From an optimization exercise on the open Yosys and OpenROAD flow, aimed at small area; shortcuts taken in it are not production practice.
Only simulation tests tie the RTL to the original design; equivalence was not proved.
The series may have gaps, and a smaller design here may also do less where the tests do not look.
Power and IR drop assume default switching activity.

==> run_1/layers.png <==
Scale: 1 px per µm. Two of the layers only.
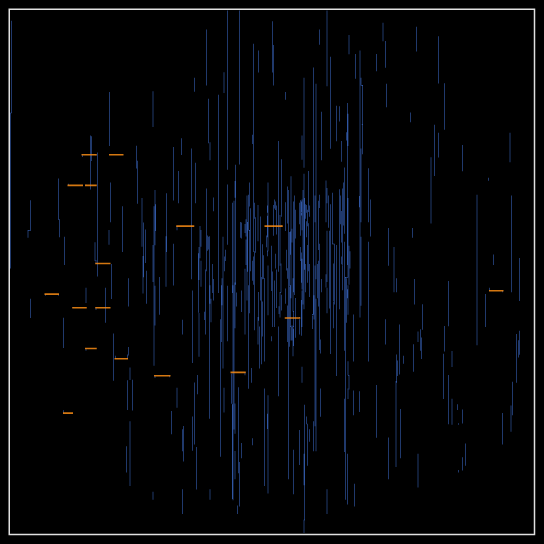
==> run_1/m3.png <==
Scale: 1 px per µm.
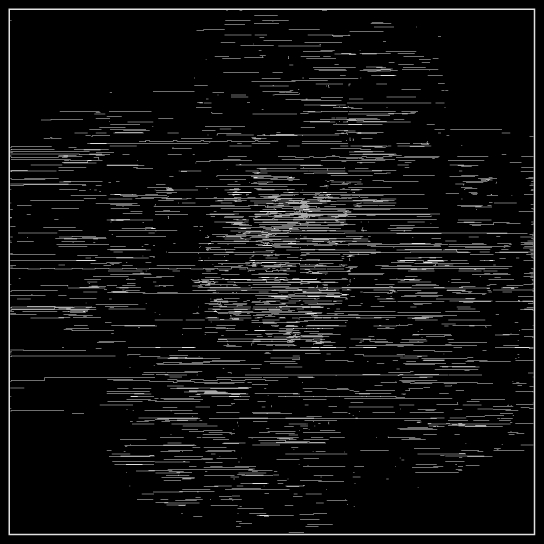
==> run_1/port_trees.png <==
Scale: 1 px per µm.
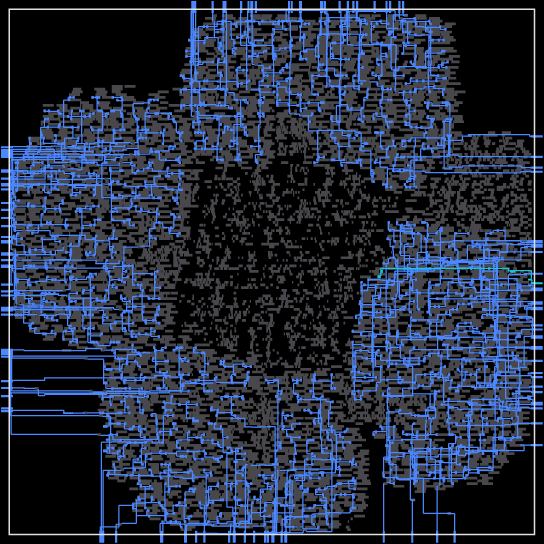
`run.sh`:
```
#!/bin/bash
# synth_recipe.tcl (not shown) runs the flow's synth.tcl, then flattens the netlist and writes it again
# the make line also repeats each setting of config.mk as NAME=value (left out here)
make -C /OpenROAD-flow-scripts/flow DESIGN_CONFIG=/design/flow/config.mk WORK_HOME=/design/flow/orfs CLKGATE_MAP_FILE= SYNTH_SCRIPT=/design/flow/synth_recipe.tcl finish
```
`config.mk`:
```
export PLATFORM = sky130hd
export DESIGN_NAME = PCIE_TX_ARB
export DESIGN_NICKNAME = PCIE_TX_ARB
export VERILOG_FILES = /design/flow/design.v
export SDC_FILE = /design/flow/constraint.sdc
export NUM_CORES = 4
export LEC_CHECK = 0
export CAP_MARGIN = 20
export CORE_MARGIN = 2
export CORE_UTILIZATION = 40
export SLEW_MARGIN = 20
```
`constraint.sdc`:
```
create_clock -name core_clock -period 5.0 [get_ports {clk}]
set_input_delay 1.0000 -clock core_clock [delete_from_list [all_inputs] [get_ports {clk}]]
set_output_delay 1.0000 -clock core_clock [all_outputs]
set_load 0.01 [all_outputs]
```
`design.v`:
```
`timescale 1ns / 1ps
module crc (
    input wire [31:0]               crcIn,
    input wire [31:0]               data,
    output reg [31:0]               crcOut
);
    assign crcOut[0] = crcIn[0] ^ crcIn[1] ^ crcIn[2] ^ crcIn[3] ^ crcIn[4] ^ crcIn[6] ^ crcIn[7] ^ crcIn[8] ^ crcIn[16] ^ crcIn[20] ^ crcIn[22] ^ crcIn[23] ^ crcIn[26] ^ data[0] ^ data[1] ^ data[2] ^ data[3] ^ data[4] ^ data[6] ^ data[7] ^ data[8] ^ data[16] ^ data[20] ^ data[22] ^ data[23] ^ data[26];
    assign crcOut[1] = crcIn[1] ^ crcIn[2] ^ crcIn[3] ^ crcIn[4] ^ crcIn[5] ^ crcIn[7] ^ crcIn[8] ^ crcIn[9] ^ crcIn[17] ^ crcIn[21] ^ crcIn[23] ^ crcIn[24] ^ crcIn[27] ^ data[1] ^ data[2] ^ data[3] ^ data[4] ^ data[5] ^ data[7] ^ data[8] ^ data[9] ^ data[17] ^ data[21] ^ data[23] ^ data[24] ^ data[27];
    assign crcOut[2] = crcIn[0] ^ crcIn[2] ^ crcIn[3] ^ crcIn[4] ^ crcIn[5] ^ crcIn[6] ^ crcIn[8] ^ crcIn[9] ^ crcIn[10] ^ crcIn[18] ^ crcIn[22] ^ crcIn[24] ^ crcIn[25] ^ crcIn[28] ^ data[0] ^ data[2] ^ data[3] ^ data[4] ^ data[5] ^ data[6] ^ data[8] ^ data[9] ^ data[10] ^ data[18] ^ data[22] ^ data[24] ^ data[25] ^ data[28];
    assign crcOut[3] = crcIn[1] ^ crcIn[3] ^ crcIn[4] ^ crcIn[5] ^ crcIn[6] ^ crcIn[7] ^ crcIn[9] ^ crcIn[10] ^ crcIn[11] ^ crcIn[19] ^ crcIn[23] ^ crcIn[25] ^ crcIn[26] ^ crcIn[29] ^ data[1] ^ data[3] ^ data[4] ^ data[5] ^ data[6] ^ data[7] ^ data[9] ^ data[10] ^ data[11] ^ data[19] ^ data[23] ^ data[25] ^ data[26] ^ data[29];
    assign crcOut[4] = crcIn[2] ^ crcIn[4] ^ crcIn[5] ^ crcIn[6] ^ crcIn[7] ^ crcIn[8] ^ crcIn[10] ^ crcIn[11] ^ crcIn[12] ^ crcIn[20] ^ crcIn[24] ^ crcIn[26] ^ crcIn[27] ^ crcIn[30] ^ data[2] ^ data[4] ^ data[5] ^ data[6] ^ data[7] ^ data[8] ^ data[10] ^ data[11] ^ data[12] ^ data[20] ^ data[24] ^ data[26] ^ data[27] ^ data[30];
    assign crcOut[5] = crcIn[0] ^ crcIn[3] ^ crcIn[5] ^ crcIn[6] ^ crcIn[7] ^ crcIn[8] ^ crcIn[9] ^ crcIn[11] ^ crcIn[12] ^ crcIn[13] ^ crcIn[21] ^ crcIn[25] ^ crcIn[27] ^ crcIn[28] ^ crcIn[31] ^ data[0] ^ data[3] ^ data[5] ^ data[6] ^ data[7] ^ data[8] ^ data[9] ^ data[11] ^ data[12] ^ data[13] ^ data[21] ^ data[25] ^ data[27] ^ data[28] ^ data[31];
    assign crcOut[6] = crcIn[0] ^ crcIn[2] ^ crcIn[3] ^ crcIn[9] ^ crcIn[10] ^ crcIn[12] ^ crcIn[13] ^ crcIn[14] ^ crcIn[16] ^ crcIn[20] ^ crcIn[23] ^ crcIn[28] ^ crcIn[29] ^ data[0] ^ data[2] ^ data[3] ^ data[9] ^ data[10] ^ data[12] ^ data[13] ^ data[14] ^ data[16] ^ data[20] ^ data[23] ^ data[28] ^ data[29];
    assign crcOut[7] = crcIn[1] ^ crcIn[3] ^ crcIn[4] ^ crcIn[10] ^ crcIn[11] ^ crcIn[13] ^ crcIn[14] ^ crcIn[15] ^ crcIn[17] ^ crcIn[21] ^ crcIn[24] ^ crcIn[29] ^ crcIn[30] ^ data[1] ^ data[3] ^ data[4] ^ data[10] ^ data[11] ^ data[13] ^ data[14] ^ data[15] ^ data[17] ^ data[21] ^ data[24] ^ data[29] ^ data[30];
    assign crcOut[8] = crcIn[0] ^ crcIn[2] ^ crcIn[4] ^ crcIn[5] ^ crcIn[11] ^ crcIn[12] ^ crcIn[14] ^ crcIn[15] ^ crcIn[16] ^ crcIn[18] ^ crcIn[22] ^ crcIn[25] ^ crcIn[30] ^ crcIn[31] ^ data[0] ^ data[2] ^ data[4] ^ data[5] ^ data[11] ^ data[12] ^ data[14] ^ data[15] ^ data[16] ^ data[18] ^ data[22] ^ data[25] ^ data[30] ^ data[31];
    assign crcOut[9] = crcIn[0] ^ crcIn[2] ^ crcIn[4] ^ crcIn[5] ^ crcIn[7] ^ crcIn[8] ^ crcIn[12] ^ crcIn[13] ^ crcIn[15] ^ crcIn[17] ^ crcIn[19] ^ crcIn[20] ^ crcIn[22] ^ crcIn[31] ^ data[0] ^ data[2] ^ data[4] ^ data[5] ^ data[7] ^ data[8] ^ data[12] ^ data[13] ^ data[15] ^ data[17] ^ data[19] ^ data[20] ^ data[22] ^ data[31];
    assign crcOut[10] = crcIn[0] ^ crcIn[2] ^ crcIn[4] ^ crcIn[5] ^ crcIn[7] ^ crcIn[9] ^ crcIn[13] ^ crcIn[14] ^ crcIn[18] ^ crcIn[21] ^ crcIn[22] ^ crcIn[26] ^ data[0] ^ data[2] ^ data[4] ^ data[5] ^ data[7] ^ data[9] ^ data[13] ^ data[14] ^ data[18] ^ data[21] ^ data[22] ^ data[26];
    assign crcOut[11] = crcIn[1] ^ crcIn[3] ^ crcIn[5] ^ crcIn[6] ^ crcIn[8] ^ crcIn[10] ^ crcIn[14] ^ crcIn[15] ^ crcIn[19] ^ crcIn[22] ^ crcIn[23] ^ crcIn[27] ^ data[1] ^ data[3] ^ data[5] ^ data[6] ^ data[8] ^ data[10] ^ data[14] ^ data[15] ^ data[19] ^ data[22] ^ data[23] ^ data[27];
    assign crcOut[12] = crcIn[2] ^ crcIn[4] ^ crcIn[6] ^ crcIn[7] ^ crcIn[9] ^ crcIn[11] ^ crcIn[15] ^ crcIn[16] ^ crcIn[20] ^ crcIn[23] ^ crcIn[24] ^ crcIn[28] ^ data[2] ^ data[4] ^ data[6] ^ data[7] ^ data[9] ^ data[11] ^ data[15] ^ data[16] ^ data[20] ^ data[23] ^ data[24] ^ data[28];
    assign crcOut[13] = crcIn[0] ^ crcIn[3] ^ crcIn[5] ^ crcIn[7] ^ crcIn[8] ^ crcIn[10] ^ crcIn[12] ^ crcIn[16] ^ crcIn[17] ^ crcIn[21] ^ crcIn[24] ^ crcIn[25] ^ crcIn[29] ^ data[0] ^ data[3] ^ data[5] ^ data[7] ^ data[8] ^ data[10] ^ data[12] ^ data[16] ^ data[17] ^ data[21] ^ data[24] ^ data[25] ^ data[29];
    assign crcOut[14] = crcIn[0] ^ crcIn[1] ^ crcIn[4] ^ crcIn[6] ^ crcIn[8] ^ crcIn[9] ^ crcIn[11] ^ crcIn[13] ^ crcIn[17] ^ crcIn[18] ^ crcIn[22] ^ crcIn[25] ^ crcIn[26] ^ crcIn[30] ^ data[0] ^ data[1] ^ data[4] ^ data[6] ^ data[8] ^ data[9] ^ data[11] ^ data[13] ^ data[17] ^ data[18] ^ data[22] ^ data[25] ^ data[26] ^ data[30];
    assign crcOut[15] = crcIn[1] ^ crcIn[2] ^ crcIn[5] ^ crcIn[7] ^ crcIn[9] ^ crcIn[10] ^ crcIn[12] ^ crcIn[14] ^ crcIn[18] ^ crcIn[19] ^ crcIn[23] ^ crcIn[26] ^ crcIn[27] ^ crcIn[31] ^ data[1] ^ data[2] ^ data[5] ^ data[7] ^ data[9] ^ data[10] ^ data[12] ^ data[14] ^ data[18] ^ data[19] ^ data[23] ^ data[26] ^ data[27] ^ data[31];
    assign crcOut[16] = crcIn[1] ^ crcIn[4] ^ crcIn[7] ^ crcIn[10] ^ crcIn[11] ^ crcIn[13] ^ crcIn[15] ^ crcIn[16] ^ crcIn[19] ^ crcIn[22] ^ crcIn[23] ^ crcIn[24] ^ crcIn[26] ^ crcIn[27] ^ crcIn[28] ^ data[1] ^ data[4] ^ data[7] ^ data[10] ^ data[11] ^ data[13] ^ data[15] ^ data[16] ^ data[19] ^ data[22] ^ data[23] ^ data[24] ^ data[26] ^ data[27] ^ data[28];
    assign crcOut[17] = crcIn[2] ^ crcIn[5] ^ crcIn[8] ^ crcIn[11] ^ crcIn[12] ^ crcIn[14] ^ crcIn[16] ^ crcIn[17] ^ crcIn[20] ^ crcIn[23] ^ crcIn[24] ^ crcIn[25] ^ crcIn[27] ^ crcIn[28] ^ crcIn[29] ^ data[2] ^ data[5] ^ data[8] ^ data[11] ^ data[12] ^ data[14] ^ data[16] ^ data[17] ^ data[20] ^ data[23] ^ data[24] ^ data[25] ^ data[27] ^ data[28] ^ data[29];
    assign crcOut[18] = crcIn[0] ^ crcIn[3] ^ crcIn[6] ^ crcIn[9] ^ crcIn[12] ^ crcIn[13] ^ crcIn[15] ^ crcIn[17] ^ crcIn[18] ^ crcIn[21] ^ crcIn[24] ^ crcIn[25] ^ crcIn[26] ^ crcIn[28] ^ crcIn[29] ^ crcIn[30] ^ data[0] ^ data[3] ^ data[6] ^ data[9] ^ data[12] ^ data[13] ^ data[15] ^ data[17] ^ data[18] ^ data[21] ^ data[24] ^ data[25] ^ data[26] ^ data[28] ^ data[29] ^ data[30];
    assign crcOut[19] = crcIn[0] ^ crcIn[1] ^ crcIn[4] ^ crcIn[7] ^ crcIn[10] ^ crcIn[13] ^ crcIn[14] ^ crcIn[16] ^ crcIn[18] ^ crcIn[19] ^ crcIn[22] ^ crcIn[25] ^ crcIn[26] ^ crcIn[27] ^ crcIn[29] ^ crcIn[30] ^ crcIn[31] ^ data[0] ^ data[1] ^ data[4] ^ data[7] ^ data[10] ^ data[13] ^ data[14] ^ data[16] ^ data[18] ^ data[19] ^ data[22] ^ data[25] ^ data[26] ^ data[27] ^ data[29] ^ data[30] ^ data[31];
    assign crcOut[20] = crcIn[0] ^ crcIn[3] ^ crcIn[4] ^ crcIn[5] ^ crcIn[6] ^ crcIn[7] ^ crcIn[11] ^ crcIn[14] ^ crcIn[15] ^ crcIn[16] ^ crcIn[17] ^ crcIn[19] ^ crcIn[22] ^ crcIn[27] ^ crcIn[28] ^ crcIn[30] ^ crcIn[31] ^ data[0] ^ data[3] ^ data[4] ^ data[5] ^ data[6] ^ data[7] ^ data[11] ^ data[14] ^ data[15] ^ data[16] ^ data[17] ^ data[19] ^ data[22] ^ data[27] ^ data[28] ^ data[30] ^ data[31];
    assign crcOut[21] = crcIn[0] ^ crcIn[2] ^ crcIn[3] ^ crcIn[5] ^ crcIn[12] ^ crcIn[15] ^ crcIn[17] ^ crcIn[18] ^ crcIn[22] ^ crcIn[26] ^ crcIn[28] ^ crcIn[29] ^ crcIn[31] ^ data[0] ^ data[2] ^ data[3] ^ data[5] ^ data[12] ^ data[15] ^ data[17] ^ data[18] ^ data[22] ^ data[26] ^ data[28] ^ data[29] ^ data[31];
    assign crcOut[22] = crcIn[2] ^ crcIn[7] ^ crcIn[8] ^ crcIn[13] ^ crcIn[18] ^ crcIn[19] ^ crcIn[20] ^ crcIn[22] ^ crcIn[26] ^ crcIn[27] ^ crcIn[29] ^ crcIn[30] ^ data[2] ^ data[7] ^ data[8] ^ data[13] ^ data[18] ^ data[19] ^ data[20] ^ data[22] ^ data[26] ^ data[27] ^ data[29] ^ data[30];
    assign crcOut[23] = crcIn[0] ^ crcIn[3] ^ crcIn[8] ^ crcIn[9] ^ crcIn[14] ^ crcIn[19] ^ crcIn[20] ^ crcIn[21] ^ crcIn[23] ^ crcIn[27] ^ crcIn[28] ^ crcIn[30] ^ crcIn[31] ^ data[0] ^ data[3] ^ data[8] ^ data[9] ^ data[14] ^ data[19] ^ data[20] ^ data[21] ^ data[23] ^ data[27] ^ data[28] ^ data[30] ^ data[31];
    assign crcOut[24] = crcIn[2] ^ crcIn[3] ^ crcIn[6] ^ crcIn[7] ^ crcIn[8] ^ crcIn[9] ^ crcIn[10] ^ crcIn[15] ^ crcIn[16] ^ crcIn[21] ^ crcIn[23] ^ crcIn[24] ^ crcIn[26] ^ crcIn[28] ^ crcIn[29] ^ crcIn[31] ^ data[2] ^ data[3] ^ data[6] ^ data[7] ^ data[8] ^ data[9] ^ data[10] ^ data[15] ^ data[16] ^ data[21] ^ data[23] ^ data[24] ^ data[26] ^ data[28] ^ data[29] ^ data[31];
    assign crcOut[25] = crcIn[1] ^ crcIn[2] ^ crcIn[6] ^ crcIn[9] ^ crcIn[10] ^ crcIn[11] ^ crcIn[17] ^ crcIn[20] ^ crcIn[23] ^ crcIn[24] ^ crcIn[25] ^ crcIn[26] ^ crcIn[27] ^ crcIn[29] ^ crcIn[30] ^ data[1] ^ data[2] ^ data[6] ^ data[9] ^ data[10] ^ data[11] ^ data[17] ^ data[20] ^ data[23] ^ data[24] ^ data[25] ^ data[26] ^ data[27] ^ data[29] ^ data[30];
    assign crcOut[26] = crcIn[2] ^ crcIn[3] ^ crcIn[7] ^ crcIn[10] ^ crcIn[11] ^ crcIn[12] ^ crcIn[18] ^ crcIn[21] ^ crcIn[24] ^ crcIn[25] ^ crcIn[26] ^ crcIn[27] ^ crcIn[28] ^ crcIn[30] ^ crcIn[31] ^ data[2] ^ data[3] ^ data[7] ^ data[10] ^ data[11] ^ data[12] ^ data[18] ^ data[21] ^ data[24] ^ data[25] ^ data[26] ^ data[27] ^ data[28] ^ data[30] ^ data[31];
    assign crcOut[27] = crcIn[0] ^ crcIn[1] ^ crcIn[2] ^ crcIn[6] ^ crcIn[7] ^ crcIn[11] ^ crcIn[12] ^ crcIn[13] ^ crcIn[16] ^ crcIn[19] ^ crcIn[20] ^ crcIn[23] ^ crcIn[25] ^ crcIn[27] ^ crcIn[28] ^ crcIn[29] ^ crcIn[31] ^ data[0] ^ data[1] ^ data[2] ^ data[6] ^ data[7] ^ data[11] ^ data[12] ^ data[13] ^ data[16] ^ data[19] ^ data[20] ^ data[23] ^ data[25] ^ data[27] ^ data[28] ^ data[29] ^ data[31];
    assign crcOut[28] = crcIn[0] ^ crcIn[4] ^ crcIn[6] ^ crcIn[12] ^ crcIn[13] ^ crcIn[14] ^ crcIn[16] ^ crcIn[17] ^ crcIn[21] ^ crcIn[22] ^ crcIn[23] ^ crcIn[24] ^ crcIn[28] ^ crcIn[29] ^ crcIn[30] ^ data[0] ^ data[4] ^ data[6] ^ data[12] ^ data[13] ^ data[14] ^ data[16] ^ data[17] ^ data[21] ^ data[22] ^ data[23] ^ data[24] ^ data[28] ^ data[29] ^ data[30];
    assign crcOut[29] = crcIn[0] ^ crcIn[1] ^ crcIn[5] ^ crcIn[7] ^ crcIn[13] ^ crcIn[14] ^ crcIn[15] ^ crcIn[17] ^ crcIn[18] ^ crcIn[22] ^ crcIn[23] ^ crcIn[24] ^ crcIn[25] ^ crcIn[29] ^ crcIn[30] ^ crcIn[31] ^ data[0] ^ data[1] ^ data[5] ^ data[7] ^ data[13] ^ data[14] ^ data[15] ^ data[17] ^ data[18] ^ data[22] ^ data[23] ^ data[24] ^ data[25] ^ data[29] ^ data[30] ^ data[31];
    assign crcOut[30] = crcIn[3] ^ crcIn[4] ^ crcIn[7] ^ crcIn[14] ^ crcIn[15] ^ crcIn[18] ^ crcIn[19] ^ crcIn[20] ^ crcIn[22] ^ crcIn[24] ^ crcIn[25] ^ crcIn[30] ^ crcIn[31] ^ data[3] ^ data[4] ^ data[7] ^ data[14] ^ data[15] ^ data[18] ^ data[19] ^ data[20] ^ data[22] ^ data[24] ^ data[25] ^ data[30] ^ data[31];
    assign crcOut[31] = crcIn[0] ^ crcIn[1] ^ crcIn[2] ^ crcIn[3] ^ crcIn[5] ^ crcIn[6] ^ crcIn[7] ^ crcIn[15] ^ crcIn[19] ^ crcIn[21] ^ crcIn[22] ^ crcIn[25] ^ crcIn[31] ^ data[0] ^ data[1] ^ data[2] ^ data[3] ^ data[5] ^ data[6] ^ data[7] ^ data[15] ^ data[19] ^ data[21] ^ data[22] ^ data[25] ^ data[31];
endmodule
`timescale 1ns / 1ps
module SAL_FIFO #(
    parameter       DEPTH_LG2           = 4,
    parameter       DATA_WIDTH          = 32,
    parameter       AFULL_THRES         = ((1<<DEPTH_LG2)-1),
    parameter       AEMPTY_THRES        = 1
)
(
    input   wire                        clk,
    input   wire                        rst_n,
    output  wire                        full_o,
    output  wire                        afull_o,
    input   wire                        wren_i,
    input   wire    [DATA_WIDTH-1:0]    wdata_i,
    output  wire                        empty_o,
    output  wire                        aempty_o,
    input   wire                        rden_i,
    output  wire    [DATA_WIDTH-1:0]    rdata_o
);
    localparam  FIFO_DEPTH              = (1<<DEPTH_LG2);
    reg     [DATA_WIDTH-1:0]            data[FIFO_DEPTH];
    reg                                 full,       full_n,
                                        afull,      afull_n,
                                        empty,      empty_n,
                                        aempty,     aempty_n;
    reg     [DEPTH_LG2:0]               wrptr,      wrptr_n,
                                        rdptr,      rdptr_n;
    reg     [DEPTH_LG2-1:0]             cnt,        cnt_n;                                
    always_ff @(posedge clk)
        if (!rst_n) begin
            full                        <= 1'b0;
            afull                       <= 1'b0;
            empty                       <= 1'b1;     
            aempty                      <= 1'b1;
            wrptr                       <= {(DEPTH_LG2+1){1'b0}};
            rdptr                       <= {(DEPTH_LG2+1){1'b0}};
            cnt                         <= {DEPTH_LG2{1'b0}};
            for (int i=0; i<FIFO_DEPTH; i=i+1) begin
                data[i]                     <= {DATA_WIDTH{1'b0}};
            end
        end
        else begin
            full                        <= full_n;
            afull                       <= afull_n;
            empty                       <= empty_n;
            aempty                      <= aempty_n;
            wrptr                       <= wrptr_n;
            rdptr                       <= rdptr_n;
            cnt                         <= cnt_n;
            if (wren_i) begin
                data[wrptr[DEPTH_LG2-1:0]]  <= wdata_i;
            end
        end
    always_comb begin
        wrptr_n                     = wrptr;
        rdptr_n                     = rdptr;
        cnt_n                       = cnt;
        if (wren_i & ~full) begin
            wrptr_n                     = wrptr + 'd1;
        end
        if (rden_i & ~empty) begin
            rdptr_n                     = rdptr + 'd1;
        end
        if (wren_i & ~rden_i) begin
            cnt_n                       = cnt + 'd1;
        end
        else if (~wren_i & rden_i) begin
            cnt_n                       = cnt - 'd1;
        end
        full_n                      = (wrptr_n[DEPTH_LG2]!=rdptr_n[DEPTH_LG2])
                                     &(wrptr_n[DEPTH_LG2-1:0]==rdptr_n[DEPTH_LG2-1:0]);
        afull_n                     = (cnt_n >= AFULL_THRES);
        empty_n                     = (wrptr_n == rdptr_n);
        aempty_n                    = (cnt_n <= AEMPTY_THRES);
    end
    assign  full_o                      = full;
    assign  afull_o                     = afull;
    assign  empty_o                     = empty;
    assign  aempty_o                    = aempty;
    assign  rdata_o                     = data[rdptr[DEPTH_LG2-1:0]];
endmodule
`timescale 1ns / 1ps
module ARBITER
#(
    parameter N_MASTER          = 4,
    parameter DATA_SIZE         = 32
)
(
    input   wire                clk,
    input   wire                rst_n,   
    input   wire    [N_MASTER-1:0]      src_valid_i,
    output  reg     [N_MASTER-1:0]      src_ready_o,
    input   wire    [N_MASTER*DATA_SIZE-1:0] src_data_i,
    output  reg                 dst_valid_o,
    input   wire                dst_ready_i,
    output  reg     [DATA_SIZE-1:0] dst_data_o
);
    localparam  MASTER_CNT        = $clog2(N_MASTER);
    reg   [MASTER_CNT-1:0]        LRU,  LRU_n;
    reg                           valid,  valid_n;
    reg   [DATA_SIZE-1:0]         data,   data_n;
    reg                           cnt, cnt_n;
    always_ff @(posedge clk) begin
        if (!rst_n) begin
            valid           <= 1'b0;
            data            <= 'd0;
            LRU             <= 'd0;
            cnt             <= 'd0;
        end
        else begin
            valid           <= valid_n;
            data            <= data_n;
            LRU             <= LRU_n;
            cnt             <= cnt_n;
        end
    end
    always_comb begin
        valid_n           = valid;
        if (!valid | dst_ready_i) begin   
            if(src_valid_i[0]|src_valid_i[1]|src_valid_i[2]|src_valid_i[3]) begin
                valid_n = 1'b1;
            end
            else begin
                valid_n = 1'b0;
            end
        end
    end
    always_comb begin
        cnt_n            = cnt;
        if(!valid | dst_ready_i) cnt_n = cnt + 1'd1;
    end
    always_comb begin
        data_n                = data;
        LRU_n                 = LRU;
        {src_ready_o[0],src_ready_o[1],src_ready_o[2],src_ready_o[3]}        = 4'b0000;
        if (!valid | dst_ready_i) begin 
            if(cnt == 0) begin  
                case(LRU)
                'd0: begin
                    if (src_valid_i[1]) begin
                        data_n              = src_data_i[1*DATA_SIZE +: DATA_SIZE];
                        LRU_n               = 'd1;
                        src_ready_o[1]      = 1'b1;
                    end
                    else if (src_valid_i[2]) begin
                        data_n              = src_data_i[2*DATA_SIZE +: DATA_SIZE];
                        LRU_n               = 'd2;
                        src_ready_o[2]      = 1'b1;
                    end
                    else if (src_valid_i[3]) begin
                        data_n              = src_data_i[3*DATA_SIZE +: DATA_SIZE];
                        LRU_n               = 'd3;
                        src_ready_o[3]      = 1'b1;
                    end
                    else if (src_valid_i[0]) begin
                        data_n              = src_data_i[0*DATA_SIZE +: DATA_SIZE];
                        src_ready_o[0]      = 1'b1;
                    end
                end
                'd1 : begin
                    if (src_valid_i[2]) begin
                        data_n              = src_data_i[2*DATA_SIZE +: DATA_SIZE];
                        LRU_n               = 'd2;
                        src_ready_o[2]      = 1'b1;
                    end
                    else if (src_valid_i[3]) begin
                        data_n              = src_data_i[3*DATA_SIZE +: DATA_SIZE];
                        LRU_n               = 'd3;
                        src_ready_o[3]      = 1'b1;
                    end
                    else if (src_valid_i[0]) begin
                        data_n              = src_data_i[0*DATA_SIZE +: DATA_SIZE];
                        LRU_n               = 'd0;
                        src_ready_o[0]      = 1'b1;
                    end
                    else if (src_valid_i[1]) begin
                        data_n              = src_data_i[1*DATA_SIZE +: DATA_SIZE];
                        src_ready_o[1]      = 1'b1;
                    end
                end
                'd2 : begin
                    if (src_valid_i[3]) begin
                        data_n              = src_data_i[3*DATA_SIZE +: DATA_SIZE];
                        LRU_n               = 'd3;
                        src_ready_o[3]      = 1'b1;
                    end
                    else if (src_valid_i[0]) begin
                        data_n              = src_data_i[0*DATA_SIZE +: DATA_SIZE];
                        LRU_n               = 'd0;
                        src_ready_o[0]      = 1'b1;
                    end
                    else if (src_valid_i[1]) begin
                        data_n              = src_data_i[1*DATA_SIZE +: DATA_SIZE];
                        LRU_n               = 'd1;
                        src_ready_o[1]      = 1'b1;
                    end
                    else if (src_valid_i[2]) begin
                        data_n              = src_data_i[2*DATA_SIZE +: DATA_SIZE];
                        src_ready_o[2]      = 1'b1;
                    end
                end
                'd3 : begin
                    if (src_valid_i[0]) begin
                        data_n              = src_data_i[0*DATA_SIZE +: DATA_SIZE];
                        LRU_n               = 'd0;
                        src_ready_o[0]      = 1'b1;
                    end
                    else if (src_valid_i[1]) begin
                        data_n              = src_data_i[1*DATA_SIZE +: DATA_SIZE];
                        LRU_n               = 'd1;
                        src_ready_o[1]      = 1'b1;
                    end
                    else if (src_valid_i[2]) begin
                        data_n              = src_data_i[2*DATA_SIZE +: DATA_SIZE];
                        LRU_n               = 'd2;
                        src_ready_o[2]      = 1'b1;
                    end
                    else if (src_valid_i[3]) begin
                        data_n              = src_data_i[3*DATA_SIZE +: DATA_SIZE];
                        src_ready_o[3]      = 1'b1;
                    end
                end
                endcase
            end else begin  
                case(LRU)
                'd0: begin
                    if (src_valid_i[3]) begin
                        data_n              = src_data_i[3*DATA_SIZE +: DATA_SIZE];
                        LRU_n               = 'd1;
                        src_ready_o[3]      = 1'b1;
                    end
                    else if (src_valid_i[2]) begin
                        data_n              = src_data_i[2*DATA_SIZE +: DATA_SIZE];
                        LRU_n               = 'd2;
                        src_ready_o[2]      = 1'b1;
                    end
                    else if (src_valid_i[1]) begin
                        data_n              = src_data_i[1*DATA_SIZE +: DATA_SIZE];
                        LRU_n               = 'd3;
                        src_ready_o[1]      = 1'b1;
                    end
                    else if (src_valid_i[0]) begin
                        data_n              = src_data_i[0*DATA_SIZE +: DATA_SIZE];
                        src_ready_o[0]      = 1'b1;
                    end
                end
                'd1 : begin
                    if (src_valid_i[0]) begin
                        data_n              = src_data_i[0*DATA_SIZE +: DATA_SIZE];
                        LRU_n               = 'd2;
                        src_ready_o[0]      = 1'b1;
                    end
                    else if (src_valid_i[3]) begin
                        data_n              = src_data_i[3*DATA_SIZE +: DATA_SIZE];
                        LRU_n               = 'd3;
                        src_ready_o[3]      = 1'b1;
                    end
                    else if (src_valid_i[2]) begin
                        data_n              = src_data_i[2*DATA_SIZE +: DATA_SIZE];
                        LRU_n               = 'd0;
                        src_ready_o[2]      = 1'b1;
                    end
                    else if (src_valid_i[1]) begin
                        data_n              = src_data_i[1*DATA_SIZE +: DATA_SIZE];
                        src_ready_o[1]      = 1'b1;
                    end
                end
                'd2 : begin
                    if (src_valid_i[1]) begin
                        data_n              = src_data_i[1*DATA_SIZE +: DATA_SIZE];
                        LRU_n               = 'd3;
                        src_ready_o[1]      = 1'b1;
                    end
                    else if (src_valid_i[0]) begin
                        data_n              = src_data_i[0*DATA_SIZE +: DATA_SIZE];
                        LRU_n               = 'd0;
                        src_ready_o[0]      = 1'b1;
                    end
                    else if (src_valid_i[3]) begin
                        data_n              = src_data_i[3*DATA_SIZE +: DATA_SIZE];
                        LRU_n               = 'd1;
                        src_ready_o[3]      = 1'b1;
                    end
                    else if (src_valid_i[2]) begin
                        data_n              = src_data_i[2*DATA_SIZE +: DATA_SIZE];
                        src_ready_o[2]      = 1'b1;
                    end
                end
                'd3 : begin
                    if (src_valid_i[2]) begin
                        data_n              = src_data_i[2*DATA_SIZE +: DATA_SIZE];
                        LRU_n               = 'd0;
                        src_ready_o[2]      = 1'b1;
                    end
                    else if (src_valid_i[1]) begin
                        data_n              = src_data_i[1*DATA_SIZE +: DATA_SIZE];
                        LRU_n               = 'd1;
                        src_ready_o[1]      = 1'b1;
                    end
                    else if (src_valid_i[0]) begin
                        data_n              = src_data_i[0*DATA_SIZE +: DATA_SIZE];
                        LRU_n               = 'd2;
                        src_ready_o[0]      = 1'b1;
                    end
                    else if (src_valid_i[3]) begin
                        data_n              = src_data_i[3*DATA_SIZE +: DATA_SIZE];
                        src_ready_o[3]      = 1'b1;
                    end
                end
                endcase
            end
        end
    end
    assign  dst_valid_o             = valid;
    assign  dst_data_o              = data;
endmodule
`timescale 1ns / 1ps
module PCIE_TX_ARB (
    input   wire                clk,
    input   wire                rst_n,
    input   wire    [3:0]       in_valid,
    output  wire    [3:0]       in_ready,
    input   wire    [127:0]     in_data,
    output  wire                out_valid,
    input   wire                out_ready,
    output  wire    [31:0]      out_data,
    output  wire    [31:0]      out_crc
);
    wire    [3:0]               full;
    wire    [3:0]               empty;
    wire    [3:0]               grant;
    wire    [127:0]             q_data;
    genvar i;
    generate
        for (i = 0; i < 4; i = i + 1) begin : g_q
            SAL_FIFO #(
                .DEPTH_LG2      (4),
                .DATA_WIDTH     (32)
            ) u_fifo (
                .clk            (clk),
                .rst_n          (rst_n),
                .full_o         (full[i]),
                .afull_o        (),
                .wren_i         (in_valid[i] & ~full[i]),
                .wdata_i        (in_data[i*32 +: 32]),
                .empty_o        (empty[i]),
                .aempty_o       (),
                .rden_i         (grant[i]),
                .rdata_o        (q_data[i*32 +: 32])
            );
        end
    endgenerate
    assign  in_ready            = ~full;
    ARBITER #(
        .N_MASTER               (4),
        .DATA_SIZE              (32)
    ) u_arb (
        .clk                    (clk),
        .rst_n                  (rst_n),
        .src_valid_i            (~empty),
        .src_ready_o            (grant),
        .src_data_i             (q_data),
        .dst_valid_o            (out_valid),
        .dst_ready_i            (out_ready),
        .dst_data_o             (out_data)
    );
    reg     [31:0]              crc_q;
    wire    [31:0]              crc_next;
    crc u_crc (
        .crcIn                  (crc_q),
        .data                   (out_data),
        .crcOut                 (crc_next)
    );
    always @(posedge clk) begin
        if (!rst_n)
            crc_q               <= 32'hFFFF_FFFF;
        else if (out_valid & out_ready)
            crc_q               <= crc_next;
    end
    assign  out_crc             = crc_q;
endmodule
```
==> summary.txt, run 1 <==
Layout Cells excl Fill: 11800
startpoint types: flop
RR Startpoint: u_arb.LRU[0]$_SDFFE_PN0P_
DP Cell Count: 11400
CTS Buf Count: 235
unrepaired setup endpoints after global routing: false
initial antenna violation count: 40
# setup viols final: 0
Mapped Nets: 8063
most used cell, CP: nor2_1
Core Region: 268000 µm²
first-pass GRT wire length: 547000 µm
Die Width: 524 µm
vias in the first global route: 70600
clock sink count: 2164
fill count: 23400
outcome: no timing/DRC/antenna violations
Reg2Reg Setup Slack: 1030 ps
worst min-delay path startpoint: crc_q[19]$_SDFFE_PN1P_
hold depth: 2
CP required: 5730 ps
Final nets: 8204
Ys Warns: 37
Final Skew: 109 ps
P&R area growth vs syn: 14.7%
Clock Tree Buf Depth: 4
row cnt: 190
syn avg cell area: 13.7 µm²
#FFs+latches synth: 2164
DRT iter0 DRCs: 9356
H-tree levels: 4
Max-Slew Margin vs Limit: 0.187
drt pass-1 iters: 8
worst hold-check path type: reg -> reg
Slowest-stage cell, CP: dfxtp_2
Async S/R FF share, synth: 0
largest net degree at the start of global routing: 62
P_leak: 43.6 nW
Via density: 5.99
cts repair resizes: 0
RePlAce Congestion: 1.00
max-slew violations: 0
Critical Path Max Stage Delay: 940 ps
P per Cell Area: 530 nW/µm²
final hold violations: 0
Hold EP: crc_q[19]$_SDFFE_PN1P_
hpwl dp: 249000 µm
crit-path leading delay family: simple AND/OR/NAND/NOR gates
sequential area share after synthesis: 0.590
Final Core Density: 0.462
setup bufs post-CTS: 0
worst-path cell chain: and3b_1 > nor2_1 > nor2_1 > o31ai_1 > nand3_1 > a2111oi_0 > a2bb2oi_1 > o22ai_1
CP max FO: 29
Multi-input gate area: 42100 µm²
ANT nets after route: 0
Crit Path Class: reg -> reg
minimum clock period: 3970 ps
Yosys cell types: 96
Post-synth EDFFs: 2048
clk latency of the worst-skew pair: 970 ps
Initial Utilization: 0.403
fmax: 0.252 GHz
Root Driver: clkbuf_16
critical path arrival: 4700 ps
DRC violations left: 0
Peak VDD IR: 0.657 mV
CP startpoint: u_arb.LRU[0]$_SDFFE_PN0P_
About layers.png:
color	layer	wire length
orange	M5	223 µm
blue	M4	16800 µm
Routed WL per cell: 33.0 µm
Tot GR Track Use: 0.281
final wirelength: 391000 µm

About m3.png:
share of all routed wire	9.5%
longest straight run	228 µm
met3 Use GR: 0.0620
vias after detailed routing: 70800

About port_trees.png:
color	port	bits	direction	edge	end cells	buffers	wire
cyan	out_ready	1	input	right	4	1	183 µm
blue	in_data	128	input	42 left, 32 right, 28 top, 26 bottom	2048	128	30.1 mm
I/O Buffers: 203
total I/O pin count: 204

## run 1: metrics by stage
step	worst slack, ps	cell area (µm²)
2_1_floorplan	602	108000
3_3_place_gp	624	116000
3_5_place_dp	624	116000
4_1_cts	1100	124000
5_1_grt	952	124000
6_report	1030	124000
## run 1: worst register-to-register path: stages, from the launching register on
cell	delay, ps
dfxtp_2	940
and3b_1	800
nor2_1	190
nor2_1	800
o31ai_1	190
nand3_1	150
a2111oi_0	80
a2bb2oi_1	160
o22ai_1	480
## run 1: where the power goes
part	switching, mW	internal [mW]
registers	1.58	20.8
clock network	7.61	9.77
logic	15.1	10.9
## run 1: cells in the final DEF, fill, tap and decap left out, drive strengths merged, types with 161 or more instances in the layout
master and instances:
and2 2090, edfxtp 2048, mux4 540, buf 387
nand2 326, xnor2 298, clkbuf 295, nor2 272
a21oi 222, clkdlybuf4s50 202, o21ai 200, mux2i 161
## run 1: synth_stat cells, drive strengths merged, types with 12 or more instances
library cell,n,area (µm²)
and2,2090,13100
edfxtp,2048,61500
mux4,540,12300
clkbuf,521,1990
nand2,326,1230
xnor2,298,2610
nor2,272,1020
a21oi,222,1110
o21ai,200,1000
buf,163,1100
mux2i,161,1610
dfxtp,116,2320
xor2,109,955
nand3,63,315
o211ai,59,448
mux2,50,563
o22ai,48,300
a211oi,47,353
nor3,47,240
nand2b,43,269
a31oi,41,257
a22oi,31,243
a221oi,30,263
inv,28,105
nor2b,24,150
ha,20,250
o31ai,20,150
nand4,18,113
nor4,17,106
o221ai,17,149
or2,14,87.6
a2111oi,13,133
o2111ai,12,105
## run 1: registers in the layout, indices dropped and copies added, names as in the netlist
register          cells
g_q.u_fifo.data    2048
crc_q                32
u_arb.data           32
g_q.u_fifo.rdptr     20
g_q.u_fifo.wrptr     20
g_q.u_fifo.empty      4
g_q.u_fifo.full       4
u_arb.LRU             2
u_arb.cnt             1
u_arb.valid           1
## run 1: layout make-up
type,instances,share of cell area
repair buffers,590,0.0466
multi-input cells,5025,0.340
well taps,3552,0.0358
clock buffers,294,0.0499
inverters,33,0.000999
flip-flops and latches,2164,0.515
diodes,20,0.000404
clock inverters,141,0.0114
## run 1: metal layers
| metal | track usage | vias to the layer above | share of wire |
|---|---|---|---|
| met1 | 0.387 | 36700 | 0.41 |
| met5 | 0 | - | 0.00057 |
| met2 | 0.437 | 3844 | 0.45 |
| li1 | - | 29400 | - |
| met3 | 0.0620 | 831 | 0.095 |
| met4 | 0.106 | 34 | 0.043 |
## run 1: worst max path at each step
stage,to,depth (start not counted)
floorplan,g_q[2].u_fifo.data[13][0]$_SDFFCE_PN0P_,4
global placement,g_q[3].u_fifo.data[0][5]$_SDFFCE_PN0P_,6
detailed placement,g_q[3].u_fifo.data[1][7]$_SDFFCE_PN0P_,6
CTS,u_arb.data[24]$_SDFFE_PN0N_,8
global route,u_arb.data[7]$_SDFFE_PN0N_,11
finish,u_arb.data[7]$_SDFFE_PN0N_,8
## run 1: cells by family after synthesis
kind of cell / synth area share
compound gates: 0.0532
xor+xnor: 0.0334
fa+ha+maj: 0.00241
buf+inv: 0.0300
flops: 0.590
mux: 0.133
simple gates: 0.157
==> run_1/m1.png <==
Scale: 1 px per µm.
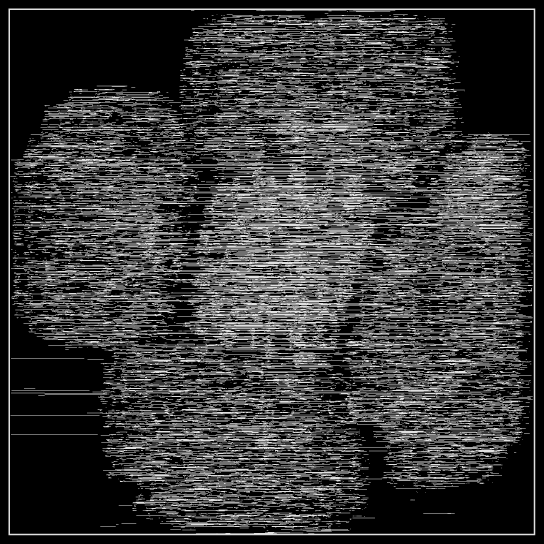

--- run 2 (changed files replaced; the others as in run 1) ---
==> design.v <==
`timescale 1ns / 1ps
module crc (
    input wire [31:0]               crcIn,
    input wire [31:0]               data,
    output reg [31:0]               crcOut
);
    assign crcOut[0] = crcIn[0] ^ crcIn[1] ^ crcIn[2] ^ crcIn[3] ^ crcIn[4] ^ crcIn[6] ^ crcIn[7] ^ crcIn[8] ^ crcIn[16] ^ crcIn[20] ^ crcIn[22] ^ crcIn[23] ^ crcIn[26] ^ data[0] ^ data[1] ^ data[2] ^ data[3] ^ data[4] ^ data[6] ^ data[7] ^ data[8] ^ data[16] ^ data[20] ^ data[22] ^ data[23] ^ data[26];
    assign crcOut[1] = crcIn[1] ^ crcIn[2] ^ crcIn[3] ^ crcIn[4] ^ crcIn[5] ^ crcIn[7] ^ crcIn[8] ^ crcIn[9] ^ crcIn[17] ^ crcIn[21] ^ crcIn[23] ^ crcIn[24] ^ crcIn[27] ^ data[1] ^ data[2] ^ data[3] ^ data[4] ^ data[5] ^ data[7] ^ data[8] ^ data[9] ^ data[17] ^ data[21] ^ data[23] ^ data[24] ^ data[27];
    assign crcOut[2] = crcIn[0] ^ crcIn[2] ^ crcIn[3] ^ crcIn[4] ^ crcIn[5] ^ crcIn[6] ^ crcIn[8] ^ crcIn[9] ^ crcIn[10] ^ crcIn[18] ^ crcIn[22] ^ crcIn[24] ^ crcIn[25] ^ crcIn[28] ^ data[0] ^ data[2] ^ data[3] ^ data[4] ^ data[5] ^ data[6] ^ data[8] ^ data[9] ^ data[10] ^ data[18] ^ data[22] ^ data[24] ^ data[25] ^ data[28];
    assign crcOut[3] = crcIn[1] ^ crcIn[3] ^ crcIn[4] ^ crcIn[5] ^ crcIn[6] ^ crcIn[7] ^ crcIn[9] ^ crcIn[10] ^ crcIn[11] ^ crcIn[19] ^ crcIn[23] ^ crcIn[25] ^ crcIn[26] ^ crcIn[29] ^ data[1] ^ data[3] ^ data[4] ^ data[5] ^ data[6] ^ data[7] ^ data[9] ^ data[10] ^ data[11] ^ data[19] ^ data[23] ^ data[25] ^ data[26] ^ data[29];
    assign crcOut[4] = crcIn[2] ^ crcIn[4] ^ crcIn[5] ^ crcIn[6] ^ crcIn[7] ^ crcIn[8] ^ crcIn[10] ^ crcIn[11] ^ crcIn[12] ^ crcIn[20] ^ crcIn[24] ^ crcIn[26] ^ crcIn[27] ^ crcIn[30] ^ data[2] ^ data[4] ^ data[5] ^ data[6] ^ data[7] ^ data[8] ^ data[10] ^ data[11] ^ data[12] ^ data[20] ^ data[24] ^ data[26] ^ data[27] ^ data[30];
    assign crcOut[5] = crcIn[0] ^ crcIn[3] ^ crcIn[5] ^ crcIn[6] ^ crcIn[7] ^ crcIn[8] ^ crcIn[9] ^ crcIn[11] ^ crcIn[12] ^ crcIn[13] ^ crcIn[21] ^ crcIn[25] ^ crcIn[27] ^ crcIn[28] ^ crcIn[31] ^ data[0] ^ data[3] ^ data[5] ^ data[6] ^ data[7] ^ data[8] ^ data[9] ^ data[11] ^ data[12] ^ data[13] ^ data[21] ^ data[25] ^ data[27] ^ data[28] ^ data[31];
    assign crcOut[6] = crcIn[0] ^ crcIn[2] ^ crcIn[3] ^ crcIn[9] ^ crcIn[10] ^ crcIn[12] ^ crcIn[13] ^ crcIn[14] ^ crcIn[16] ^ crcIn[20] ^ crcIn[23] ^ crcIn[28] ^ crcIn[29] ^ data[0] ^ data[2] ^ data[3] ^ data[9] ^ data[10] ^ data[12] ^ data[13] ^ data[14] ^ data[16] ^ data[20] ^ data[23] ^ data[28] ^ data[29];
    assign crcOut[7] = crcIn[1] ^ crcIn[3] ^ crcIn[4] ^ crcIn[10] ^ crcIn[11] ^ crcIn[13] ^ crcIn[14] ^ crcIn[15] ^ crcIn[17] ^ crcIn[21] ^ crcIn[24] ^ crcIn[29] ^ crcIn[30] ^ data[1] ^ data[3] ^ data[4] ^ data[10] ^ data[11] ^ data[13] ^ data[14] ^ data[15] ^ data[17] ^ data[21] ^ data[24] ^ data[29] ^ data[30];
    assign crcOut[8] = crcIn[0] ^ crcIn[2] ^ crcIn[4] ^ crcIn[5] ^ crcIn[11] ^ crcIn[12] ^ crcIn[14] ^ crcIn[15] ^ crcIn[16] ^ crcIn[18] ^ crcIn[22] ^ crcIn[25] ^ crcIn[30] ^ crcIn[31] ^ data[0] ^ data[2] ^ data[4] ^ data[5] ^ data[11] ^ data[12] ^ data[14] ^ data[15] ^ data[16] ^ data[18] ^ data[22] ^ data[25] ^ data[30] ^ data[31];
    assign crcOut[9] = crcIn[0] ^ crcIn[2] ^ crcIn[4] ^ crcIn[5] ^ crcIn[7] ^ crcIn[8] ^ crcIn[12] ^ crcIn[13] ^ crcIn[15] ^ crcIn[17] ^ crcIn[19] ^ crcIn[20] ^ crcIn[22] ^ crcIn[31] ^ data[0] ^ data[2] ^ data[4] ^ data[5] ^ data[7] ^ data[8] ^ data[12] ^ data[13] ^ data[15] ^ data[17] ^ data[19] ^ data[20] ^ data[22] ^ data[31];
    assign crcOut[10] = crcIn[0] ^ crcIn[2] ^ crcIn[4] ^ crcIn[5] ^ crcIn[7] ^ crcIn[9] ^ crcIn[13] ^ crcIn[14] ^ crcIn[18] ^ crcIn[21] ^ crcIn[22] ^ crcIn[26] ^ data[0] ^ data[2] ^ data[4] ^ data[5] ^ data[7] ^ data[9] ^ data[13] ^ data[14] ^ data[18] ^ data[21] ^ data[22] ^ data[26];
    assign crcOut[11] = crcIn[1] ^ crcIn[3] ^ crcIn[5] ^ crcIn[6] ^ crcIn[8] ^ crcIn[10] ^ crcIn[14] ^ crcIn[15] ^ crcIn[19] ^ crcIn[22] ^ crcIn[23] ^ crcIn[27] ^ data[1] ^ data[3] ^ data[5] ^ data[6] ^ data[8] ^ data[10] ^ data[14] ^ data[15] ^ data[19] ^ data[22] ^ data[23] ^ data[27];
    assign crcOut[12] = crcIn[2] ^ crcIn[4] ^ crcIn[6] ^ crcIn[7] ^ crcIn[9] ^ crcIn[11] ^ crcIn[15] ^ crcIn[16] ^ crcIn[20] ^ crcIn[23] ^ crcIn[24] ^ crcIn[28] ^ data[2] ^ data[4] ^ data[6] ^ data[7] ^ data[9] ^ data[11] ^ data[15] ^ data[16] ^ data[20] ^ data[23] ^ data[24] ^ data[28];
    assign crcOut[13] = crcIn[0] ^ crcIn[3] ^ crcIn[5] ^ crcIn[7] ^ crcIn[8] ^ crcIn[10] ^ crcIn[12] ^ crcIn[16] ^ crcIn[17] ^ crcIn[21] ^ crcIn[24] ^ crcIn[25] ^ crcIn[29] ^ data[0] ^ data[3] ^ data[5] ^ data[7] ^ data[8] ^ data[10] ^ data[12] ^ data[16] ^ data[17] ^ data[21] ^ data[24] ^ data[25] ^ data[29];
    assign crcOut[14] = crcIn[0] ^ crcIn[1] ^ crcIn[4] ^ crcIn[6] ^ crcIn[8] ^ crcIn[9] ^ crcIn[11] ^ crcIn[13] ^ crcIn[17] ^ crcIn[18] ^ crcIn[22] ^ crcIn[25] ^ crcIn[26] ^ crcIn[30] ^ data[0] ^ data[1] ^ data[4] ^ data[6] ^ data[8] ^ data[9] ^ data[11] ^ data[13] ^ data[17] ^ data[18] ^ data[22] ^ data[25] ^ data[26] ^ data[30];
    assign crcOut[15] = crcIn[1] ^ crcIn[2] ^ crcIn[5] ^ crcIn[7] ^ crcIn[9] ^ crcIn[10] ^ crcIn[12] ^ crcIn[14] ^ crcIn[18] ^ crcIn[19] ^ crcIn[23] ^ crcIn[26] ^ crcIn[27] ^ crcIn[31] ^ data[1] ^ data[2] ^ data[5] ^ data[7] ^ data[9] ^ data[10] ^ data[12] ^ data[14] ^ data[18] ^ data[19] ^ data[23] ^ data[26] ^ data[27] ^ data[31];
    assign crcOut[16] = crcIn[1] ^ crcIn[4] ^ crcIn[7] ^ crcIn[10] ^ crcIn[11] ^ crcIn[13] ^ crcIn[15] ^ crcIn[16] ^ crcIn[19] ^ crcIn[22] ^ crcIn[23] ^ crcIn[24] ^ crcIn[26] ^ crcIn[27] ^ crcIn[28] ^ data[1] ^ data[4] ^ data[7] ^ data[10] ^ data[11] ^ data[13] ^ data[15] ^ data[16] ^ data[19] ^ data[22] ^ data[23] ^ data[24] ^ data[26] ^ data[27] ^ data[28];
    assign crcOut[17] = crcIn[2] ^ crcIn[5] ^ crcIn[8] ^ crcIn[11] ^ crcIn[12] ^ crcIn[14] ^ crcIn[16] ^ crcIn[17] ^ crcIn[20] ^ crcIn[23] ^ crcIn[24] ^ crcIn[25] ^ crcIn[27] ^ crcIn[28] ^ crcIn[29] ^ data[2] ^ data[5] ^ data[8] ^ data[11] ^ data[12] ^ data[14] ^ data[16] ^ data[17] ^ data[20] ^ data[23] ^ data[24] ^ data[25] ^ data[27] ^ data[28] ^ data[29];
    assign crcOut[18] = crcIn[0] ^ crcIn[3] ^ crcIn[6] ^ crcIn[9] ^ crcIn[12] ^ crcIn[13] ^ crcIn[15] ^ crcIn[17] ^ crcIn[18] ^ crcIn[21] ^ crcIn[24] ^ crcIn[25] ^ crcIn[26] ^ crcIn[28] ^ crcIn[29] ^ crcIn[30] ^ data[0] ^ data[3] ^ data[6] ^ data[9] ^ data[12] ^ data[13] ^ data[15] ^ data[17] ^ data[18] ^ data[21] ^ data[24] ^ data[25] ^ data[26] ^ data[28] ^ data[29] ^ data[30];
    assign crcOut[19] = crcIn[0] ^ crcIn[1] ^ crcIn[4] ^ crcIn[7] ^ crcIn[10] ^ crcIn[13] ^ crcIn[14] ^ crcIn[16] ^ crcIn[18] ^ crcIn[19] ^ crcIn[22] ^ crcIn[25] ^ crcIn[26] ^ crcIn[27] ^ crcIn[29] ^ crcIn[30] ^ crcIn[31] ^ data[0] ^ data[1] ^ data[4] ^ data[7] ^ data[10] ^ data[13] ^ data[14] ^ data[16] ^ data[18] ^ data[19] ^ data[22] ^ data[25] ^ data[26] ^ data[27] ^ data[29] ^ data[30] ^ data[31];
    assign crcOut[20] = crcIn[0] ^ crcIn[3] ^ crcIn[4] ^ crcIn[5] ^ crcIn[6] ^ crcIn[7] ^ crcIn[11] ^ crcIn[14] ^ crcIn[15] ^ crcIn[16] ^ crcIn[17] ^ crcIn[19] ^ crcIn[22] ^ crcIn[27] ^ crcIn[28] ^ crcIn[30] ^ crcIn[31] ^ data[0] ^ data[3] ^ data[4] ^ data[5] ^ data[6] ^ data[7] ^ data[11] ^ data[14] ^ data[15] ^ data[16] ^ data[17] ^ data[19] ^ data[22] ^ data[27] ^ data[28] ^ data[30] ^ data[31];
    assign crcOut[21] = crcIn[0] ^ crcIn[2] ^ crcIn[3] ^ crcIn[5] ^ crcIn[12] ^ crcIn[15] ^ crcIn[17] ^ crcIn[18] ^ crcIn[22] ^ crcIn[26] ^ crcIn[28] ^ crcIn[29] ^ crcIn[31] ^ data[0] ^ data[2] ^ data[3] ^ data[5] ^ data[12] ^ data[15] ^ data[17] ^ data[18] ^ data[22] ^ data[26] ^ data[28] ^ data[29] ^ data[31];
    assign crcOut[22] = crcIn[2] ^ crcIn[7] ^ crcIn[8] ^ crcIn[13] ^ crcIn[18] ^ crcIn[19] ^ crcIn[20] ^ crcIn[22] ^ crcIn[26] ^ crcIn[27] ^ crcIn[29] ^ crcIn[30] ^ data[2] ^ data[7] ^ data[8] ^ data[13] ^ data[18] ^ data[19] ^ data[20] ^ data[22] ^ data[26] ^ data[27] ^ data[29] ^ data[30];
    assign crcOut[23] = crcIn[0] ^ crcIn[3] ^ crcIn[8] ^ crcIn[9] ^ crcIn[14] ^ crcIn[19] ^ crcIn[20] ^ crcIn[21] ^ crcIn[23] ^ crcIn[27] ^ crcIn[28] ^ crcIn[30] ^ crcIn[31] ^ data[0] ^ data[3] ^ data[8] ^ data[9] ^ data[14] ^ data[19] ^ data[20] ^ data[21] ^ data[23] ^ data[27] ^ data[28] ^ data[30] ^ data[31];
    assign crcOut[24] = crcIn[2] ^ crcIn[3] ^ crcIn[6] ^ crcIn[7] ^ crcIn[8] ^ crcIn[9] ^ crcIn[10] ^ crcIn[15] ^ crcIn[16] ^ crcIn[21] ^ crcIn[23] ^ crcIn[24] ^ crcIn[26] ^ crcIn[28] ^ crcIn[29] ^ crcIn[31] ^ data[2] ^ data[3] ^ data[6] ^ data[7] ^ data[8] ^ data[9] ^ data[10] ^ data[15] ^ data[16] ^ data[21] ^ data[23] ^ data[24] ^ data[26] ^ data[28] ^ data[29] ^ data[31];
    assign crcOut[25] = crcIn[1] ^ crcIn[2] ^ crcIn[6] ^ crcIn[9] ^ crcIn[10] ^ crcIn[11] ^ crcIn[17] ^ crcIn[20] ^ crcIn[23] ^ crcIn[24] ^ crcIn[25] ^ crcIn[26] ^ crcIn[27] ^ crcIn[29] ^ crcIn[30] ^ data[1] ^ data[2] ^ data[6] ^ data[9] ^ data[10] ^ data[11] ^ data[17] ^ data[20] ^ data[23] ^ data[24] ^ data[25] ^ data[26] ^ data[27] ^ data[29] ^ data[30];
    assign crcOut[26] = crcIn[2] ^ crcIn[3] ^ crcIn[7] ^ crcIn[10] ^ crcIn[11] ^ crcIn[12] ^ crcIn[18] ^ crcIn[21] ^ crcIn[24] ^ crcIn[25] ^ crcIn[26] ^ crcIn[27] ^ crcIn[28] ^ crcIn[30] ^ crcIn[31] ^ data[2] ^ data[3] ^ data[7] ^ data[10] ^ data[11] ^ data[12] ^ data[18] ^ data[21] ^ data[24] ^ data[25] ^ data[26] ^ data[27] ^ data[28] ^ data[30] ^ data[31];
    assign crcOut[27] = crcIn[0] ^ crcIn[1] ^ crcIn[2] ^ crcIn[6] ^ crcIn[7] ^ crcIn[11] ^ crcIn[12] ^ crcIn[13] ^ crcIn[16] ^ crcIn[19] ^ crcIn[20] ^ crcIn[23] ^ crcIn[25] ^ crcIn[27] ^ crcIn[28] ^ crcIn[29] ^ crcIn[31] ^ data[0] ^ data[1] ^ data[2] ^ data[6] ^ data[7] ^ data[11] ^ data[12] ^ data[13] ^ data[16] ^ data[19] ^ data[20] ^ data[23] ^ data[25] ^ data[27] ^ data[28] ^ data[29] ^ data[31];
    assign crcOut[28] = crcIn[0] ^ crcIn[4] ^ crcIn[6] ^ crcIn[12] ^ crcIn[13] ^ crcIn[14] ^ crcIn[16] ^ crcIn[17] ^ crcIn[21] ^ crcIn[22] ^ crcIn[23] ^ crcIn[24] ^ crcIn[28] ^ crcIn[29] ^ crcIn[30] ^ data[0] ^ data[4] ^ data[6] ^ data[12] ^ data[13] ^ data[14] ^ data[16] ^ data[17] ^ data[21] ^ data[22] ^ data[23] ^ data[24] ^ data[28] ^ data[29] ^ data[30];
    assign crcOut[29] = crcIn[0] ^ crcIn[1] ^ crcIn[5] ^ crcIn[7] ^ crcIn[13] ^ crcIn[14] ^ crcIn[15] ^ crcIn[17] ^ crcIn[18] ^ crcIn[22] ^ crcIn[23] ^ crcIn[24] ^ crcIn[25] ^ crcIn[29] ^ crcIn[30] ^ crcIn[31] ^ data[0] ^ data[1] ^ data[5] ^ data[7] ^ data[13] ^ data[14] ^ data[15] ^ data[17] ^ data[18] ^ data[22] ^ data[23] ^ data[24] ^ data[25] ^ data[29] ^ data[30] ^ data[31];
    assign crcOut[30] = crcIn[3] ^ crcIn[4] ^ crcIn[7] ^ crcIn[14] ^ crcIn[15] ^ crcIn[18] ^ crcIn[19] ^ crcIn[20] ^ crcIn[22] ^ crcIn[24] ^ crcIn[25] ^ crcIn[30] ^ crcIn[31] ^ data[3] ^ data[4] ^ data[7] ^ data[14] ^ data[15] ^ data[18] ^ data[19] ^ data[20] ^ data[22] ^ data[24] ^ data[25] ^ data[30] ^ data[31];
    assign crcOut[31] = crcIn[0] ^ crcIn[1] ^ crcIn[2] ^ crcIn[3] ^ crcIn[5] ^ crcIn[6] ^ crcIn[7] ^ crcIn[15] ^ crcIn[19] ^ crcIn[21] ^ crcIn[22] ^ crcIn[25] ^ crcIn[31] ^ data[0] ^ data[1] ^ data[2] ^ data[3] ^ data[5] ^ data[6] ^ data[7] ^ data[15] ^ data[19] ^ data[21] ^ data[22] ^ data[25] ^ data[31];
endmodule
`timescale 1ns / 1ps
module PCIE_TX_ARB (
    input   wire                clk,
    input   wire                rst_n,
    input   wire    [3:0]       in_valid,
    output  wire    [3:0]       in_ready,
    input   wire    [127:0]     in_data,
    output  wire                out_valid,
    input   wire                out_ready,
    output  wire    [31:0]      out_data,
    output  wire    [31:0]      out_crc
);
    reg     [4:0]   wptr [0:3];
    reg     [4:0]   rptr [0:3];
    wire    [3:0]   full, empty, wen;
    wire    [3:0]   grant;
    genvar q, k;
    generate
        for (q = 0; q < 4; q = q + 1) begin : g_ptr
            wire [4:0] x = wptr[q] ^ rptr[q];
            assign empty[q] = ~|x;
            assign full[q]  = x[4] & ~|x[3:0];
            assign wen[q]   = in_valid[q] & ~full[q];
            always @(posedge clk) begin
                if (!rst_n) begin
                    wptr[q] <= 5'd0;
                    rptr[q] <= 5'd0;
                end else begin
                    wptr[q] <= wptr[q] + {4'd0, wen[q]};
                    rptr[q] <= rptr[q] + {4'd0, grant[q]};
                end
            end
        end
    endgenerate
    assign in_ready = ~full;
    reg             valid;
    reg     [1:0]   lru;
    reg             dir;
    reg     [31:0]  data;
    wire            load = ~valid | out_ready;
    wire    [3:0]   ne   = ~empty;
    wire            any  = |ne;
    wire    [1:0]   s1 = dir ? lru - 2'd1 : lru + 2'd1;
    wire    [1:0]   s2 = lru + 2'd2;
    wire    [1:0]   s3 = dir ? lru + 2'd1 : lru - 2'd1;
    wire            h1 = ne[s1];
    wire            h2 = ne[s2];
    wire            h3 = ne[s3];
    wire            h4 = ne[lru];
    reg     [1:0]   gidx;
    reg     [1:0]   step;
    always @(*) begin
        if (h1)      begin gidx = s1;  step = 2'd1; end
        else if (h2) begin gidx = s2;  step = 2'd2; end
        else if (h3) begin gidx = s3;  step = 2'd3; end
        else         begin gidx = lru; step = 2'd0; end
    end
    wire            take_new = load & any;
    assign grant[0] = take_new & (gidx == 2'd0);
    assign grant[1] = take_new & (gidx == 2'd1);
    assign grant[2] = take_new & (gidx == 2'd2);
    assign grant[3] = take_new & (gidx == 2'd3);
    wire    [31:0]  rd_term [0:64];
    generate
        for (q = 0; q < 4; q = q + 1) begin : g_q
            wire [31:0] wd = in_data[q*32 +: 32];
            for (k = 0; k < 16; k = k + 1) begin : g_e
                wire we  = wen[q] & rst_n & (wptr[q][3:0] == k);
                wire sel = grant[q] & (rptr[q][3:0] == k);
                wire hd  = ~sel & rst_n;
                reg  [31:0] m;
                always @(posedge clk)
                    m <= (m & {32{hd}}) | (wd & {32{we}});
                assign rd_term[q*16+k] = m & {32{sel}};
            end
        end
    endgenerate
    assign rd_term[64] = data & {32{~take_new}};
    reg     [31:0]  data_n;
    integer j;
    always @(*) begin
        data_n = 32'd0;
        for (j = 0; j < 65; j = j + 1)
            data_n = data_n | rd_term[j];
    end
    always @(posedge clk) begin
        data <= data_n;
        if (!rst_n) begin
            valid <= 1'b0;
            lru   <= 2'd0;
            dir   <= 1'b0;
        end else if (load) begin
            valid <= any;
            lru   <= lru + step;
            dir   <= ~dir;
        end
    end
    assign out_valid = valid;
    assign out_data  = data;
    reg     [31:0]  crc_q;
    wire    [31:0]  crc_next;
    crc u_crc (
        .crcIn  (crc_q),
        .data   (data),
        .crcOut (crc_next)
    );
    always @(posedge clk) begin
        if (!rst_n)
            crc_q <= 32'hFFFF_FFFF;
        else if (valid & out_ready)
            crc_q <= crc_next;
    end
    assign out_crc = crc_q;
endmodule
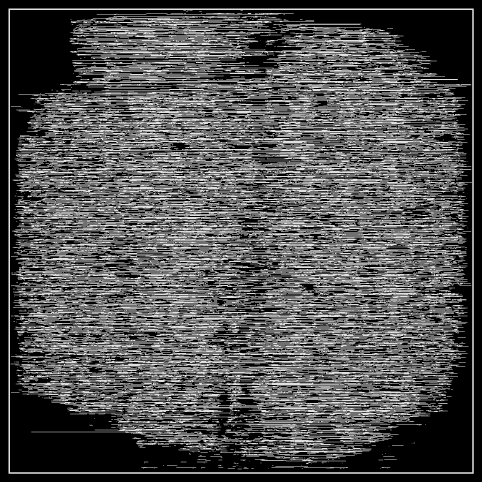
(run_2/m1.png)
Scale: 1 px per µm.
nets with wire on the layer	7884
main direction	horizontal
longest straight run	133 µm
final wirelength: 484000 µm
met1 Use GR: 0.568
vias after detailed routing: 80100

==> summary.txt, run 2 <==
RePlAce Congestion: 1.03
Yosys cell types: 86
fmax: 0.199 GHz
clock sink count: 2156
total I/O pin count: 204
Synth Flop Type: dfxtp_1
Reg clk slew, reported paths: 70 ps
syn avg cell area: 10.6 µm²
Top Registers: g_q.g_e.m: 2048 flops, crc_q: 32 flops, data: 32 flops
sequential area share after synthesis: 0.514
Die Width: 462 µm
largest area contributor in the netlist: dfxtp_1
clk latency of the worst-skew pair: 920 ps
Max-Slew Margin vs Limit: 0.129
CTS Buf Count: 224
Via density: 7.27
setup ws final: -21.4 ps
Initial Utilization: 0.402
#FFs+latches synth: 2156
Cells after Synth: 7922
CP max FO: 16
P&R area growth vs syn: 20.3%
fin crit share: 1.00
unrepaired setup endpoints after global routing: true
I/O Buffers: 203
die area: 214000 µm²
Reg with most FFs: g_q.g_e.m
initial antenna violation count: 43
Ys Warns: 35
Hold WS: 467 ps
DRC violations left: 0
hpwl dp: 325000 µm
hold depth: 1
Async S/R FF share, synth: 0
cell with the most instances after synthesis: dfxtp_1
Post-synth EDFFs: 0
ANT nets after route: 0
fraction of layout cells with a size suffix above 1: 0.153
startpoint types: flop
CP required: 5800 ps
max-slew violations: 0
P_leak: 37.5 nW
Peak VDD IR: 0.530 mV
minimum clock period: 5020 ps
max FFs per register: 2048
Layout Check Fail Reasons: negative setup slack
Slowest-stage cell, CP: dfxtp_1
max cap viols: 0
Die Y: 462 µm
outcome: finished with violations
synth top area cells: dfxtp_1 51%, a22o_1 22%, xnor2_1 3.2%
Final Skew: 39.6 ps
CTS tree: done
largest net degree at the start of global routing: 45
most frequent cells in the layout: 2156 x dfxtp_1, 2131 x a22o_1, 526 x buf_4
final hold violations: 0
worst slack at placement: -113 ps
worst-path cell chain: xnor2_1 > and4_1 > nand2_1 > buf_4 > o31ai_4 > a211oi_4 > buf_4 > and2_2 > buf_4 > a22o_1 > a2111oi_2 > nand4_1 > a2111o_1
Root Driver: clkbuf_16
type of element capturing the critical path: flop
Mapped Area: 84000 µm²
Clock Tree Buf Depth: 3
Least-Margin Pin Slew: 1270 ps
Final nets: 8160
commonest cells in the synthesized netlist: 2156 x dfxtp_1, 2131 x a22o_1, 619 x clkbuf_1, 306 x xnor2_1, 305 x a22oi_1
setup bufs post-CTS: 0
most common cell after layout, fill and taps aside: dfxtp_1
Yosys top cell area share: 0.514
Crit Path Class: reg -> reg
row cnt: 168
# setup viols final: 1
Mapped Nets: 8074
critical path arrival: 5820 ps
depth of the most critical reg-to-reg path: 13
worst hold-check path type: reg -> reg
DRT iter0 DRCs: 15600
most used cell, CP: buf_4
first-pass GRT wire length: 648000 µm
Sum Neg Setup Slack: -21.4 ps
Critical Path Max Stage Delay: 570 ps
P per Cell Area: 661 nW/µm²
H-tree levels: 4
global route overflow: 0
Core Region: 209000 µm²
drt pass-1 iters: 9
hold buffers post-CTS: 0
vias in the first global route: 72200
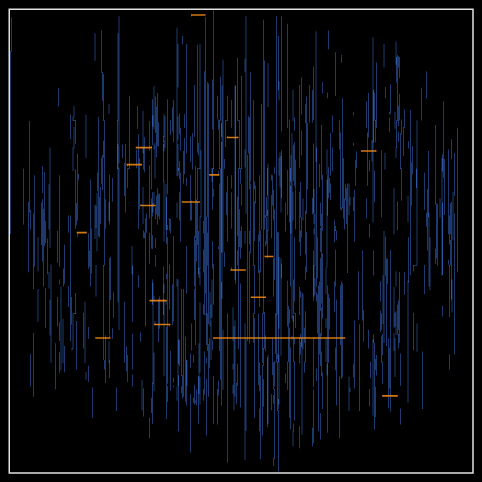
(run_2/layers.png)
Scale: 1 px per µm. Two of the layers only.
Tot GR Track Use: 0.432
Routed WL per cell: 43.9 µm

## run 2: cell types whose count changed after synthesis, moves of 117 or more
cell and delta:
buf_1 +117, edfxtp_1 -2048, mux2i_1 -142, mux4_2 -516
and2_1 -2049, o21ai_0 -119, a221oi_1 +157, a22o_1 +2121
buf_2 +133, dfxtp_1 +2040, a22oi_1 +276, a222oi_1 +143
## run 2: cells by family after synthesis
group / after synthesis / share of synthesized area
xor gates and xnor gates: 404 / 0.0421
DFF: 2156 / 0.514
AOI/OAI and AO/OA: 3329 / 0.332
buffers and inverters: 995 / 0.0484
adders and majority gates: 17 / 0.00253
and+or+nand+nor: 997 / 0.0587
muxes: 24 / 0.00293
## run 2: power breakdown
part	switching [mW]	leakage, nW	internal, mW
logic	20.4	16.4	10.3
clock network	7.57	3.76	10.0
registers	0.759	17.4	17.7
total	28.8	37.5	38.1
## run 2: path summary, 6_finish.rpt
| check | endpoint | slack, ps | start |
|---|---|---|---|
| min reg2reg | g_q[2].g_e[14].m[11]$_DFF_P_ | 470 | g_q[2].g_e[14].m[11]$_DFF_P_ |
| max reg2reg | data[26]$_DFF_P_ | -20 | wptr[3][1]$_SDFF_PN0_ |
| max | data[26]$_DFF_P_ | -20 | wptr[3][1]$_SDFF_PN0_ |
| min | g_q[2].g_e[14].m[11]$_DFF_P_ | 470 | g_q[2].g_e[14].m[11]$_DFF_P_ |
## run 2: what timing repair did
action,4_1_cts,5_1_grt
resized for setup,1,3
endpoints found under the hold margin,0,0
setup endpoints to repair,1,3
## run 2: layout make-up
type / count / area [µm²]
diodes: 20 / 50.0
clock buffers: 328 / 6580
clock inverters: 84 / 997
fillers: 18800 / 108000
inverters: 12 / 52.6
multi-input cells: 4771 / 38500
flip-flops and latches: 2156 / 43200
well taps: 2805 / 3510
repair buffers: 843 / 8200
## run 2: metal layers
metal | share of wire | routed length [µm] | vias to the layer above | global-route usage
met2 | 0.39 | 189000 | 7621 | 0.590
met3 | 0.16 | 79600 | 1478 | 0.190
li1 | - | - | 31000 | -
met4 | 0.065 | 31300 | 34 | 0.224
met5 | 0.00069 | 335 | - | 0
met1 | 0.38 | 183000 | 40000 | 0.568
## run 2: metrics by stage
| step | power, mW | util | instances | cell area [µm²] |
|---|---|---|---|---|
| detailed placement | 47.5 | 0.446 | 10600 | 93400 |
| global route | 67.6 | 0.483 | 11000 | 101000 |
| finish | 66.8 | 0.483 | 11000 | 101000 |
| global placement | 47.6 | 0.446 | 10600 | 93300 |
| floorplan | 33.3 | - | 7922 | 84000 |
| CTS | 64.7 | 0.483 | 11000 | 101000 |
## run 2: worst max-delay path: cells and delay by family, from the launching register on
| kind | cells | cell delay, ps |
|---|---|---|
| AOI/OAI and AO/OA | 5 | 1890 |
| xor gates and xnor gates | 1 | 190 |
| buffers and inverters | 3 | 760 |
| DFF | 1 | 570 |
| and+or+nand+nor | 4 | 1500 |
==> run_2/m3.png <==
Scale: 1 px per µm.
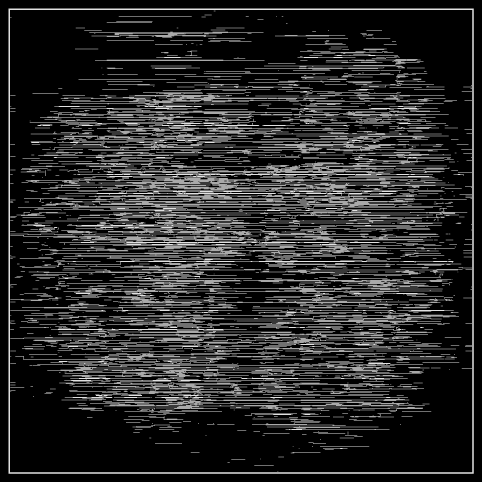

==> run 3: a larger rewrite; changed files in full <==
==> design.v <==
`timescale 1ns / 1ps
module crc (
    input wire [31:0]               crcIn,
    input wire [31:0]               data,
    output wire [31:0]              crcOut
);
    wire [31:0] u = crcIn ^ data;
    wire t32 = u[2] ^ u[7];
    wire t33 = u[0] ^ u[22];
    wire t34 = u[3] ^ u[5];
    wire t35 = u[4] ^ t33;
    wire t36 = u[1] ^ u[23];
    wire t37 = u[10] ^ u[26];
    wire t38 = u[11] ^ u[27];
    wire t39 = u[17] ^ u[24];
    wire t40 = u[6] ^ u[25];
    wire t41 = u[14] ^ u[30];
    wire t42 = u[12] ^ u[28];
    wire t43 = u[13] ^ u[29];
    wire t44 = u[19] ^ u[31];
    wire t45 = u[8] ^ u[20];
    wire t46 = u[9] ^ t40;
    wire t47 = u[18] ^ u[26];
    wire t48 = u[18] ^ u[25];
    wire t49 = u[6] ^ u[16];
    wire t50 = u[3] ^ u[21];
    wire t51 = u[8] ^ t34;
    wire t52 = u[9] ^ t32;
    wire t53 = u[15] ^ t41;
    wire t54 = t36 ^ t37;
    wire t55 = u[5] ^ u[12];
    wire t56 = t39 ^ t43;
    wire t57 = u[0] ^ t42;
    wire t58 = t32 ^ t45;
    wire t59 = u[4] ^ u[24];
    wire t60 = u[7] ^ t38;
    wire t61 = u[21] ^ t51;
    wire t62 = u[30] ^ t38;
    wire t63 = u[13] ^ t35;
    wire t64 = u[19] ^ u[22];
    wire t65 = t48 ^ t53;
    wire t66 = u[23] ^ t49;
    wire t67 = u[2] ^ u[29];
    wire t68 = u[30] ^ t47;
    wire t69 = u[16] ^ t43;
    wire t70 = u[27] ^ t44;
    wire t71 = u[15] ^ u[28];
    wire t72 = t39 ^ t61;
    wire t73 = u[31] ^ t33;
    wire t74 = u[1] ^ u[11];
    wire t75 = u[15] ^ u[17];
    wire t76 = t52 ^ t66;
    wire t77 = t40 ^ t44;
    wire t78 = t41 ^ t70;
    wire t79 = u[24] ^ t50;
    wire t80 = u[20] ^ t57;
    wire t81 = u[2] ^ t35;
    wire t82 = u[14] ^ t52;
    wire t83 = u[14] ^ u[23];
    wire t84 = t55 ^ t58;
    wire t85 = u[20] ^ t59;
    wire t86 = t46 ^ t54;
    wire t87 = u[7] ^ t65;
    wire t88 = t35 ^ t49;
    wire t89 = t50 ^ t56;
    wire t90 = u[31] ^ t79;
    wire t91 = t37 ^ t48;
    wire t92 = t46 ^ t57;
    wire t93 = u[13] ^ t60;
    wire t94 = u[16] ^ u[25];
    wire t95 = t39 ^ t67;
    wire t96 = t32 ^ t77;
    wire t97 = t69 ^ t80;
    wire t98 = u[10] ^ t51;
    wire t99 = t71 ^ t76;
    wire t100 = u[27] ^ t64;
    wire t101 = u[7] ^ u[29];
    assign crcOut[0] = u[3] ^ u[26] ^ t36 ^ t58 ^ t88;
    assign crcOut[1] = u[4] ^ u[27] ^ t36 ^ t52 ^ t72;
    assign crcOut[2] = u[18] ^ u[24] ^ u[28] ^ t46 ^ t81 ^ t98;
    assign crcOut[3] = u[4] ^ u[11] ^ u[19] ^ t34 ^ t86 ^ t101;
    assign crcOut[4] = u[6] ^ t37 ^ t59 ^ t62 ^ t84;
    assign crcOut[5] = u[31] ^ t61 ^ t92 ^ t93;
    assign crcOut[6] = u[2] ^ u[3] ^ u[9] ^ u[10] ^ t83 ^ t97;
    assign crcOut[7] = u[4] ^ u[10] ^ t53 ^ t74 ^ t89;
    assign crcOut[8] = u[11] ^ u[16] ^ u[31] ^ t55 ^ t65 ^ t81;
    assign crcOut[9] = t44 ^ t63 ^ t75 ^ t84;
    assign crcOut[10] = u[5] ^ u[21] ^ t47 ^ t63 ^ t82;
    assign crcOut[11] = u[6] ^ u[14] ^ u[15] ^ t36 ^ t98 ^ t100;
    assign crcOut[12] = u[11] ^ t85 ^ t99;
    assign crcOut[13] = u[0] ^ u[10] ^ u[12] ^ t72 ^ t94 ^ t101;
    assign crcOut[14] = u[8] ^ u[17] ^ t46 ^ t63 ^ t68 ^ t74;
    assign crcOut[15] = u[18] ^ t54 ^ t55 ^ t70 ^ t82;
    assign crcOut[16] = u[16] ^ t54 ^ t59 ^ t64 ^ t71 ^ t93;
    assign crcOut[17] = u[5] ^ t38 ^ t42 ^ t45 ^ t83 ^ t94 ^ t95;
    assign crcOut[18] = u[15] ^ t68 ^ t89 ^ t92;
    assign crcOut[19] = u[1] ^ u[7] ^ t35 ^ t69 ^ t78 ^ t91;
    assign crcOut[20] = u[17] ^ u[28] ^ t34 ^ t44 ^ t53 ^ t60 ^ t88;
    assign crcOut[21] = t34 ^ t42 ^ t47 ^ t67 ^ t73 ^ t75;
    assign crcOut[22] = t43 ^ t58 ^ t68 ^ t100;
    assign crcOut[23] = u[0] ^ u[9] ^ u[23] ^ u[28] ^ t45 ^ t50 ^ t78;
    assign crcOut[24] = u[8] ^ u[29] ^ t37 ^ t90 ^ t99;
    assign crcOut[25] = u[20] ^ t62 ^ t86 ^ t95;
    assign crcOut[26] = t32 ^ t42 ^ t62 ^ t90 ^ t91;
    assign crcOut[27] = t36 ^ t38 ^ t96 ^ t97;
    assign crcOut[28] = u[21] ^ t35 ^ t41 ^ t42 ^ t56 ^ t66;
    assign crcOut[29] = u[5] ^ t36 ^ t56 ^ t73 ^ t87;
    assign crcOut[30] = u[3] ^ u[22] ^ t44 ^ t85 ^ t87;
    assign crcOut[31] = u[1] ^ u[15] ^ u[21] ^ t33 ^ t34 ^ t96;
endmodule
`timescale 1ns / 1ps
module PCIE_TX_ARB (
    input   wire                clk,
    input   wire                rst_n,
    input   wire    [3:0]       in_valid,
    output  wire    [3:0]       in_ready,
    input   wire    [127:0]     in_data,
    output  wire                out_valid,
    input   wire                out_ready,
    output  wire    [31:0]      out_data,
    output  wire    [31:0]      out_crc
);
    reg             valid;
    reg     [1:0]   lru;
    reg             dir;
    reg     [3:0]   cand;        
    reg     [31:0]  data;
    wire            load = ~valid | out_ready;
    wire            any  = |cand;
    wire    [3:0]   grant = cand & {4{load}};
    reg     [4:0]   wptr [0:3];
    reg     [4:0]   rptr [0:3];
    wire    [3:0]   full, wen, ne_n;
    genvar q, k;
    generate
        for (q = 0; q < 4; q = q + 1) begin : g_ptr
            wire [4:0] x  = wptr[q] ^ rptr[q];
            wire [4:0] r1 = rptr[q] + 5'd1;
            wire       ne   = |x;
            wire       one  = (wptr[q] == r1);
            assign full[q] = x[4] & ~|x[3:0];
            assign wen[q]  = in_valid[q] & ~full[q];
            assign ne_n[q] = wen[q] | (ne & ~(grant[q] & one));
            always @(posedge clk) begin
                if (!rst_n) begin
                    wptr[q] <= 5'd0;
                    rptr[q] <= 5'd0;
                end else begin
                    wptr[q] <= wptr[q] + {4'd0, wen[q]};
                    rptr[q] <= rptr[q] + {4'd0, grant[q]};
                end
            end
        end
    endgenerate
    assign in_ready = ~full;
    wire    [1:0]   g = {cand[3] | cand[2], cand[3] | cand[1]};
    wire    [1:0]   lru_g = dir ? {lru[0], 1'b0} - g : g;
    wire    [1:0]   lru_n = (load & any) ? lru_g : lru;
    wire            dir_n = load ? ~dir : dir;
    wire    [1:0]   s1 = dir_n ? lru_n - 2'd1 : lru_n + 2'd1;
    wire    [1:0]   s2 = lru_n + 2'd2;
    wire    [1:0]   s3 = dir_n ? lru_n + 2'd1 : lru_n - 2'd1;
    reg     [1:0]   gi;
    always @(*) begin
        if (ne_n[s1])      gi = s1;
        else if (ne_n[s2]) gi = s2;
        else if (ne_n[s3]) gi = s3;
        else               gi = lru_n;
    end
    wire            any_n = |ne_n;
    wire    [3:0]   cand_n = {4{any_n}} & (4'b0001 << gi);
    always @(posedge clk) begin
        if (!rst_n) begin
            valid <= 1'b0;
            lru   <= 2'd0;
            dir   <= 1'b0;
            cand  <= 4'd0;
        end else begin
            if (load)
                valid <= any;
            lru   <= lru_n;
            dir   <= dir_n;
            cand  <= cand_n;
        end
    end
    reg     [3:0]   rd_prev;
    always @(posedge clk)
        rd_prev <= grant & {4{rst_n}};
    wire    [31:0]  rd_term [0:63];
    generate
        for (q = 0; q < 4; q = q + 1) begin : g_q
            wire [31:0] wd = in_data[q*32 +: 32];
            wire [15:0] rdec;
            wire [15:0] wdec;
            for (k = 0; k < 16; k = k + 1) begin : g_dec
                assign rdec[k] = (rptr[q][3:0] == k);
                assign wdec[k] = (wptr[q][3:0] == k);
            end
            for (k = 0; k < 16; k = k + 1) begin : g_e
                wire we  = wen[q] & rst_n & wdec[k];
                wire hd  = ~(rd_prev[q] & rdec[(k+1)%16]) & rst_n;
                wire sel = cand[q] & rdec[k];
                reg  [31:0] m;
                always @(posedge clk)
                    m <= (m & {32{hd}}) | (wd & {32{we}});
                assign rd_term[q*16+k] = m & {32{sel}};
            end
        end
    endgenerate
    reg     [31:0]  rd_word;
    integer j;
    always @(*) begin
        rd_word = 32'd0;
        for (j = 0; j < 64; j = j + 1)
            rd_word = rd_word | rd_term[j];
    end
    always @(posedge clk)
        if (load & any)
            data <= rd_word;
    assign out_valid = valid;
    assign out_data  = data;
    reg     [31:0]  crc_q;
    wire    [31:0]  crc_next;
    crc u_crc (
        .crcIn  (crc_q),
        .data   (data),
        .crcOut (crc_next)
    );
    always @(posedge clk) begin
        if (!rst_n)
            crc_q <= 32'hFFFF_FFFF;
        else if (valid & out_ready)
            crc_q <= crc_next;
    end
    assign out_crc = crc_q;
endmodule
==> config.mk <==
export PLATFORM = sky130hd
export DESIGN_NAME = PCIE_TX_ARB
export DESIGN_NICKNAME = PCIE_TX_ARB
export VERILOG_FILES = /design/flow/design.v
export SDC_FILE = /design/flow/constraint.sdc
export NUM_CORES = 4
export LEC_CHECK = 0
export CAP_MARGIN = 0
export CORE_MARGIN = 2
export CORE_UTILIZATION = 60
export CTS_CLUSTER_DIAMETER = 60
export CTS_CLUSTER_SIZE = 30
export SLEW_MARGIN = 0
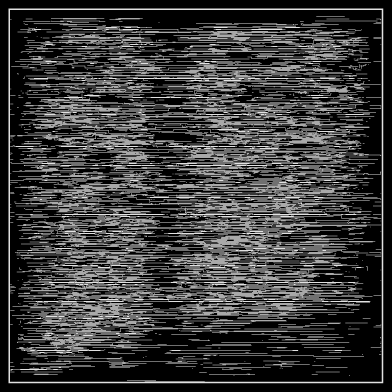
(run_3/m3.png)
Scale: 1 px per µm.
share of all routed wire	19%
wire length on this layer	75.1 mm
main direction	horizontal
longest straight run	272 µm
nets with wire on the layer	1327

==> summary.txt, run 3 <==
CP max FO: 15
Slowest-stage cell, CP: nor4_1
P_leak: 34.3 nW
Int Power: 30.4 mW
Comb pwr share: 0.332
worst-path cell chain: inv_1 > ha_1 > nand2_1 > nor2_4 > buf_4 > a22o_1 > a221oi_1 > nand4_1 > nor4_1 > nand4_1
Critical Path Max Stage Delay: 910 ps
Net Sw Frac: 0.358
H-tree levels: 4
Reg with most FFs: g_q.g_e.m
Routed WL per cell: 45.4 µm
DRC violations left: 0
Die Width: 372 µm
Yosys cell types: 65
minimum clock period: 4820 ps
largest family of logic cells by synthesized area: compound AO/OA/AOI/OAI gates
Die Y: 372 µm
CTS Buf Count: 136
RePlAce Congestion: 1.00
Via density: 8.42
largest net degree at the start of global routing: 70
Multi-input gate area: 35300 µm²
Max-Slew Margin vs Limit: 0.0380
ANT nets after route: 0
post-synthesis compound-gate area fraction: 0.336
critical path arrival: 5280 ps
crit-path leading delay family: simple AND/OR/NAND/NOR gates
multiplexer share of the synthesized area: 0
max cap viols: 0
Post-synth EDFFs: 32
Root Driver: clkbuf_16
Finished Cell Area: 90600 µm²
Tot GR Track Use: 0.566
Mapped Area: 81100 µm²
drt pass-1 iters: 8
setup ws final: 181 ps
row cnt: 134
Hold WS: 479 ps
Synth Area in XOR/XNOR: 0.0330
commonest cells in the synthesized netlist: 2311 x a22o_1, 2132 x dfxtp_1, 653 x clkbuf_1, 407 x a22oi_1, 261 x a221oi_1
fmax: 0.208 GHz
most used cell, CP: nand4_1
Final Core Density: 0.677
outcome: no timing/DRC/antenna violations
initial antenna violation count: 37
hpwl dp: 248000 µm
Clock Tree Buf Depth: 3
worst slack at placement: 868 ps
fraction of layout cells with a size suffix above 1: 0.105
startpoint types: flop
DP Area: 85700 µm²
adder-cell share of the synthesized area: 0.00493
Core Region: 134000 µm²
Crit Path Class: reg -> reg
Cells after Synth: 7265
Yosys top cell area share: 0.526
RR Startpoint: rptr[0][0]$_SDFF_PN0_
fin crit share: 0.964
vias in the first global route: 68500
Top Registers: g_q.g_e.m: 2048 flops, crc_q: 32 flops, data: 32 flops
synth top area cells: dfxtp_1 53%, a22o_1 25%, a22oi_1 3.8%
Final nets: 7148
first-pass GRT wire length: 551000 µm
clock sink count: 2164
Final Skew: 60.6 ps
P&R area growth vs syn: 11.6%
cts repair resizes: 0
total I/O pin count: 204
worst min-delay path startpoint: g_q[0].g_e[1].m[2]$_DFF_P_
final hold violations: 0
CP required: 5460 ps
global route overflow: 0
Reg2Reg Setup Slack: 180 ps
unrepaired setup endpoints after global routing: false
Sum Neg Setup Slack: 0 ps
setup bufs post-CTS: 0
Net Sw Power: 17.0 mW
die area: 138000 µm²
Ys Warns: 3
CP startpoint: rptr[0][0]$_SDFF_PN0_
clock power share: 0.274
#FFs+latches synth: 2164
Reg clk slew, reported paths: 100 ps
sequential power share: 0.394
# setup viols final: 0
worst hold-check path type: reg -> reg
Async S/R FF share, synth: 0
P per Cell Area: 523 nW/µm²
most frequent cells in the layout: 2311 x a22o_1, 2132 x dfxtp_1, 407 x a22oi_1
fill count: 10100
clk latency of the worst-skew pair: 870 ps
cell with the most instances after synthesis: a22o_1
hold buffers post-CTS: 0
most common cell after layout, fill and taps aside: a22o_1
max-slew violations: 0
Least-Margin Pin Slew: 1440 ps
Synth Flop Type: dfxtp_1
Mapped Nets: 7432
I/O Buffers: 203
Initial Utilization: 0.606
largest area contributor in the netlist: dfxtp_1
sequential area share after synthesis: 0.538
DRT iter0 DRCs: 14800
Register Area: 43600 µm²
Critical path buffers and inverters: 2
max FFs per register: 2048
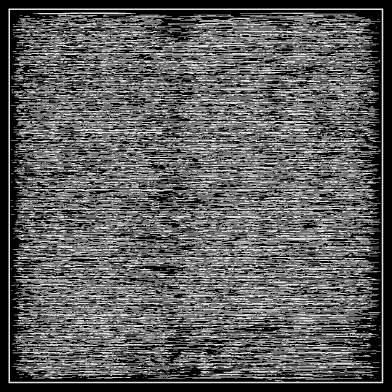
(run_3/m1.png)
Scale: 1 px per µm.
nets with wire on the layer	6928
main direction	horizontal
wire length on this layer	135 mm
longest straight run	103 µm
share of all routed wire	34%
vias after detailed routing: 74800
final wirelength: 404000 µm
met1 Use GR: 0.692

==> run 3: per-stage QoR <==
stage,total power [mW],instances
final,47.4,8882
after floorplan,29.3,7265
after global routing,48.5,8864
after global placement,34.4,8611
after detailed placement,34.3,8611
after CTS,46.8,8860
==> run 3: path summary, 6_finish.rpt <==
kind,cells after the start,end
worst max-delay path,10,data[31]$_DFFE_PP_
worst min register to register,1,g_q[0].g_e[1].m[2]$_DFF_P_
worst max register to register,10,data[31]$_DFFE_PP_
worst min-delay path,1,g_q[0].g_e[1].m[2]$_DFF_P_
==> run 3: power groups by stage <==
stage / sequential (mW) / combinational, mW / clock (mW)
6_report: 18.7 / 15.7 / 13.0
5_1_grt: 18.7 / 16.5 / 13.4
4_1_cts: 18.6 / 15.4 / 12.7
3_5_place_dp: 19.0 / 15.3 / 0
3_3_place_gp: 19.0 / 15.4 / 0
2_1_floorplan: 18.6 / 10.7 / 0
==> run 3: cell type report <==
class / count / share of cell area
clock inverters: 97 / 0.0132
repair buffers: 486 / 0.0486
well taps: 1768 / 0.0244
clock buffers: 152 / 0.0403
multi-input cells: 4178 / 0.390
inverters: 15 / 0.000622
flip-flops and latches: 2164 / 0.482
diodes: 22 / 0.000608
==> run 3: kinds of logic after synthesis <==
kind of cell / Yosys count
compound gates: 3183
flops: 2164
buf+inv: 923
simple gates: 666
xor+xnor: 297
fa+ha+maj: 32
==> run 3: per-layer routing <==
metal	up-vias	wire [µm]	share of wire	track usage
met5	-	315	0.00078	0
met4	48	43100	0.11	0.450
met3	2650	75100	0.19	0.285
met2	8306	150000	0.37	0.744
met1	35900	135000	0.34	0.692
li1	28000	-	-	-

## static timing again, ports no longer ideal
The results above use ideal ports. As a check the final layouts listed here were re-extracted and re-timed, cells and wires unchanged.
Step 1, drivers: a clkbuf_16 drives clk and a buf_2 each remaining input, both assumed.
Step 2, shift: input delay + t, output delay - t, t = (earliest + latest rising clock arrival at the registers) / 2. This alone moves slack from input paths to output paths.
Three values: ideal, step 1, step 2; two values: the first two.
run	shift t [ns]	setup WS [ns]	worst data-port slew with drivers (ns)
run 1	1.026	1.033 / 1.033 / 0.697	0.17
run 2	0.998	-0.021 / -0.021 / -0.116	0.23
run 3	0.931	0.181 / 0.181 / 0.181	0.26
The setup slack of run 1, which loses most, moves by 0.000 ns with the drivers and by -0.336 ns with both steps.
